Context: an optimization exercise on an open-source flow, tuned for small area. The choices shown serve that exercise and are no tape-out recipe.
Only simulation tests tie the RTL to the original design; equivalence was not proved.
The series may have gaps, and a smaller design here may also do less where the tests do not look.
Power and IR drop assume default switching activity.

==> flow/design.v <==
module mux32
  (
   input [4:0] sel_i,
   input [31:0] data_i,
   output data_o
   );
   genvar i;
   wire [1:0] data_mux16_w;
   wire       data_mux32_w;
   assign data_mux32_w = (sel_i[4]) ? data_mux16_w[1] : data_mux16_w[0];
   assign data_o = data_mux32_w;
generate
   for(i=0;i<2;i=i+1)
     begin : mux16
	mux16 mux16
	 (
	  .sel_i(sel_i[3:0]),
	  .data_i(data_i[(i*16+15)-:16]),
	  .data_o(data_mux16_w[i])
	  );
     end 
endgenerate  
endmodule
module mux16
  (
   input [3:0] 	sel_i,
   input [15:0] data_i,
   output 	data_o
   );
   genvar 	i;
   wire [3:0] 	data_mux4_w;
   wire [1:0] 	data_mux8_w;
   wire 	data_mux16_w;
   assign data_mux8_w[0] = (sel_i[2]) ? data_mux4_w[1] : data_mux4_w[0];
   assign data_mux8_w[1] = (sel_i[2]) ? data_mux4_w[3] : data_mux4_w[2];
   assign data_mux16_w = (sel_i[3]) ? data_mux8_w[1] : data_mux8_w[0];
generate
   for(i=0;i<4;i=i+1)
     begin : mux4
	mux4 mux4
	 (
	  .sel_i(sel_i[1:0]),
	  .data_i(data_i[(i*4+3)-:4]),
	  .data_o(data_mux4_w[i])
	  );
     end 
endgenerate
   assign data_o = data_mux16_w;
endmodule
module mux4
  (
   input [1:0] sel_i,
   input [3:0] data_i,
   output data_o
   );
   reg 	  data_v;
   always @(*)
     case(sel_i)
       2'b00 : data_v = data_i[0];
       2'b01 : data_v = data_i[1];
       2'b10 : data_v = data_i[2];
       2'b11 : data_v = data_i[3];
     endcase
   assign data_o = data_v;
endmodule
module registers_32x32
  (
   input       clk_i,
   input       reset_ni,
   input       write_enable_i,
   input [4:0] register_addr_a_i,
   input [4:0] register_addr_b_i,
   input [4:0] register_write_i,
   input [31:0] write_data_i,
   output [31:0] read_data_a_o,
   output [31:0] read_data_b_o
   );
   integer 	 i;
   wire [4:0] 	 enable_data_w;
   reg 		 enable_register_v [1:31];
   reg [31:0] 	 register [1:31];
   assign enable_data_w = register_write_i & {5{write_enable_i}};
   always @(*)
     begin
	for(i=1;i<32;i=i+1)
	  begin
	     enable_register_v[i] = 1'b0;
	  end
	for(i=1;i<32;i=i+1)
	  begin
	     if (enable_data_w == i) enable_register_v[i] = 1'b1;
	  end 
     end 
   always @(posedge clk_i or negedge reset_ni)
     begin
	if (!reset_ni)
	  for(i=1;i<32;i=i+1)
	    begin
	       register[i] <= 32'b0;
	    end
	else
	  for(i=1;i<32;i=i+1)
	    begin
	       if (enable_register_v[i])
		 begin
		    register[i] <= write_data_i;
		 end
	    end 
     end 
   wire [31:0] decoded_read_a_data_w;
   wire [31:0] decoded_read_b_data_w;
   genvar      j;
generate
   for(j=0;j<32;j=j+1)
     begin : multiplexer
	mux32 mux32_a
	 (
	  .sel_i(register_addr_a_i),
	  .data_i({register[31][j],
		   register[30][j],
		   register[29][j],
		   register[28][j],
		   register[27][j],
		   register[26][j],
		   register[25][j],
		   register[24][j],
		   register[23][j],
		   register[22][j],
		   register[21][j],
		   register[20][j],
		   register[19][j],
		   register[18][j],
		   register[17][j],
		   register[16][j],
		   register[15][j],
		   register[14][j],
		   register[13][j],
		   register[12][j],
		   register[11][j],
		   register[10][j],
		   register[9][j],
		   register[8][j],
		   register[7][j],
		   register[6][j],
		   register[5][j],
		   register[4][j],
		   register[3][j],
		   register[2][j],
		   register[1][j],
		   1'b0}),
	  .data_o(decoded_read_a_data_w[j])
	  );
	mux32 mux32_b
	 (
	  .sel_i(register_addr_b_i),
	  .data_i({register[31][j],
		   register[30][j],
		   register[29][j],
		   register[28][j],
		   register[27][j],
		   register[26][j],
		   register[25][j],
		   register[24][j],
		   register[23][j],
		   register[22][j],
		   register[21][j],
		   register[20][j],
		   register[19][j],
		   register[18][j],
		   register[17][j],
		   register[16][j],
		   register[15][j],
		   register[14][j],
		   register[13][j],
		   register[12][j],
		   register[11][j],
		   register[10][j],
		   register[9][j],
		   register[8][j],
		   register[7][j],
		   register[6][j],
		   register[5][j],
		   register[4][j],
		   register[3][j],
		   register[2][j],
		   register[1][j],
		   1'b0}),
	  .data_o(decoded_read_b_data_w[j])
	  );
     end 
endgenerate 
   assign read_data_a_o = decoded_read_a_data_w;
   assign read_data_b_o = decoded_read_b_data_w;
endmodule 
==> flow/run.sh <==
#!/bin/bash
# synth_recipe.tcl (not shown) runs the flow's synth.tcl, then flattens the netlist and writes it again
# the make line also repeats each setting of config.mk as NAME=value (left out here)
make -C /OpenROAD-flow-scripts/flow DESIGN_CONFIG=/design/flow/config.mk WORK_HOME=/design/flow/orfs CLKGATE_MAP_FILE= SYNTH_SCRIPT=/design/flow/synth_recipe.tcl finish
==> flow/config.mk <==
export PLATFORM = sky130hd
export DESIGN_NAME = registers_32x32
export DESIGN_NICKNAME = registers_32x32
export VERILOG_FILES = /design/flow/design.v
export SDC_FILE = /design/flow/constraint.sdc
export NUM_CORES = 4
export LEC_CHECK = 0
export CAP_MARGIN = 20
export CORE_MARGIN = 2
export CORE_UTILIZATION = 40
export SLEW_MARGIN = 20
==> flow/constraint.sdc <==
create_clock -name core_clock -period 6.0 [get_ports {clk_i}]
set_input_delay 1.2000 -clock core_clock [delete_from_list [all_inputs] [get_ports {clk_i}]]
set_output_delay 1.2000 -clock core_clock [all_outputs]
set_load 0.01 [all_outputs]
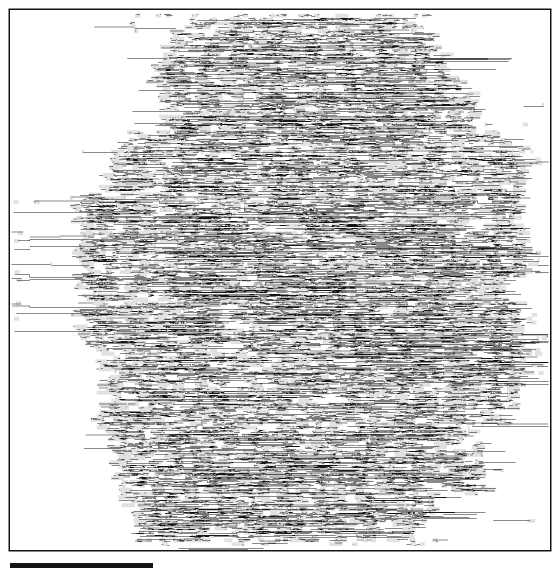
Figure 1: run 1, M1 wires.
The bar under the picture is 100 um long.
longest straight run = 116 um
share of all routed wire = 45%

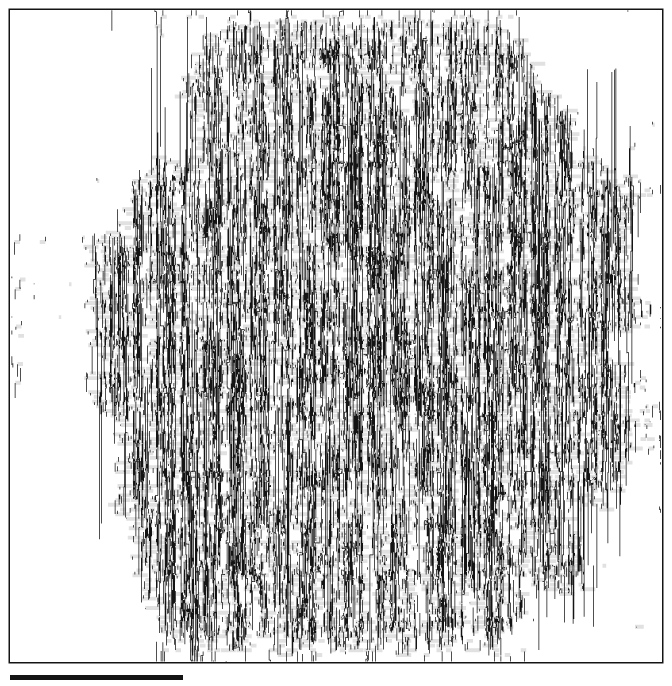
Figure 2: run 1, metal 2.
The bar under the picture is 100 um long.
wire length on this layer = 81.8 mm
share of all routed wire = 47%
main direction = vertical
nets with wire on the layer = 3676
longest straight run = 143 um

==> results.cfg, run 1 <==
[synthesis]
syn-cell-area_um2 = 55900
seq_area_frac_synth = 0.444
syn_avg_cell_area_um2 = 13.3
ys_async_sr_fraction = 1.00
synth.area.top_cells = dfrtp_1 (44%), mux2_2 (28%), mux4_2 (6.5%)
syn-instance-count = 4209
yosysWarningCount = 4
syn-num-nets = 4259

[drt]
met3_length_um = 10300
route.vias.total = 37000
drt-met1-wl_um = 78700
drt_first_iter_violations = 3095

[floorplan]
pin_count = 114
fp-row-count = 137
die_y_um = 378
coreArea_um2 = 139000

[global_routing]
grt_pass1_wl_um = 260000
grt_overflow_total = 0
grt_pass1_vias = 37000
grt_usage = 0.245
antenna_found_initial = 11
grt_max_degree = 133

[cells_and_area]
largest_reg_flops = 992
drive_above_1_share = 0.475
area_growth_pct = 10.8
nNetsFinal = 4114

[sta]
rsz0062_at_grt = false
worst_slew_pin_slew_ns = 1.14
hold_viol = 0
skew_ns = 0
max_freq_ghz = 0.176
whs_ns = 0.495
fin_crit_sh = 0.946
setup_viol = 0
worst_slack_ns = 0.322
finalSetupTns_ns = 0

[placed_design]
place_ws_ns = 0.234
dpl.hpwl_um = 106000

[power_and_ir_drop]
ir_worst_vdd_v = 0.000217
leakagePower_nw = 27.1

[setup_path]
path_cells = clkdlybuf4s50_1, and4_2, buf_4, a22oi_1, o221ai_1, nor4_1, buf_4, clkdlybuf4s50_1
r2r-start = register[3][4]$_DFFE_PN0N_
worstSetupStartpointType = input pin
slowest_delay_ns = 0.67

[cts]
cts_root_buf = clkbuf_16
numCtsBuffers = 111
clk_pin_slew_ns = 0.05

[status]
status = finished clean
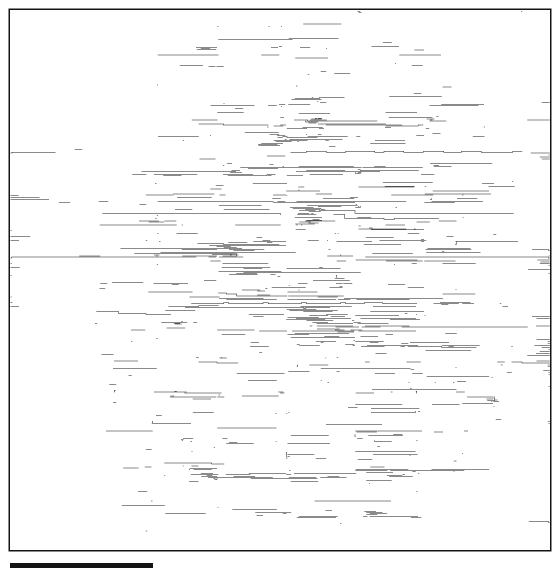
Figure 3: run 1, metal 3.
The bar under the picture is 100 um long.
wire length on this layer = 10300 um
main direction = horizontal

-- run 1: where the power goes --
group / switching, mW / leakage (nW) / internal (mW)
Combinational: 1.61 / 12.5 / 2.19
Clock: 2.87 / 1.77 / 3.93
Sequential: 0.809 / 12.8 / 7.82
-- run 1: cells by family (layout without fill, tap and decap cells) --
group	Yosys count	count (layout)	share of synthesized area
other	0	4	0
flip-flops	992	992	0.444
multiplexers	1761	1761	0.383
buffers and inverters	519	459	0.0501
AND/OR/NAND/NOR	296	296	0.0345
AO/OA/AOI/OAI	641	641	0.0882
-- run 1: layer usage --
metal,vias up,track usage
met1,19700,0.349
met4,8,0.0764
met2,1155,0.387
li1,15900,-
met3,267,0.0335
met5,-,0
-- run 1: path summary, 6_finish.rpt --
| kind | endpoint | slack [ns] | cells after the start |
|---|---|---|---|
| max | read_data_b_o[26] | 0.32 | 8 |
| min | register[11][26]$_DFFE_PN0N_ | 0.49 | 1 |
| max reg2reg | register[3][4]$_DFFE_PN0N_ | 5.18 | 1 |
| min reg2reg | register[11][26]$_DFFE_PN0N_ | 0.49 | 1 |
| max in group asynchronous | register[12][18]$_DFFE_PN0N_ | 4.06 | 2 |
| min in group asynchronous | register[12][13]$_DFFE_PN0N_ | 0.53 | 1 |
-- run 1: area by class of cell --
cell class / count / area (um^2)
timing repair buffer: 260 / 2690
antenna: 4 / 10.0
clock inverter: 32 / 300
tap: 1876 / 2350
sequential: 992 / 24800
clock buffer: 166 / 3290
multi-input combinational: 2698 / 28500
fill: 12600 / 77200
inverter: 1 / 3.75
-- run 1: cell usage in the layout (no fill, tap or decap), drive strengths merged, types with 3 or more instances in the layout --
cell type	count
a221oi	64
mux2	1442
nand3b	3
a211oi	62
nor4	64
mux2i	158
o211ai	65
nand4b	5
o221ai	95
nand2b	66
a22oi	31
o21ai	65
nor2	47
a21boi	32
and4bb	3
nand4bb	3
clkbuf	167
o22ai	127
buf	172
clkinv	23
a221o	31
clkinvlp	4
nand2	19
bufinv	4
diode	4
clkdlybuf4s50	87
dfrtp	992
o211a	63
mux4	161
nor2b	65
## Run 2: what changed since run 1
==> flow/design.v (replaced) <==
module mux32
  (
   input [4:0]  sel_i,
   input [31:0] data_i,
   output       data_o
   );
   assign data_o = data_i[sel_i];
endmodule
module registers_32x32
  (
   input         clk_i,
   input         reset_ni,
   input         write_enable_i,
   input [4:0]   register_addr_a_i,
   input [4:0]   register_addr_b_i,
   input [4:0]   register_write_i,
   input [31:0]  write_data_i,
   output [31:0] read_data_a_o,
   output [31:0] read_data_b_o
   );
   wire [31:0] data_w [1:31];
   reg [31:1]  valid_q;
   wire [31:1] write_w;
   wire [31:1] hold_w;
   wire [31:1] sel_a_w;
   wire [31:1] sel_b_w;
   genvar r, b, g;
generate
   for (r = 1; r < 32; r = r + 1)
     begin : reg_g
        assign write_w[r] = write_enable_i & (register_write_i == r);
        assign hold_w[r]  = ~write_w[r];
        assign sel_a_w[r] = valid_q[r] & (register_addr_a_i == r);
        assign sel_b_w[r] = valid_q[r] & (register_addr_b_i == r);
        reg [31:0]  data_q;
        wire [31:0] next_w;
        for (b = 0; b < 32; b = b + 1)
          begin : bit_g
             rf_ao22 next
               (.a_i(write_w[r]), .b_i(write_data_i[b]),
                .c_i(hold_w[r]),  .d_i(data_q[b]),
                .y_o(next_w[b]));
          end
        always @(posedge clk_i)
          data_q <= next_w;
        assign data_w[r] = data_q;
        always @(posedge clk_i or negedge reset_ni)
          if (!reset_ni)
            valid_q[r] <= 1'b0;
          else if (write_w[r])
            valid_q[r] <= 1'b1;
     end
   for (b = 0; b < 32; b = b + 1)
     begin : bit_g
        wire [10:0] grp_a_n;
        wire [10:0] grp_b_n;
        for (g = 0; g < 10; g = g + 1)
          begin : grp_g
             rf_aoi222 aoi_a
               (.s_i({sel_a_w[3*g+3], sel_a_w[3*g+2], sel_a_w[3*g+1]}),
                .d_i({data_w[3*g+3][b], data_w[3*g+2][b], data_w[3*g+1][b]}),
                .y_no(grp_a_n[g]));
             rf_aoi222 aoi_b
               (.s_i({sel_b_w[3*g+3], sel_b_w[3*g+2], sel_b_w[3*g+1]}),
                .d_i({data_w[3*g+3][b], data_w[3*g+2][b], data_w[3*g+1][b]}),
                .y_no(grp_b_n[g]));
          end
        assign grp_a_n[10] = ~(sel_a_w[31] & data_w[31][b]);
        assign grp_b_n[10] = ~(sel_b_w[31] & data_w[31][b]);
        rf_nand11 nand_a (.a_ni(grp_a_n), .y_o(read_data_a_o[b]));
        rf_nand11 nand_b (.a_ni(grp_b_n), .y_o(read_data_b_o[b]));
     end
endgenerate
endmodule
module rf_ao22
  (
   input  a_i,
   input  b_i,
   input  c_i,
   input  d_i,
   output y_o
   );
   assign y_o = (a_i & b_i) | (c_i & d_i);
endmodule
module rf_aoi222
  (
   input [2:0] s_i,
   input [2:0] d_i,
   output      y_no
   );
   assign y_no = ~|(s_i & d_i);
endmodule
module rf_nand11
  (
   input [10:0] a_ni,
   output       y_o
   );
   assign y_o = ~&a_ni;
endmodule
--- a/flow/config.mk
+++ b/flow/config.mk
@@ -7,5 +7,6 @@
 export LEC_CHECK = 0
 export CAP_MARGIN = 20
 export CORE_MARGIN = 2
-export CORE_UTILIZATION = 40
+export CORE_UTILIZATION = 55
 export SLEW_MARGIN = 20
+export SYNTH_HIERARCHICAL = 1
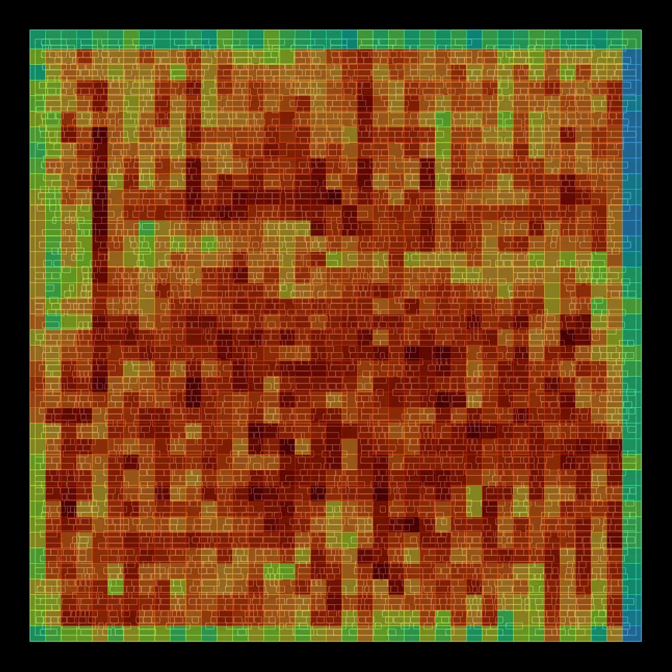
Figure 4: run 2, track usage over the die.
met3 usage: 0.190
met2 usage: 0.691

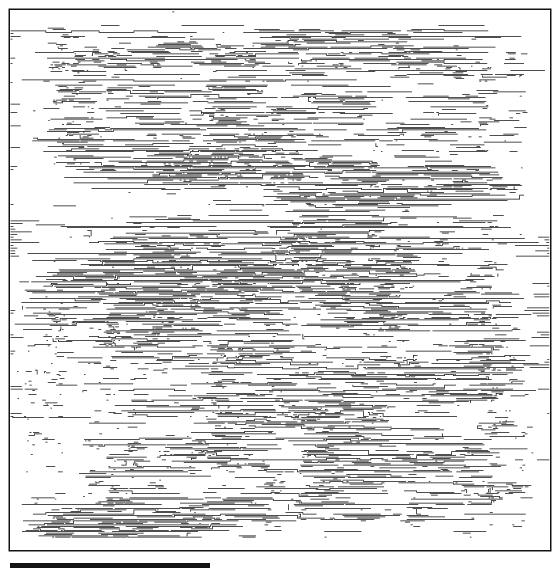
Figure 5: run 2, metal 3.
The bar under the picture is 100 um long.
share of all routed wire = 17%
wire length on this layer = 32.1 mm
nets with wire on the layer = 832
main direction = horizontal
longest straight run = 125 um

==> run 2 against run 1 <==
- clock skew unchanged
- total power fell by 4.5%
- fmax is 5.0% lower
- sequential share of layout area grew 3.9 points
- via count rose by 9.8%
- still clean
- non-clock buffer count grew 18
- highest routed layer unchanged
- area after synthesis down 30%
- register-to-register slack better by 0.02 ns
==> results.cfg, run 2 <==
[cells_and_area]
area_growth_pct = 20.1
largest_reg_flops = 992
nNetsFinal = 3625
final_cell_mix = a22o_1 (992), dfxtp_1 (992), a222oi_1 (640)

[sta]
worst_slew_pin_slew_ns = 1.31
hold_viol = 0
finalSetupTns_ns = 0
setup_viol = 0
rsz0062_at_grt = false
fin_crit_sh = 0.996
max_freq_ghz = 0.167

[synthesis]
ys_async_sr_fraction = 0.0303
yosysWarningCount = 7
synth.area.top_cells = dfxtp_1 (51%), a22o_1 (22%), a222oi_1 (16%)
syn-num-nets = 3280
synth.area.mux_share = 0
syn_avg_cell_area_um2 = 12.1
seq_area_frac_synth = 0.528
synth_top_family_by_area = compound AO/OA/AOI/OAI gates
synth_fa_ha_area_frac = 0
synth-compound-area-share = 0.392
synth-xor-area-share = 0
synth-simple-area-share = 0.0750

[status]
status = finished clean

[power_and_ir_drop]
p_sw_mw = 4.99
ir_worst_vdd_v = 0.000345
leakagePower_nw = 19.1
pg_seq_mw = 9.30
p_seq_frac = 0.506
power.group.top = sequential cells
combPwrFrac = 0.121
cellInternalPower_mw = 13.4
power_clock_mw = 6.84
p_sw_frac = 0.272
comb_power_mw = 2.22

[setup_path]
worstSetupStartpointType = input pin

[placed_design]
dpl.hpwl_um = 106000

[global_routing]
grt_pass1_wl_um = 266000
grt_usage = 0.486
antenna_found_initial = 14
grt_max_degree = 33
grt_pass1_vias = 39400

[floorplan]
die_y_um = 271

[cts]
clk_pin_slew_ns = 0.06

[drt]
drt_first_iter_violations = 10900
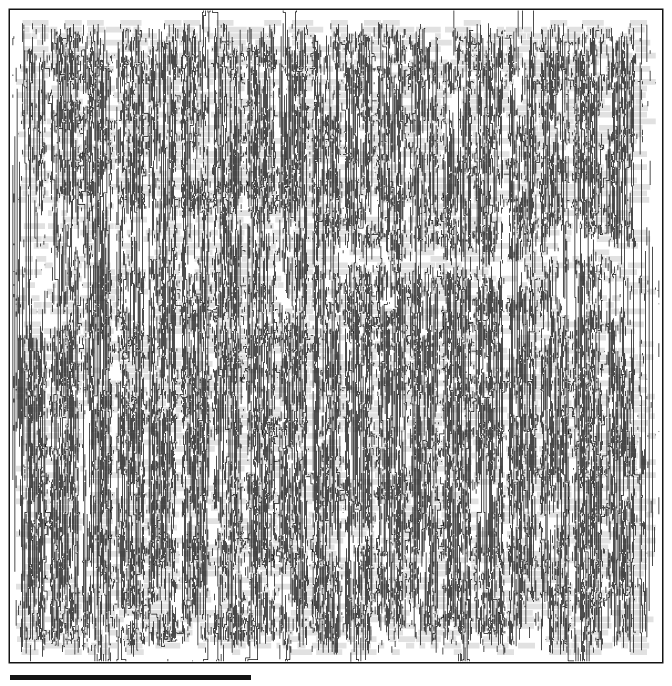
Figure 6: run 2, metal 2.
The bar under the picture is 100 um long.
wire length on this layer = 76.5 mm
nets with wire on the layer = 3300
share of all routed wire = 41%
main direction = vertical

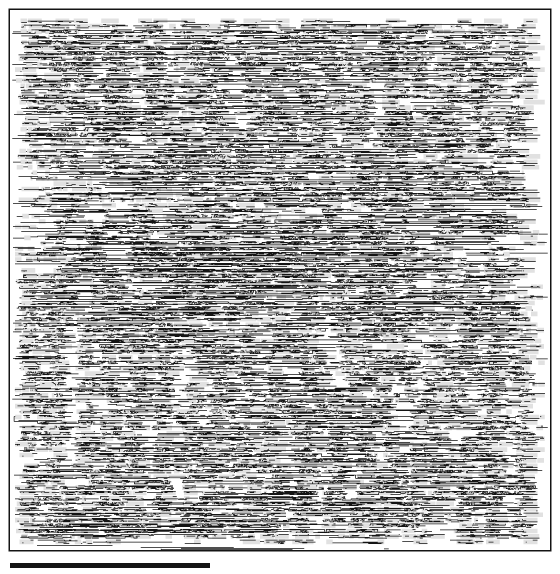
Figure 7: run 2, M1 wires.
The bar under the picture is 100 um long.
total number of vias: 40.7k
final wirelength: 188000 um

## run 2: cell count changes after synthesis, moves of 95 or more
cell / previous run / this run
o22ai_1: 127 / 0
mux2i_1: 158 / 0
mux4_2: 161 / 0
buf_4: 120 / 0
dfxtp_1: 0 / 992
mux2_2: 1395 / 0
dfrtp_1: 992 / 31
a222oi_1: 0 / 640
buf_2: 155 / 22
nand3_1: 1 / 140
nand4_1: 2 / 129
clkbuf_1: 216 / 16
a22o_1: 1 / 992
o221ai_1: 95 / 0
## run 2: metal layers
layer,vias to the layer above,share of wire,routed length (um),track usage
li1,15700,-,-,-
met3,1071,0.17,32100,0.190
met4,8,0.088,16500,0.357
met2,4392,0.41,76500,0.691
met5,-,0.00028,52,0.00197
met1,19500,0.33,62500,0.597
## run 2: cell type report
type,instances,area (um^2)
clock buffer,158,3100
sequential,1023,20600
timing repair buffer,278,2880
antenna,14,35.0
multi-input combinational,2167,18600
tap,940,1180
clock inverter,36,493
fill,5342,23200
## run 2: worst max-delay path: stages
cell and delay, ns:
clkdlybuf4s50_1 0.71, nor3b_1 0.17, and3_1 0.21, buf_4 0.30, a222oi_1 0.38, nand4_1 0.65, or3_1 0.62, clkdlybuf4s50_1 0.51
## run 2: timing repair
action,4_1_cts,5_1_grt
setup endpoints to repair,0,2
resized for setup,0,2
hold buffers,0,0
## run 2: path summary, 6_finish.rpt
path | endpoint | startpoint | depth (start not counted) | slack (ns)
max in group asynchronous | valid_q[8]$_DFFE_PN0P_ | reset_ni | 2 | 4.75
setup / recovery | read_data_b_o[26] | register_addr_b_i[0] | 8 | 0.02
setup reg to reg | valid_q[27]$_DFFE_PN0P_ | valid_q[27]$_DFFE_PN0P_ | 1 | 5.20
hold reg to reg | valid_q[24]$_DFFE_PN0P_ | valid_q[24]$_DFFE_PN0P_ | 1 | 0.49
min in group asynchronous | valid_q[26]$_DFFE_PN0P_ | reset_ni | 2 | 0.92
hold / removal | valid_q[24]$_DFFE_PN0P_ | valid_q[24]$_DFFE_PN0P_ | 1 | 0.49
## run 2: metrics by stage
stage	hold WS (ns)	power (mW)	setup slack, ns	cells	util
final	0.487	18.4	0.0237	4616	0.669
after CTS	0.477	18.2	0.303	4593	0.665
after global placement	0.456	11.3	0.312	4398	0.613
after detailed placement	0.456	11.4	0.301	4399	0.614
after floorplan	0.433	10.4	0.495	3230	-
after global routing	0.504	18.8	0.0519	4607	0.669
## Run 3: what changed since run 2
==> flow/flow/run.sh (new file) <==
#!/bin/bash
# The standard layout, with a leaner clock tree (small clock buffers, no
# dummy loads), small port buffers, and no very large buffers in repair.
# Each step's full output stays in orfs/logs/; make's own output goes to
# standard.log.
set -euo pipefail
here=$(pwd)
export CTS_ARGS="-sink_clustering_enable -repair_clock_nets -dont_use_dummy_load -sink_clustering_size 16 -sink_clustering_max_diameter 50 -buf_list {sky130_fd_sc_hd__clkbuf_4 sky130_fd_sc_hd__clkbuf_8}"
export BUFFER_PORTS_ARGS="-buffer_cell sky130_fd_sc_hd__buf_1"
export PRE_RESIZE_TCL=$here/flow/small_bufs.tcl
export PRE_GLOBAL_ROUTE_TCL=$here/flow/small_bufs.tcl
bash standard.sh > standard.log 2>&1
==> flow/flow/small_bufs.tcl (new file) <==
# Keep repair from reaching for very large buffers on the register file's
# control nets; a few mid-size buffers fix the same slews.
set_dont_use [get_lib_cells {sky130_fd_sc_hd__buf_6 sky130_fd_sc_hd__buf_8 sky130_fd_sc_hd__buf_12 sky130_fd_sc_hd__buf_16 sky130_fd_sc_hd__bufbuf_8 sky130_fd_sc_hd__bufbuf_16 sky130_fd_sc_hd__bufinv_8 sky130_fd_sc_hd__bufinv_16 sky130_fd_sc_hd__clkbuf_16 sky130_fd_sc_hd__inv_12 sky130_fd_sc_hd__inv_16 sky130_fd_sc_hd__clkinv_16}]
==> flow/standard.sh (new file) <==
#!/bin/bash
# synth_recipe.tcl (not shown) runs the flow's synth.tcl, then flattens the netlist and writes it again
# the make line also repeats each setting of config.mk as NAME=value (left out here)
make -C /OpenROAD-flow-scripts/flow DESIGN_CONFIG=/design/flow/config.mk WORK_HOME=/design/flow/orfs CLKGATE_MAP_FILE= SYNTH_SCRIPT=/design/flow/synth_recipe.tcl "${@:-finish}"
--- a/flow/config.mk
+++ b/flow/config.mk
@@ -5,8 +5,9 @@
 export SDC_FILE = /design/flow/constraint.sdc
 export NUM_CORES = 4
 export LEC_CHECK = 0
-export CAP_MARGIN = 20
+export CAP_MARGIN = 0
 export CORE_MARGIN = 2
-export CORE_UTILIZATION = 55
-export SLEW_MARGIN = 20
+export CORE_UTILIZATION = 60
+export GPL_TIMING_DRIVEN = 0
+export SLEW_MARGIN = 0
 export SYNTH_HIERARCHICAL = 1
removed: flow/run.sh
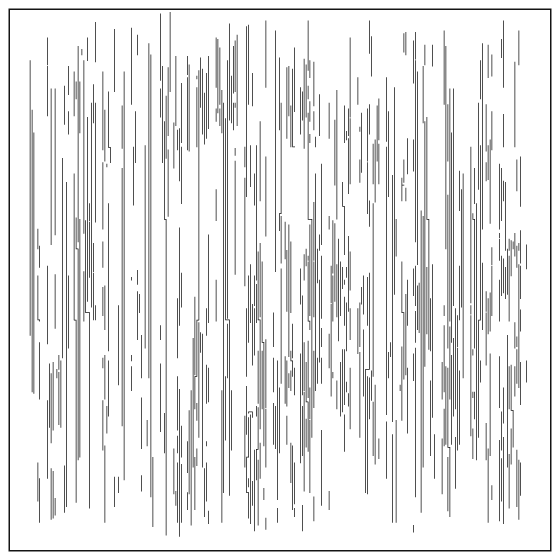
Figure 8: run 3, the metal 4 layer.
main direction = vertical
nets with wire on the layer = 254
share of all routed wire = 9.3%
longest straight run = 212 um

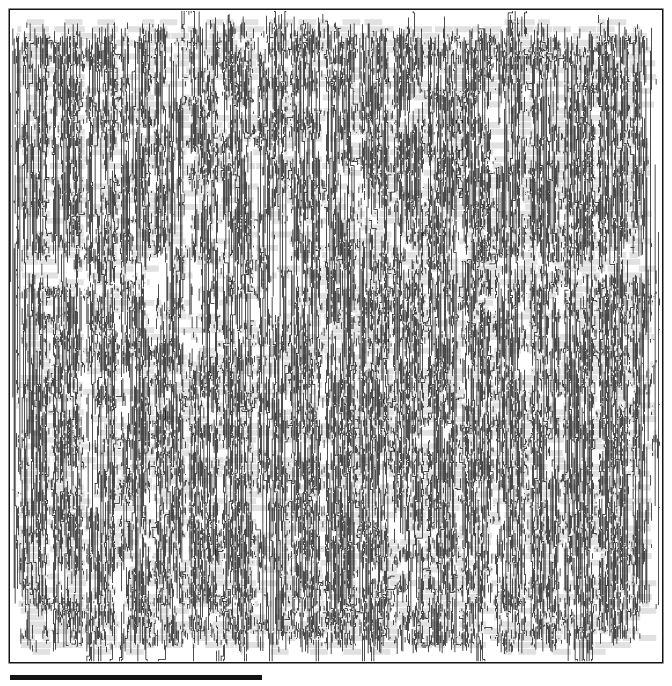
Figure 9: run 3, metal 2.
The bar under the picture is 100 um long.
main direction = vertical
share of all routed wire = 39%
longest straight run = 148 um
wire length on this layer = 72.8 mm

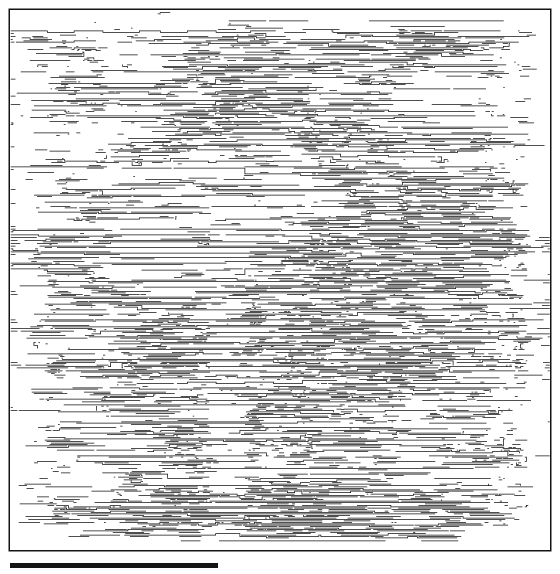
Figure 10: run 3, metal 3.
The bar under the picture is 100 um long.
wire length on this layer = 35.5 mm
share of all routed wire = 19%
longest straight run = 200 um
main direction = horizontal
nets with wire on the layer = 818

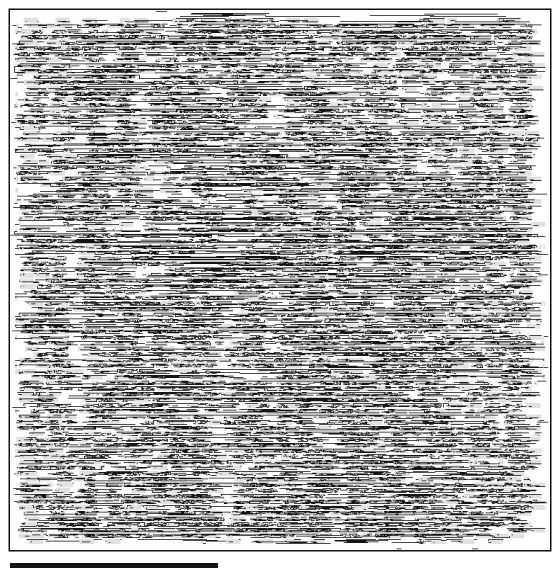
Figure 11: run 3, M1 wires.
The bar under the picture is 100 um long.
main direction = horizontal
share of all routed wire = 33%
wire length on this layer = 60.6 mm
nets with wire on the layer = 3411
longest straight run = 112 um

==> run 3 against run 2 <==
- the layout now fails its checks (negative setup slack)
- first-iteration DRC count decreased by 0.34%
- flip-flop and latch count stayed put
- critical path depth up 2
- cell area decreased by 8.3%
- synthesized cell count is the same
- via count fell by 0.24%
- final cell count shrank 4.7%
- die area is 8.2% lower
- highest routed layer unchanged
==> results.cfg, run 3 <==
[sta]
skew_ns = 0
hold_viol = 0
rsz0062_at_grt = false
setup_viol = 2
worst_slack_ns = -0.146
fin_crit_sh = 1.02
finalSetupTns_ns = -0.159
worst_slew_pin_slew_ns = 1.28
whs_ns = 0.471

[drt]
drt-total-wl_um = 186000
route.vias.total = 40600
drt_first_iter_violations = 10900

[power_and_ir_drop]
p_sw_mw = 4.45
power_clock_mw = 3.72
power_mw = 15.1
combPwrFrac = 0.140
p_sw_frac = 0.295
power.group.top = sequential cells
pwr-share-clk = 0.246
pg_seq_mw = 9.26
cellInternalPower_mw = 10.6

[synthesis]
synth.area.mux_share = 0
syn-instance-count = 3230
synth-xor-area-share = 0
synth_top_family_by_area = compound AO/OA/AOI/OAI gates
syn-num-nets = 3280
synth.area.top_cells = dfxtp_1 (51%), a22o_1 (22%), a222oi_1 (16%)
synth-compound-area-share = 0.392
seq_area_frac_synth = 0.528
syn_avg_cell_area_um2 = 12.1
yosysWarningCount = 7

[status]
status = failed layout checks
failed_checks = negative setup slack

[cells_and_area]
fillers = 4911
final_cell_mix = a22o_1 (992), dfxtp_1 (992), a222oi_1 (640)
seq_area_um2 = 20600
area_growth_pct = 10.1
nNetsFinal = 3581
largest_reg_flops = 992
final_core_util = 0.667
multi_input_area_um2 = 18700

[global_routing]
grtUsageMet2 = 0.718
grt_max_degree = 33
grtUsageMet1 = 0.642
grt_pass1_vias = 38800
grt_usage = 0.528
grt_busiest_layer = met2

[setup_path]
slowest_delay_ns = 0.87
critPathSlowestCell = nor3b_2
worstSetupStartpointType = input pin
path_cells = buf_1, nor2b_1, nor3b_2, buf_2, buf_4, buf_2, a222oi_1, nand4_1, or3_1, buf_1

[floorplan]
pin_count = 114
coreArea_um2 = 64500
die_y_um = 259

[cts]
cts_resized = 0
ctsHoldBuffers = 0
numCtsBuffers = 96
clk_pin_slew_ns = 0.07
cts_root_buf = clkbuf_8

[placed_design]
dpl.hpwl_um = 111000
place_ws_ns = 0.325
-- run 3: cell types whose count changed in the layout (fill, tap and decap cells not counted), moves of 14 or more --
cell             before  now
and3_1               37    5
and3_2               24   56
buf_1                 0   82
buf_12               28    0
buf_2                 1   64
buf_4               129   80
clkbuf_16           107    0
clkbuf_8             23   96
clkdlybuf4s50_1     110    0
clkinv_2             16    0
nand2_1              16    2
nand2_2               9   23
-- run 3: layer usage --
| metal | vias to the layer above | share of wire |
|---|---|---|
| met5 | - | 0.0010 |
| met3 | 1205 | 0.19 |
| met1 | 19500 | 0.33 |
| li1 | 15500 | - |
| met2 | 4391 | 0.39 |
| met4 | 14 | 0.093 |
-- run 3: final timing paths --
kind,start,end,slack [ns],depth (start not counted)
setup / recovery,register_addr_b_i[2],read_data_b_o[15],-0.15,10
hold reg to reg,valid_q[24]$_DFFE_PN0P_,valid_q[24]$_DFFE_PN0P_,0.47,1
max in group asynchronous,reset_ni,valid_q[25]$_DFFE_PN0P_,4.93,1
hold / removal,valid_q[24]$_DFFE_PN0P_,valid_q[24]$_DFFE_PN0P_,0.47,1
min in group asynchronous,reset_ni,valid_q[27]$_DFFE_PN0P_,0.52,1
setup reg to reg,valid_q[31]$_DFFE_PN0P_,valid_q[31]$_DFFE_PN0P_,5.20,1
-- run 3: kinds of logic after synthesis --
logic type             after synthesis
DFF                               1023
buffers and inverters               40
AOI/OAI and AO/OA                 1663
and+or+nand+nor                    504
-- run 3: worst max-delay path, delay by kind of cell --
family	cells	cell delay, ns
AOI/OAI and AO/OA	1	0.14
and+or+nand+nor	4	2.11
buffers and inverters	5	1.48
-- run 3: modules after synthesis (local to each module, per instance) --
| module | cell area (um^2) | times used |
|---|---|---|
| registers_32x32 | 22500 | 1 |
| rf_ao22 | 8.76 | 992 |
| rf_aoi222 | 10.0 | 640 |
| rf_nand11 | 23.8 | 64 |
-- run 3: layout make-up --
type                       instances  share of cell area
clock buffer                      96              0.0307
timing repair buffer             203              0.0259
multi-input combinational       2167               0.434
antenna                           14            0.000814
sequential                      1023               0.480
buffer                            40             0.00430
tap                              855              0.0249
## Run 4: what changed since run 3
--- a/flow/config.mk
+++ b/flow/config.mk
@@ -7,7 +7,7 @@
 export LEC_CHECK = 0
 export CAP_MARGIN = 0
 export CORE_MARGIN = 2
-export CORE_UTILIZATION = 60
+export CORE_UTILIZATION = 50
 export GPL_TIMING_DRIVEN = 0
 export SLEW_MARGIN = 0
 export SYNTH_HIERARCHICAL = 1
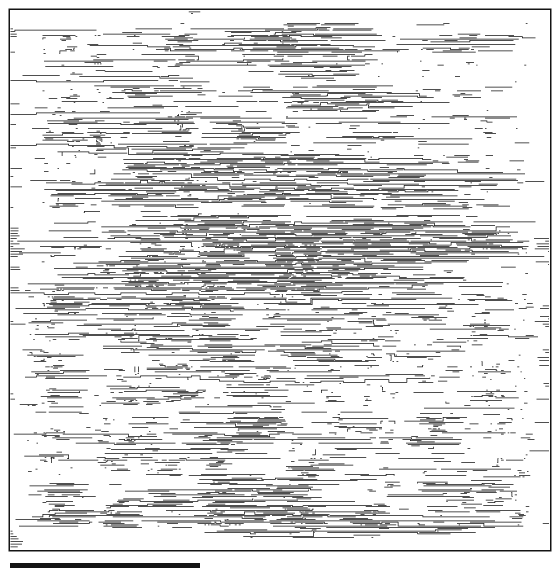
Figure 12: run 4, metal 3.
The bar under the picture is 100 um long.
share of all routed wire = 16%
nets with wire on the layer = 770

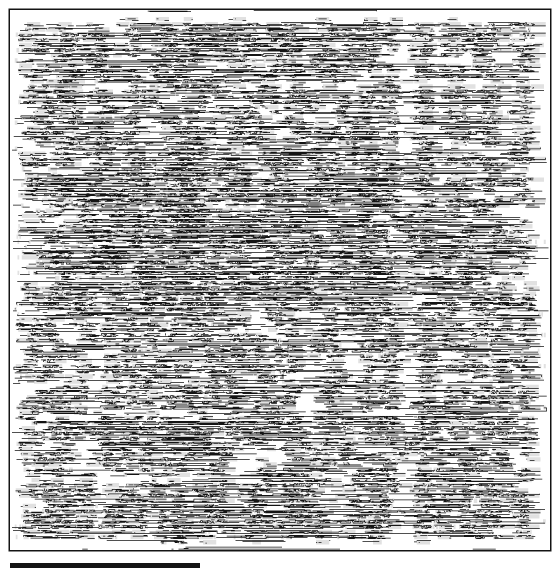
Figure 13: run 4, M1 wires.
The bar under the picture is 100 um long.
wire length on this layer = 67.1 mm
share of all routed wire = 34%

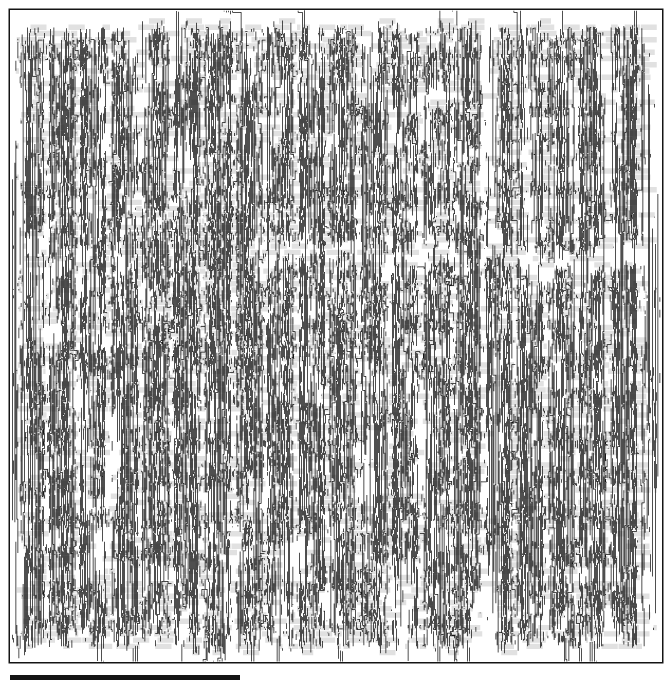
Figure 14: run 4, metal 2.
The bar under the picture is 100 um long.
met2 usage: 0.663
final wirelength: 196000 um
total number of vias: 40.2k

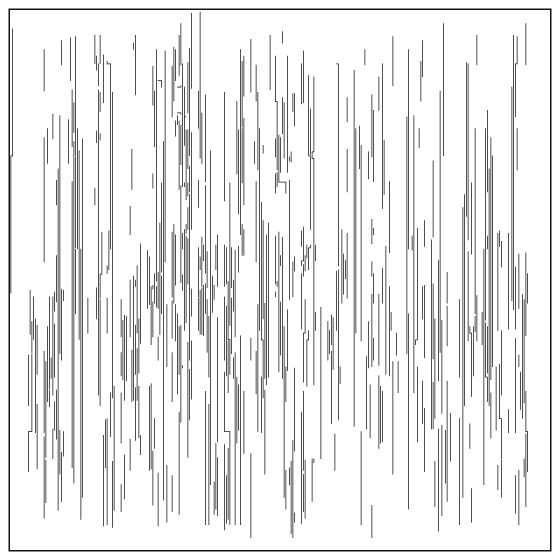
Figure 15: run 4, the metal 4 layer.
nets with wire on the layer = 267
wire length on this layer = 17300 um
main direction = vertical
share of all routed wire = 8.8%
longest straight run = 188 um

==> run 4 against run 3 <==
- now clean on timing, DRC and antenna
- non-clock buffer count increased by 57
- total power increased by 1.4%
- clock power increased by 6.5%
==> results.cfg, run 4 <==
[setup_path]
arrival_ns = 4.66
crit_fanout = 11
reg2reg_depth = 1
crit_type = in2out
r2r-start = valid_q[31]$_DFFE_PN0P_
worstSetupStartpointType = input pin
r2r-end = valid_q[31]$_DFFE_PN0P_
end_kind = output pin
reg2reg_slack_ns = 5.23
required_ns = 4.80

[status]
status = finished clean

[cts]
clk_pin_slew_ns = 0.04
cts_resized = 0
clk_path_buf_depth = 3
h-tree-depth = 3
ctsHoldBuffers = 0
cts_tree = done
cts_root_buf = clkbuf_8
cts_setup_buffers = 0
clock_sinks = 1023
numCtsBuffers = 108

[power_and_ir_drop]
pwr-share-clk = 0.259
power_mw = 15.3
comb_power_mw = 2.10
ir_worst_vdd_v = 0.000219
p_seq_frac = 0.604
pg_seq_mw = 9.24
combPwrFrac = 0.137
p_sw_frac = 0.293
leakagePower_nw = 17.8
power_clock_mw = 3.96
power.group.top = sequential cells
p_sw_mw = 4.48
cellInternalPower_mw = 10.8

[global_routing]
grt_overflow_total = 0
grt_pass1_vias = 39400
grt_usage = 0.458
grt_max_degree = 33
antenna_found_initial = 13
grt_pass1_wl_um = 272000

[sta]
skew_ns = 0
max_freq_ghz = 0.171
relSlewSlack = 0.233
rsz0062_at_grt = false
hold_viol = 0
worst_slack_ns = 0.139
worst_slew_pin_slew_ns = 1.15
fin_crit_sh = 0.977
drv_slew = 0
setup_viol = 0
post-route-min-period_ns = 5.86

[placed_design]
port_buffers = 113
place_congestion = 0.964
place_ws_ns = 0.370
dp.cells = 4530
place_area_um2 = 42300
dpl.hpwl_um = 122000

[synthesis]
synth.distinct_cells = 32
seq_area_frac_synth = 0.528
syn-num-nets = 3280
synth_top_area_frac = 0.508
synthTopCellsByCount = a22o_1 (992), dfxtp_1 (992), a222oi_1 (640)
ys_async_sr_fraction = 0.0303
syn-instance-count = 3230
synth_edf_count = 0
ys_ff_latch = 1023
synth_top_flop_cell = dfxtp_1
yosysWarningCount = 7
synth_top_area_cell = dfxtp_1
syn-cell-area_um2 = 39100
syn_avg_cell_area_um2 = 12.1
synth.area.top_cells = dfxtp_1 (51%), a22o_1 (22%), a222oi_1 (16%)

[floorplan]
coreArea_um2 = 77500
initial_core_util = 0.505
fp-row-count = 102
die_y_um = 284
die_width_um = 284
die_area_um2 = 80400
pin_count = 114

[drt]
viasPerCell = 8.64
wl_per_cell_um = 42.1
drt_first_iter_violations = 8988
drc = 0
firstDrtPassIters = 14
ant_nets = 0

[cells_and_area]
final_cells = 4649
largest_reg_flops = 992
fillers = 6539
reg_top3 = reg_g.data_q: 992 flops, valid_q: 31 flops
drive_above_1_share = 0.121
final_cell_mix = a22o_1 (992), dfxtp_1 (992), a222oi_1 (640)
nNetsFinal = 3650
top_register = reg_g.data_q
area_growth_pct = 12.2
final_area_um2 = 43800

[min_path]
hold_class = reg2reg
hold_path.startpoint = valid_q[18]$_DFFE_PN0P_
hold_path_depth = 1
holdPathEnd = valid_q[18]$_DFFE_PN0P_

[run]
maxCapViolations = 0
## run 4: cell counts after synthesis
Identical to the previous run, type by type.
## run 4: metrics by stage
| stage | hold WS (ns) | util | TNS (ns) |
|---|---|---|---|
| 2_1_floorplan | 0.433 | - | 0 |
| 3_3_place_gp | 0.447 | 0.527 | -407.41 |
| 3_5_place_dp | 0.453 | 0.546 | 0 |
| 4_1_cts | 0.462 | 0.565 | 0 |
| 5_1_grt | 0.478 | 0.566 | 0 |
| 6_report | 0.470 | 0.566 | 0 |
## run 4: per-module statistics from Yosys (local to each module, per instance)
module / copies in the design / cells / cell area, um^2 / flip-flops and latches
rf_ao22: 992 / 1 / 8.76 / 0
rf_nand11: 64 / 4 / 23.8 / 0
rf_aoi222: 640 / 1 / 10.0 / 0
registers_32x32: 1 / 1342 / 22500 / 1023
## run 4: critical path: stages
cell and delay (ns):
buf_1 0.22, nor2b_1 0.55, nor3b_2 0.84, buf_4 0.35, buf_2 0.31, buf_4 0.28
a222oi_1 0.12, nand4_1 0.38, or3_1 0.22, buf_1 0.18
## run 4: final cells by class
class,count,area (um^2),share of cell area
timing repair buffer,260,1540,0.0351
clock buffer,108,1490,0.0339
tap,1040,1300,0.0297
buffer,40,185,0.00422
multi-input combinational,2167,18700,0.426
antenna,11,27.5,0.000628
sequential,1023,20600,0.471
## run 4: worst max path at each step
stage	endpoint	cells after the start	slack, ns	from
global placement	read_data_b_o[12]	7	-5.11	register_addr_b_i[1]
detailed placement	read_data_b_o[13]	10	0.37	register_addr_b_i[2]
floorplan	read_data_b_o[0]	5	0.50	register_addr_b_i[1]
global route	read_data_b_o[13]	10	0.16	register_addr_b_i[2]
CTS	read_data_b_o[13]	10	0.37	register_addr_b_i[2]
finish	read_data_b_o[13]	10	0.14	register_addr_b_i[2]
## run 4: logic make-up after synthesis
kind of cell    Yosys count  synth area share
flops                  1023             0.528
simple gates            504            0.0750
buf+inv                  40           0.00474
compound gates         1663             0.392
## run 4: per-layer routing
metal / routed length, um / global-route usage
met5: 47 / 0.00595
met4: 17300 / 0.347
met3: 30600 / 0.172
met2: 80600 / 0.663
met1: 67100 / 0.552
## Run 5: what changed since run 4
--- a/flow/design.v
+++ b/flow/design.v
@@ -24,14 +24,40 @@
    wire [31:1] hold_w;
    wire [31:1] sel_a_w;
    wire [31:1] sel_b_w;
-   genvar r, b, g;
+   wire [3:0] write_lo_w;
+   wire [7:0] write_hi_w;
+   wire [3:0] addr_a_lo_w;
+   wire [7:0] addr_a_hi_w;
+   wire [3:0] addr_b_lo_w;
+   wire [7:0] addr_b_hi_w;
+   genvar r, b, g, k;
+generate
+   for (k = 0; k < 4; k = k + 1)
+     begin : lo_g
+        assign write_lo_w[k]  = write_enable_i & (register_write_i[1:0] == k);
+        assign addr_a_lo_w[k] = (register_addr_a_i[1:0] == k);
+        assign addr_b_lo_w[k] = (register_addr_b_i[1:0] == k);
+     end
+   for (k = 0; k < 8; k = k + 1)
+     begin : hi_g
+        assign write_hi_w[k]  = (register_write_i[4:2] == k);
+        assign addr_a_hi_w[k] = (register_addr_a_i[4:2] == k);
+        assign addr_b_hi_w[k] = (register_addr_b_i[4:2] == k);
+     end
+endgenerate
 generate
    for (r = 1; r < 32; r = r + 1)
      begin : reg_g
-        assign write_w[r] = write_enable_i & (register_write_i == r);
-        assign hold_w[r]  = ~write_w[r];
-        assign sel_a_w[r] = valid_q[r] & (register_addr_a_i == r);
-        assign sel_b_w[r] = valid_q[r] & (register_addr_b_i == r);
+        rf_and2 write
+          (.a_i(write_lo_w[r % 4]), .b_i(write_hi_w[r / 4]), .y_o(write_w[r]));
+        rf_nand2 hold
+          (.a_i(write_lo_w[r % 4]), .b_i(write_hi_w[r / 4]), .y_no(hold_w[r]));
+        rf_and3 sel_a
+          (.a_i(addr_a_lo_w[r % 4]), .b_i(addr_a_hi_w[r / 4]), .c_i(valid_q[r]),
+           .y_o(sel_a_w[r]));
+        rf_and3 sel_b
+          (.a_i(addr_b_lo_w[r % 4]), .b_i(addr_b_hi_w[r / 4]), .c_i(valid_q[r]),
+           .y_o(sel_b_w[r]));
         reg [31:0]  data_q;
         wire [31:0] next_w;
         for (b = 0; b < 32; b = b + 1)
@@ -72,6 +98,31 @@
      end
 endgenerate
 endmodule
+module rf_and2
+  (
+   input  a_i,
+   input  b_i,
+   output y_o
+   );
+   assign y_o = a_i & b_i;
+endmodule
+module rf_nand2
+  (
+   input  a_i,
+   input  b_i,
+   output y_no
+   );
+   assign y_no = ~(a_i & b_i);
+endmodule
+module rf_and3
+  (
+   input  a_i,
+   input  b_i,
+   input  c_i,
+   output y_o
+   );
+   assign y_o = a_i & b_i & c_i;
+endmodule
 module rf_ao22
   (
    input  a_i,
--- a/flow/config.mk
+++ b/flow/config.mk
@@ -7,7 +7,8 @@
 export LEC_CHECK = 0
 export CAP_MARGIN = 0
 export CORE_MARGIN = 2
-export CORE_UTILIZATION = 50
+export CORE_UTILIZATION = 55
 export GPL_TIMING_DRIVEN = 0
+export SETUP_SLACK_MARGIN = 0.3
 export SLEW_MARGIN = 0
 export SYNTH_HIERARCHICAL = 1
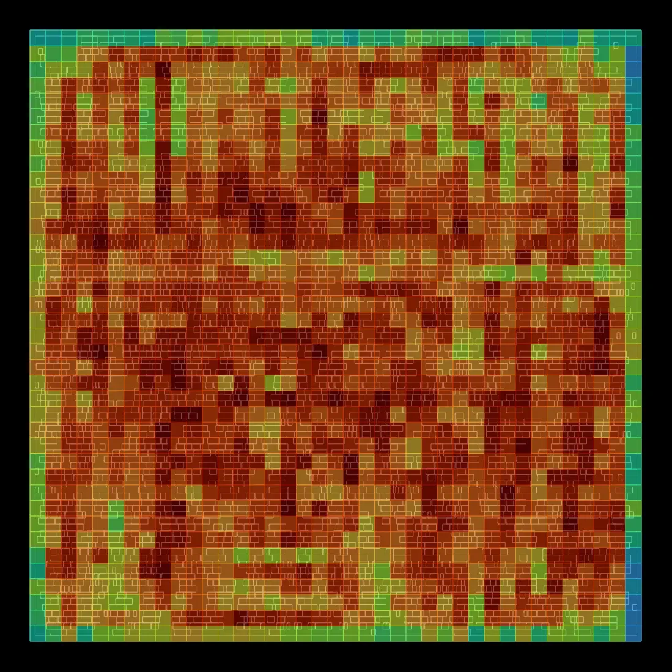
Figure 16: run 5, track usage over the die.
overall routing resource usage: 0.491
Final Util: 0.613

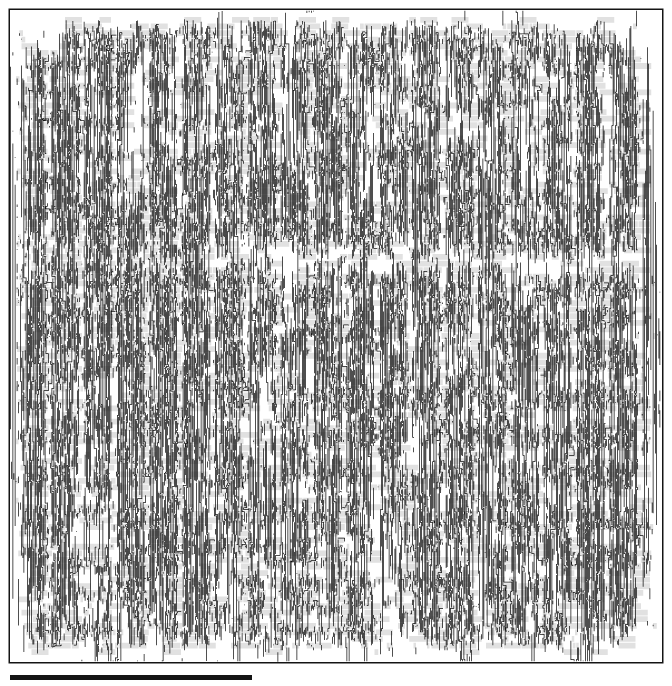
Figure 17: run 5, metal 2.
The bar under the picture is 100 um long.
final wirelength: 190000 um
total number of vias: 40.1k

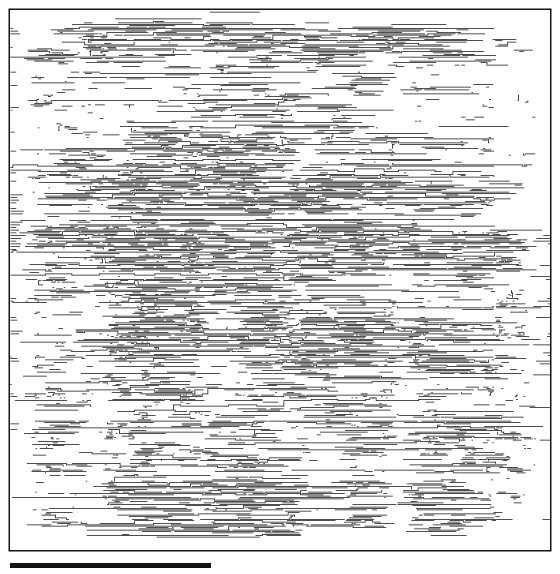
Figure 18: run 5, metal 3.
The bar under the picture is 100 um long.
share of all routed wire = 18%
main direction = horizontal

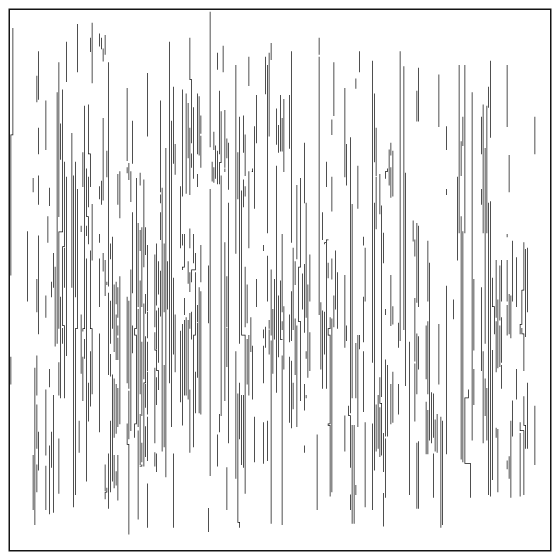
Figure 19: run 5, the metal 4 layer.
share of all routed wire = 8.7%
nets with wire on the layer = 266
main direction = vertical

==> run 5 against run 4 <==
- still clean on timing, DRC and antenna
- combinational power fell by 3%
- die area fell by 9.8%
- cell area fell by 2.2%
- register-to-register slack got worse by 0.07 ns
- global-route usage rose by 3.3 points
- fmax rose by 6.9%
- area after synthesis fell by 0.96%
- synthesized cell count fell by 1.8%
- critical path depth fell by 3
- clock power fell by 2%
==> results.cfg, run 5 <==
[synthesis]
syn-cell-area_um2 = 38700
syn-instance-count = 3172
synth_top_flop_cell = dfxtp_1
ys_async_sr_fraction = 0.0303
ys_ff_latch = 1023
synth.distinct_cells = 17
synth_top_area_cell = dfxtp_1
syn_avg_cell_area_um2 = 12.2
synth.area.top_cells = dfxtp_1 (51%), a22o_1 (22%), a222oi_1 (17%)
synth_edf_count = 0
synthTopCellsByCount = a22o_1 (992), dfxtp_1 (992), a222oi_1 (640)
synth_top_area_frac = 0.513
syn-num-nets = 3222
seq_area_frac_synth = 0.533

[power_and_ir_drop]
power_mw = 15.2
ir_worst_vdd_v = 0.000229
leakagePower_nw = 17.5

[cells_and_area]
final_area_um2 = 42900
nNetsFinal = 3558
final_cells = 4457
area_growth_pct = 10.8
seq_area_um2 = 20600
fillers = 5644
top_register = reg_g.data_q
multi_input_area_um2 = 18200
drive_above_1_share = 0.117
largest_reg_flops = 992

[cts]
clock_sinks = 1023
cts_resized = 0
cts_tree = done
clk_pin_slew_ns = 0.09
ctsHoldBuffers = 0
cts_root_buf = clkbuf_8
h-tree-depth = 3

[sta]
finalSetupTns_ns = 0
setup_viol = 0
whs_ns = 0.488
worst_slack_ns = 0.519
max_freq_ghz = 0.182
drv_slew = 0
rsz0062_at_grt = false
post-route-min-period_ns = 5.48
hold_viol = 0
fin_crit_sh = 0.913

[placed_design]
dp.cells = 4342
place_ws_ns = 0.877
dpl.hpwl_um = 112000
place_area_um2 = 41400

[floorplan]
pin_count = 114
die_y_um = 269
die_area_um2 = 72500
initial_core_util = 0.554
die_width_um = 269
fp-row-count = 97

[drt]
wl_per_cell_um = 42.7
drt_first_iter_violations = 10300
viasPerCell = 9.00
firstDrtPassIters = 15
ant_nets = 0
drc = 0

[global_routing]
grt_pass1_wl_um = 263000
grt_overflow_total = 0
grt_pass1_vias = 38300
grt_max_degree = 33
antenna_found_initial = 9

[setup_path]
r2r-start = valid_q[4]$_DFFE_PN0P_
cp-startpoint = register_addr_b_i[0]
crit_type = in2out
end_kind = output pin
reg2reg_slack_ns = 5.16
required_ns = 4.80
critPathSlowestCell = and3_2
critPathCapture = read_data_b_o[27]
reg2reg_depth = 1
r2r-end = valid_q[4]$_DFFE_PN0P_

[run]
maxCapViolations = 0

[min_path]
hold_class = in2async

[status]
status = finished clean
[run 5: cell types whose count changed in the layout (fill, tap and decap cells not counted), moves of 19 or more]
cell | previous run | this run
buf_2 | 47 | 14
or2_2 | 0 | 31
and2_2 | 0 | 31
a21o_1 | 23 | 0
nor2_4 | 24 | 0
buf_4 | 136 | 117
nand2_1 | 2 | 64
nand3_1 | 132 | 64
[run 5: cells by family after synthesis]
| family | Yosys count | share of synthesized area |
|---|---|---|
| flops | 1023 | 0.533 |
| compound gates | 1632 | 0.390 |
| simple gates | 511 | 0.0752 |
| buf+inv | 6 | 0.00175 |
[run 5: power breakdown]
part / leakage [nW] / switching, mW / internal (mW)
Combinational: 8.11 / 0.985 / 1.06
Clock: 0.748 / 2.34 / 1.53
Sequential: 8.61 / 1.08 / 8.16
[run 5: worst min-delay path by stage]
stage | cells after the start | to | slack, ns
2_1_floorplan | 1 | valid_q[10]$_DFFE_PN0P_ | 0.45
3_3_place_gp | 1 | valid_q[23]$_DFFE_PN0P_ | 0.46
3_5_place_dp | 1 | valid_q[31]$_DFFE_PN0P_ | 0.47
4_1_cts | 1 | valid_q[19]$_DFFE_PN0P_ | 0.49
5_1_grt | 1 | valid_q[22]$_DFFE_PN0P_ | 0.50
6_report | 1 | valid_q[19]$_DFFE_PN0P_ | 0.49
[run 5: layout make-up]
| class | count | area share |
|---|---|---|
| multi-input cells | 2143 | 0.424 |
| diodes | 11 | 0.000642 |
| clock buffers | 104 | 0.0334 |
| well taps | 940 | 0.0274 |
| plain buffers | 6 | 0.00158 |
| repair buffers | 230 | 0.0312 |
| flip-flops and latches | 1023 | 0.481 |
[run 5: metal layers]
layer	share of wire	track usage
met1	0.33	0.604
met2	0.40	0.687
met3	0.18	0.216
met4	0.087	0.343
met5	0.00022	0.00526
[run 5: modules after synthesis, one instance, submodules excluded]
module | cells | flops+latches
rf_and3 | 1 | 0
rf_ao22 | 1 | 0
rf_nand11 | 4 | 0
rf_aoi222 | 1 | 0
registers_32x32 | 1160 | 1023
rf_and2 | 1 | 0
rf_nand2 | 1 | 0
[run 5: critical path: cells and delay by family]
kind | cells | cell delay [ns]
buffers and inverters | 2 | 0.31
AND/OR/NAND/NOR | 4 | 2.45
AO/OA/AOI/OAI | 1 | 0.28
## Run 6: what changed since run 5
==> flow/flow/run.sh (replaced) <==
#!/bin/bash
# The standard layout, with a leaner clock tree (small clock buffers, no
# dummy loads), small port buffers, and no very large buffers in repair.
# Each step's full output stays in orfs/logs/; make's own output goes to
# standard.log.
set -euo pipefail
here=$(pwd)
export CTS_ARGS="-sink_clustering_enable -repair_clock_nets -dont_use_dummy_load -sink_clustering_size 16 -sink_clustering_max_diameter 60 -buf_list {sky130_fd_sc_hd__clkbuf_4 sky130_fd_sc_hd__clkbuf_8}"
export BUFFER_PORTS_ARGS="-buffer_cell sky130_fd_sc_hd__buf_1"
export PRE_RESIZE_TCL=$here/flow/small_bufs.tcl
export PRE_GLOBAL_ROUTE_TCL=$here/flow/small_bufs.tcl
bash standard.sh > standard.log 2>&1
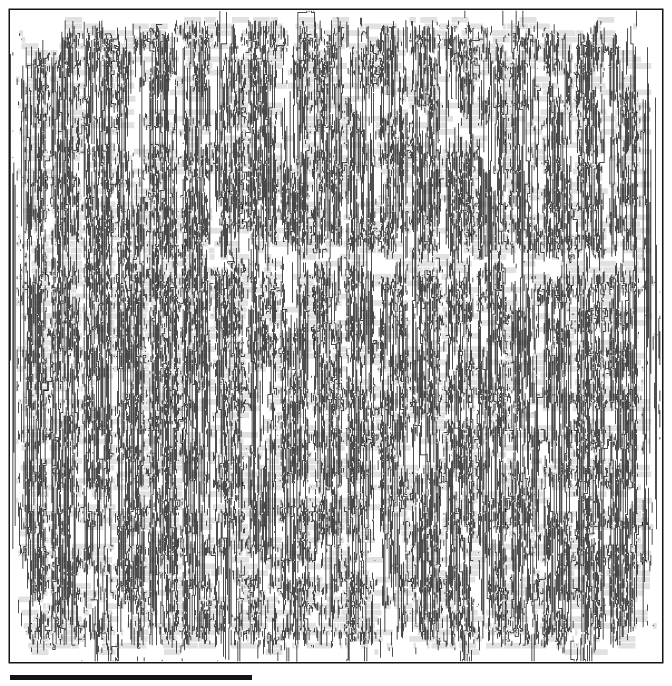
Figure 20: run 6, metal 2.
The bar under the picture is 100 um long.
final wirelength: 190000 um
met2 usage: 0.683

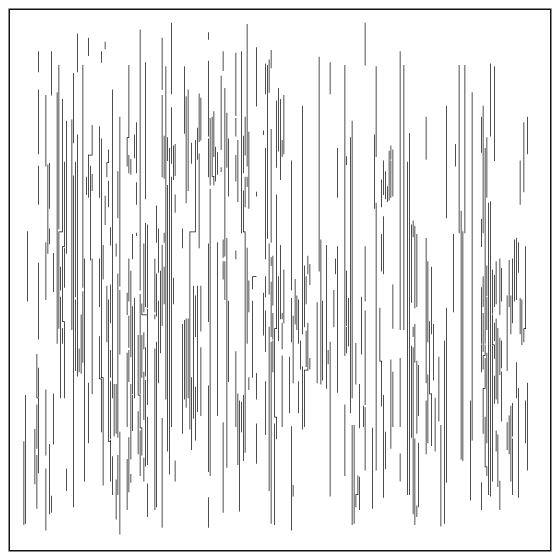
Figure 21: run 6, the metal 4 layer.
main direction = vertical
nets with wire on the layer = 238
wire length on this layer = 16400 um
share of all routed wire = 8.7%

==> run 6 against run 5 <==
- area after synthesis unchanged
- clock-buffer cell count is 27 lower
- global-route usage shrank 0.081 points
- via count down 1.2%
- combinational power about the same
- highest routed layer unchanged
==> results.cfg, run 6 <==
[sta]
drv_slew = 0
fin_crit_sh = 0.905
max_freq_ghz = 0.184
worst_slack_ns = 0.568
relSlewSlack = 0.215
skew_ns = 0
finalSetupTns_ns = 0
setup_viol = 0
hold_viol = 0
rsz0062_at_grt = false
post-route-min-period_ns = 5.43
worst_slew_pin_slew_ns = 1.18

[power_and_ir_drop]
pwr-share-clk = 0.232
p_sw_frac = 0.294
ir_worst_vdd_v = 0.000236
combPwrFrac = 0.139
leakagePower_nw = 17.3
power_mw = 14.7
p_seq_frac = 0.629

[min_path]
hold_class = reg2reg

[drt]
wl_met2_um = 75500
drt_first_iter_violations = 10200
firstDrtPassIters = 13
drt-met1-wl_um = 63300
met3_length_um = 34300
ant_nets = 0
route.vias.total = 39700
viasPerCell = 8.96
maxUsedRoutingLayer = met5
drc = 0

[synthesis]
synthTopCellsByCount = a22o_1 (992), dfxtp_1 (992), a222oi_1 (640)
synth_edf_count = 0
syn_avg_cell_area_um2 = 12.2
synth_top_area_cell = dfxtp_1
syn-cell-area_um2 = 38700
seq_area_frac_synth = 0.533
ys_async_sr_fraction = 0.0303
synth_top_flop_cell = dfxtp_1
yosysWarningCount = 7
synth.area.top_cells = dfxtp_1 (51%), a22o_1 (22%), a222oi_1 (17%)
syn-instance-count = 3172
synth_top_area_frac = 0.513
ys_ff_latch = 1023
synth.distinct_cells = 17

[cts]
cts_tree = done
cts_resized = 0
clock_sinks = 1023
clk_pin_slew_ns = 0.08
numCtsBuffers = 77
ctsHoldBuffers = 0
cts_setup_buffers = 0
cts_root_buf = clkbuf_8
h-tree-depth = 3

[setup_path]
path_cells = buf_1, nor2b_1, and3_2, a222oi_1, nand4_1, or3_1, buf_1
arrival_ns = 4.23
crit_type = in2out
critPathSlowestCell = and3_2
worstSetupStartpointType = input pin
crit_fanout = 32
reg2reg_slack_ns = 5.15
end_kind = output pin
critPathCapture = read_data_b_o[0]
crit_cells = 7
path_buf_inv = 2
r2r-start = valid_q[4]$_DFFE_PN0P_
r2r-end = valid_q[4]$_DFFE_PN0P_
slowest_delay_ns = 1.06
crit_family = simple AND/OR/NAND/NOR gates
cp-startpoint = register_addr_b_i[0]
required_ns = 4.80

[global_routing]
use_met3 = 0.211
grt_pass1_vias = 38000
grt_overflow_total = 0
antenna_found_initial = 11

[floorplan]
coreArea_um2 = 69900
pin_count = 114
initial_core_util = 0.554
die_y_um = 269
die_area_um2 = 72500
die_width_um = 269
fp-row-count = 97

[cells_and_area]
seq_area_um2 = 20600
fillers = 5687
nNetsFinal = 3531
multi_input_area_um2 = 18200
largest_reg_flops = 992
final_cell_mix = a22o_1 (992), dfxtp_1 (992), a222oi_1 (640)
final_core_util = 0.608
reg_top3 = reg_g.data_q: 992 flops, valid_q: 31 flops
drive_above_1_share = 0.110

[placed_design]
port_buffers = 113
dpl.hpwl_um = 112000
place_ws_ns = 0.877

[run]
maxCapViolations = 0

[status]
status = finished clean
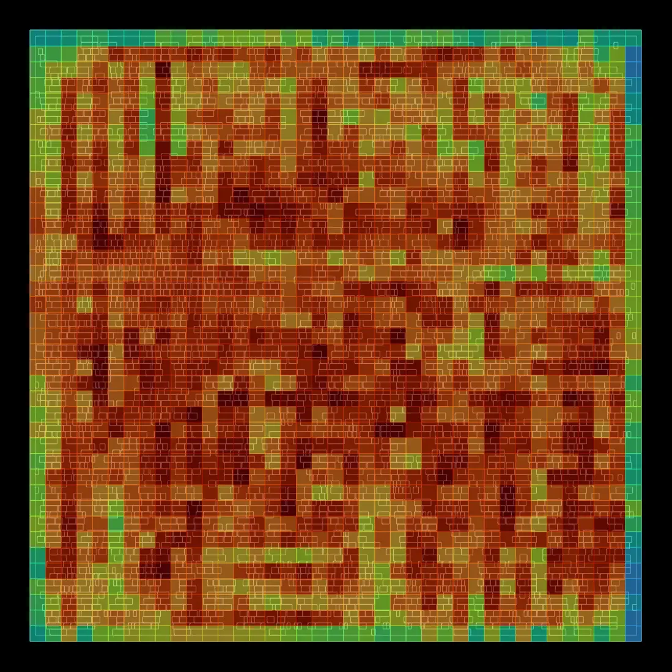
Figure 22: run 6, track usage over the die.
met1 Track Usage GR: 0.609
wire per inst: 42.8 um
GR peak layer: met2

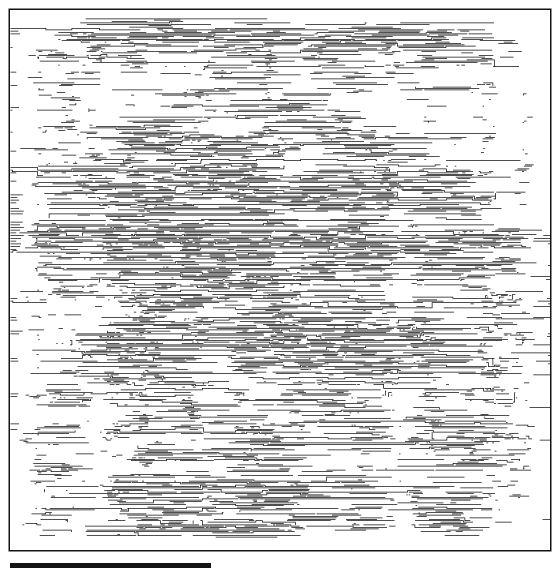
Figure 23: run 6, metal 3.
The bar under the picture is 100 um long.
main direction = horizontal
longest straight run = 141 um
nets with wire on the layer = 752

[run 6: changes by cell type in the layout (fill, tap and decap cells not counted)]
cell,before,now
clkbuf_8,104,77
diode_2,11,7
[run 6: stage by stage]
| step | instances | area (um^2) | hold slack (ns) |
|---|---|---|---|
| 6_report | 4426 | 42500 | 0.489 |
| 5_1_grt | 4423 | 42500 | 0.503 |
| 4_1_cts | 4419 | 42500 | 0.490 |
| 3_5_place_dp | 4342 | 41400 | 0.472 |
| 3_3_place_gp | 4225 | 40300 | 0.460 |
| 2_1_floorplan | 3172 | 38700 | 0.448 |
[run 6: area by class of cell]
| class | instances | area share |
|---|---|---|
| well taps | 940 | 0.0277 |
| diodes | 7 | 0.000412 |
| clock buffers | 77 | 0.0249 |
| repair buffers | 230 | 0.0315 |
| flip-flops and latches | 1023 | 0.486 |
| multi-input cells | 2143 | 0.428 |
| plain buffers | 6 | 0.00159 |
[run 6: worst min-delay path by stage]
| stage | cells after the start | from | endpoint |
|---|---|---|---|
| global route | 1 | valid_q[22]$_DFFE_PN0P_ | valid_q[22]$_DFFE_PN0P_ |
| detailed placement | 1 | valid_q[31]$_DFFE_PN0P_ | valid_q[31]$_DFFE_PN0P_ |
| floorplan | 1 | valid_q[10]$_DFFE_PN0P_ | valid_q[10]$_DFFE_PN0P_ |
| finish | 1 | valid_q[31]$_DFFE_PN0P_ | valid_q[31]$_DFFE_PN0P_ |
| global placement | 1 | valid_q[23]$_DFFE_PN0P_ | valid_q[23]$_DFFE_PN0P_ |
| CTS | 1 | valid_q[31]$_DFFE_PN0P_ | valid_q[31]$_DFFE_PN0P_ |
[run 6: per-module statistics from Yosys, one instance, submodules excluded]
module           times used  cells  flops+latches
registers_32x32           1   1160           1023
rf_and2                  31      1              0
rf_and3                  62      1              0
rf_ao22                 992      1              0
rf_aoi222               640      1              0
rf_nand11                64      4              0
rf_nand2                 31      1              0
[run 6: power groups by stage]
stage | registers, mW | logic (mW) | clock network, mW
after floorplan | 9.02 | 1.32 | 0
after global placement | 9.16 | 1.83 | 0
after detailed placement | 9.29 | 1.93 | 0
after CTS | 9.16 | 1.94 | 3.37
after global routing | 9.36 | 2.11 | 3.62
final | 9.23 | 2.04 | 3.41
[run 6: logic make-up after synthesis]
family                 count (synthesis)  synth area share
AND/OR/NAND/NOR                      511            0.0752
buffers and inverters                  6           0.00175
AO/OA/AOI/OAI                       1632             0.390
flip-flops                          1023             0.533
## Run 7: what changed since run 6
--- a/flow/config.mk
+++ b/flow/config.mk
@@ -9,6 +9,7 @@
 export CORE_MARGIN = 2
 export CORE_UTILIZATION = 55
 export GPL_TIMING_DRIVEN = 0
+export PLACE_DENSITY = 0.85
 export SETUP_SLACK_MARGIN = 0.3
 export SLEW_MARGIN = 0
 export SYNTH_HIERARCHICAL = 1
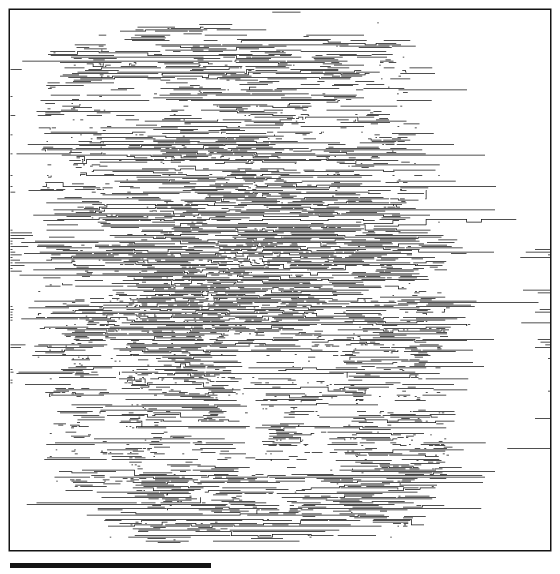
Figure 24: run 7, metal 3.
The bar under the picture is 100 um long.
main direction = horizontal
share of all routed wire = 18%

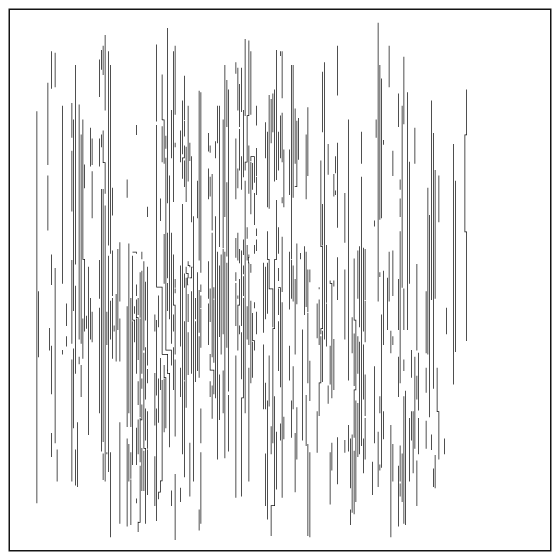
Figure 25: run 7, the metal 4 layer.
wire length on this layer = 15300 um
longest straight run = 195 um
main direction = vertical
share of all routed wire = 9.1%
nets with wire on the layer = 228

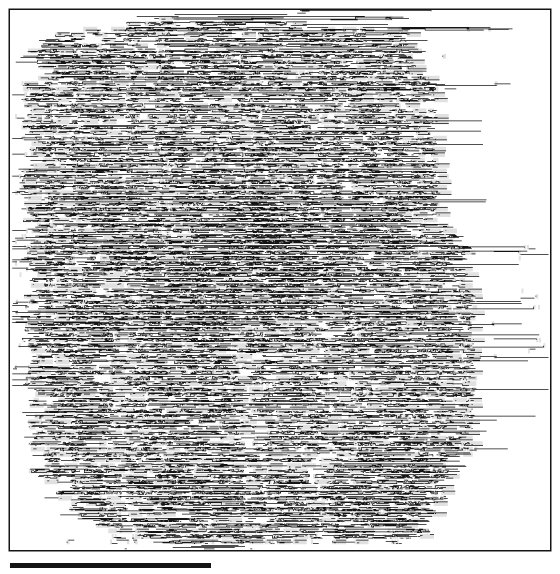
Figure 26: run 7, M1 wires.
The bar under the picture is 100 um long.
longest straight run = 109 um
wire length on this layer = 54.7 mm
share of all routed wire = 33%
main direction = horizontal

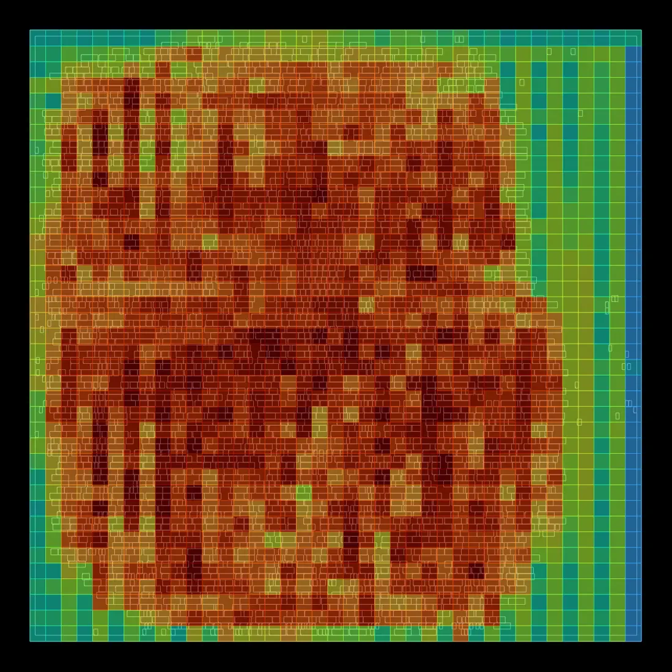
Figure 27: run 7, track usage over the die.
met3 usage: 0.203
wire per inst: 38.8 um
met2 usage: 0.602
Final Util: 0.597
overall routing resource usage: 0.435

==> run 7 against run 6 <==
- setup slack got worse by 0.29 ns
- sequential share of layout area increased by 0.85 points
- critical path depth unchanged
- wire length decreased by 11%
- area after synthesis unchanged
- cell area decreased by 1.7%
- flip-flop and latch count unchanged
- synthesized cell count unchanged
- first-iteration DRC count increased by 4.1%
- critical path type unchanged
- critical endpoint is now read_data_b_o[7]
- largest cell class unchanged
- largest power group unchanged
==> results.cfg, run 7 <==
[global_routing]
grt_pass1_wl_um = 238000
antenna_found_initial = 12
grt_max_degree = 34
grt_pass1_vias = 36400
grt_overflow_total = 0

[drt]
drt-total-wl_um = 168000
drc = 0
firstDrtPassIters = 22
ant_nets = 0
drt_first_iter_violations = 10600
route.vias.total = 38700
viasPerCell = 8.92

[setup_path]
end_kind = output pin
crit_type = in2out
arrival_ns = 4.53
crit_fanout = 32
required_ns = 4.80
worstSetupStartpointType = input pin

[cts]
cts_tree = done
numCtsBuffers = 74
ctsHoldBuffers = 0
clock_sinks = 1023
cts_resized = 0
clk_path_buf_depth = 3
cts_root_buf = clkbuf_8
h-tree-depth = 3
clk_pin_slew_ns = 0.10
clk_latency_ns = 0.72
cts_setup_buffers = 0

[power_and_ir_drop]
pwr_density_cell_nw_per_um2 = 347
leakagePower_nw = 16.8
ir_worst_vdd_v = 0.000191
power_mw = 14.5

[min_path]
hold_class = reg2reg

[sta]
relSlewSlack = 0.155
setup_viol = 0
worst_slack_ns = 0.274
fin_crit_sh = 0.954
post-route-min-period_ns = 5.73
worst_slew_pin_slew_ns = 1.27
hold_viol = 0
max_freq_ghz = 0.175
finalSetupTns_ns = 0
skew_ns = 0
drv_slew = 0
rsz0062_at_grt = false

[cells_and_area]
final_cells = 4335
nNetsFinal = 3434
final_cell_mix = a22o_1 (992), dfxtp_1 (992), a222oi_1 (640)
seq_area_um2 = 20600
reg_top3 = reg_g.data_q: 992 flops, valid_q: 31 flops
area_growth_pct = 7.89
fillers = 5813
top_register = reg_g.data_q
largest_reg_flops = 992
multi_input_area_um2 = 18200
drive_above_1_share = 0.0846

[synthesis]
synth.distinct_cells = 17
syn-num-nets = 3222
synthTopCellsByCount = a22o_1 (992), dfxtp_1 (992), a222oi_1 (640)
synth_edf_count = 0
synth.area.top_cells = dfxtp_1 (51%), a22o_1 (22%), a222oi_1 (17%)
ys_ff_latch = 1023
syn-instance-count = 3172
syn-cell-area_um2 = 38700
synth_top_area_frac = 0.513
ys_async_sr_fraction = 0.0303
synth_top_area_cell = dfxtp_1
seq_area_frac_synth = 0.533
synth_top_flop_cell = dfxtp_1
syn_avg_cell_area_um2 = 12.2
yosysWarningCount = 7

[floorplan]
fp-row-count = 97
initial_core_util = 0.554
die_y_um = 269
die_width_um = 269
die_area_um2 = 72500
coreArea_um2 = 69900
pin_count = 114

[status]
status = finished clean

[placed_design]
place_ws_ns = 0.848
dpl.hpwl_um = 89100
place_congestion = 1.00
dp.cells = 4248
port_buffers = 113

[run]
maxCapViolations = 0
-- run 7: cell counts after synthesis --
No cell type changed its count.
-- run 7: critical path: stages --
cell,delay [ns]
buf_1,0.24
nor2b_1,0.64
and3_2,1.11
a222oi_1,0.23
nand4_1,0.71
or3_1,0.23
buf_1,0.15
-- run 7: worst paths after layout --
path / slack, ns / end / depth (start not counted) / start
hold / removal: 0.49 / valid_q[20]$_DFFE_PN0P_ / 1 / valid_q[20]$_DFFE_PN0P_
setup / recovery: 0.27 / read_data_b_o[7] / 7 / register_addr_b_i[0]
hold reg to reg: 0.49 / valid_q[20]$_DFFE_PN0P_ / 1 / valid_q[20]$_DFFE_PN0P_
max in group asynchronous: 5.04 / valid_q[15]$_DFFE_PN0P_ / 1 / reset_ni
min in group asynchronous: 0.50 / valid_q[18]$_DFFE_PN0P_ / 1 / reset_ni
setup reg to reg: 5.18 / valid_q[1]$_DFFE_PN0P_ / 1 / valid_q[1]$_DFFE_PN0P_
-- run 7: metrics by stage --
step / cell area, um^2 / utilization / hold slack, ns
after floorplan: 38700 / - / 0.448
after global placement: 40300 / 0.577 / 0.457
after detailed placement: 40700 / 0.582 / 0.464
after CTS: 41700 / 0.597 / 0.488
after global routing: 41700 / 0.597 / 0.505
final: 41800 / 0.597 / 0.494
-- run 7: layer usage --
| layer | global-route usage | routed length, um | vias up |
|---|---|---|---|
| met1 | 0.518 | 54700 | 18300 |
| li1 | - | - | 15100 |
| met2 | 0.602 | 67100 | 4192 |
| met5 | 0.00592 | 185 | - |
| met4 | 0.339 | 15300 | 12 |
| met3 | 0.203 | 30900 | 1072 |
-- run 7: cell families (layout without fill, tap and decap cells) --
family                 count (synthesis)  after routing  synth area share
DFF                                 1023           1023             0.533
buffers and inverters                  6            216           0.00175
other                                  0             13                 0
and+or+nand+nor                      511            511            0.0752
AOI/OAI and AO/OA                   1632           1632             0.390
-- run 7: area by class of cell --
class,count,area share
Timing Repair Buffer,136,0.0152
Antenna cell,13,0.000779
Multi-Input combinational cell,2143,0.436
Buffer,6,0.00162
Clock buffer,74,0.0244
Sequential cell,1023,0.494
Tap cell,940,0.0282
-- run 7: where the power goes --
group | leakage, nW | switching [mW] | internal, mW
logic | 7.63 | 0.958 | 1.05
registers | 8.61 | 1.06 | 8.15
clock network | 0.532 | 2.17 | 1.11

==> screenshots <==
Track usage over the die.
image #1
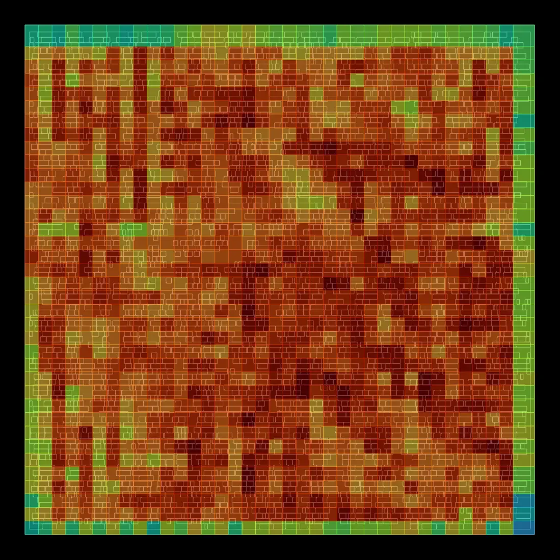
image #2
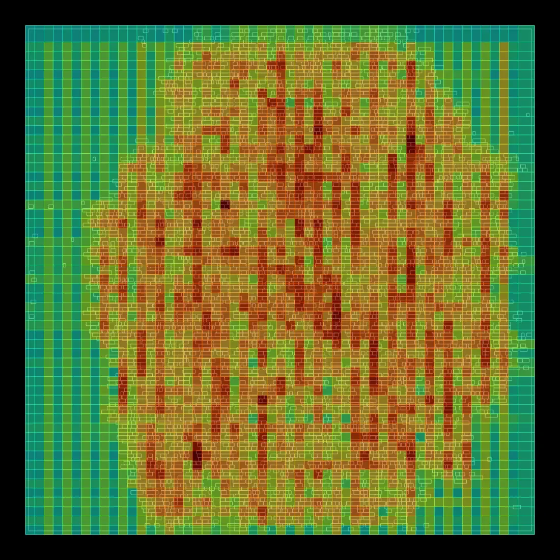
image #3
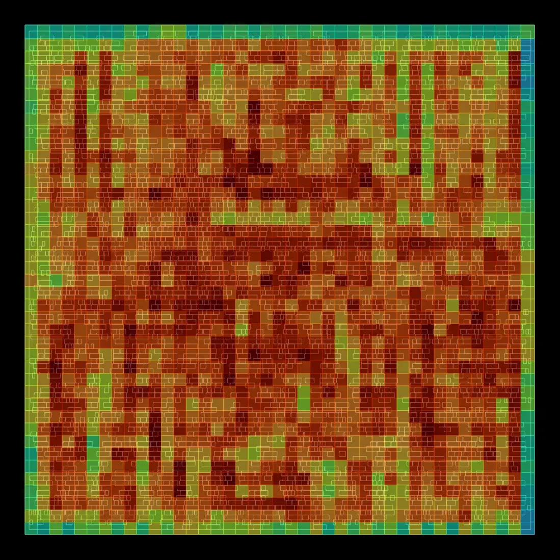
- image #3 = run 4
- image #2 = run 1
- image #1 = run 3
Of these, highest utilization: image #1

-- separate check: timing with driven ports --
The results above use ideal ports. As a check the final layouts listed here were re-extracted and re-timed, cells and wires unchanged.
Step 1, drivers: a clkbuf_16 drives clk_i and a buf_2 each remaining input, both assumed.
Step 2 also shifts input and output timing later by t, the mid clock arrival at the registers, as if the neighbouring blocks saw the same clock.
Slacks: ideal ports / drivers / drivers and shift; pairs: ideal ports / drivers.
| run | shift t [ns] | setup WS [ns] | worst setup path after step 2 | slew at the worst register clock pin (ns) |
|---|---|---|---|---|
| run 1 | 0.794 | 0.322 / 0.266 / 0.266 | input to output | 0.07 / 0.07 |
| run 2 | 0.755 | 0.024 / -0.009 / -0.009 | input to output | 0.07 / 0.07 |
| run 3 | 0.807 | -0.146 / -0.219 / -0.219 | input to output | 0.11 / 0.11 |
| run 4 | 0.818 | 0.139 / 0.108 / 0.108 | input to output | 0.10 / 0.10 |
| run 5 | 0.818 | 0.519 / 0.401 / 0.401 | input to output | 0.11 / 0.11 |
| run 6 | 0.799 | 0.568 / 0.451 / 0.451 | input to output | 0.11 / 0.11 |
| run 7 | 0.788 | 0.274 / 0.208 / 0.208 | input to output | 0.11 / 0.11 |
With both steps, setup timing fails in run 2, where it was met with ideal ports. For run 5, which loses most, drivers alone change the setup slack by -0.118 ns; drivers and shift together by -0.118 ns.
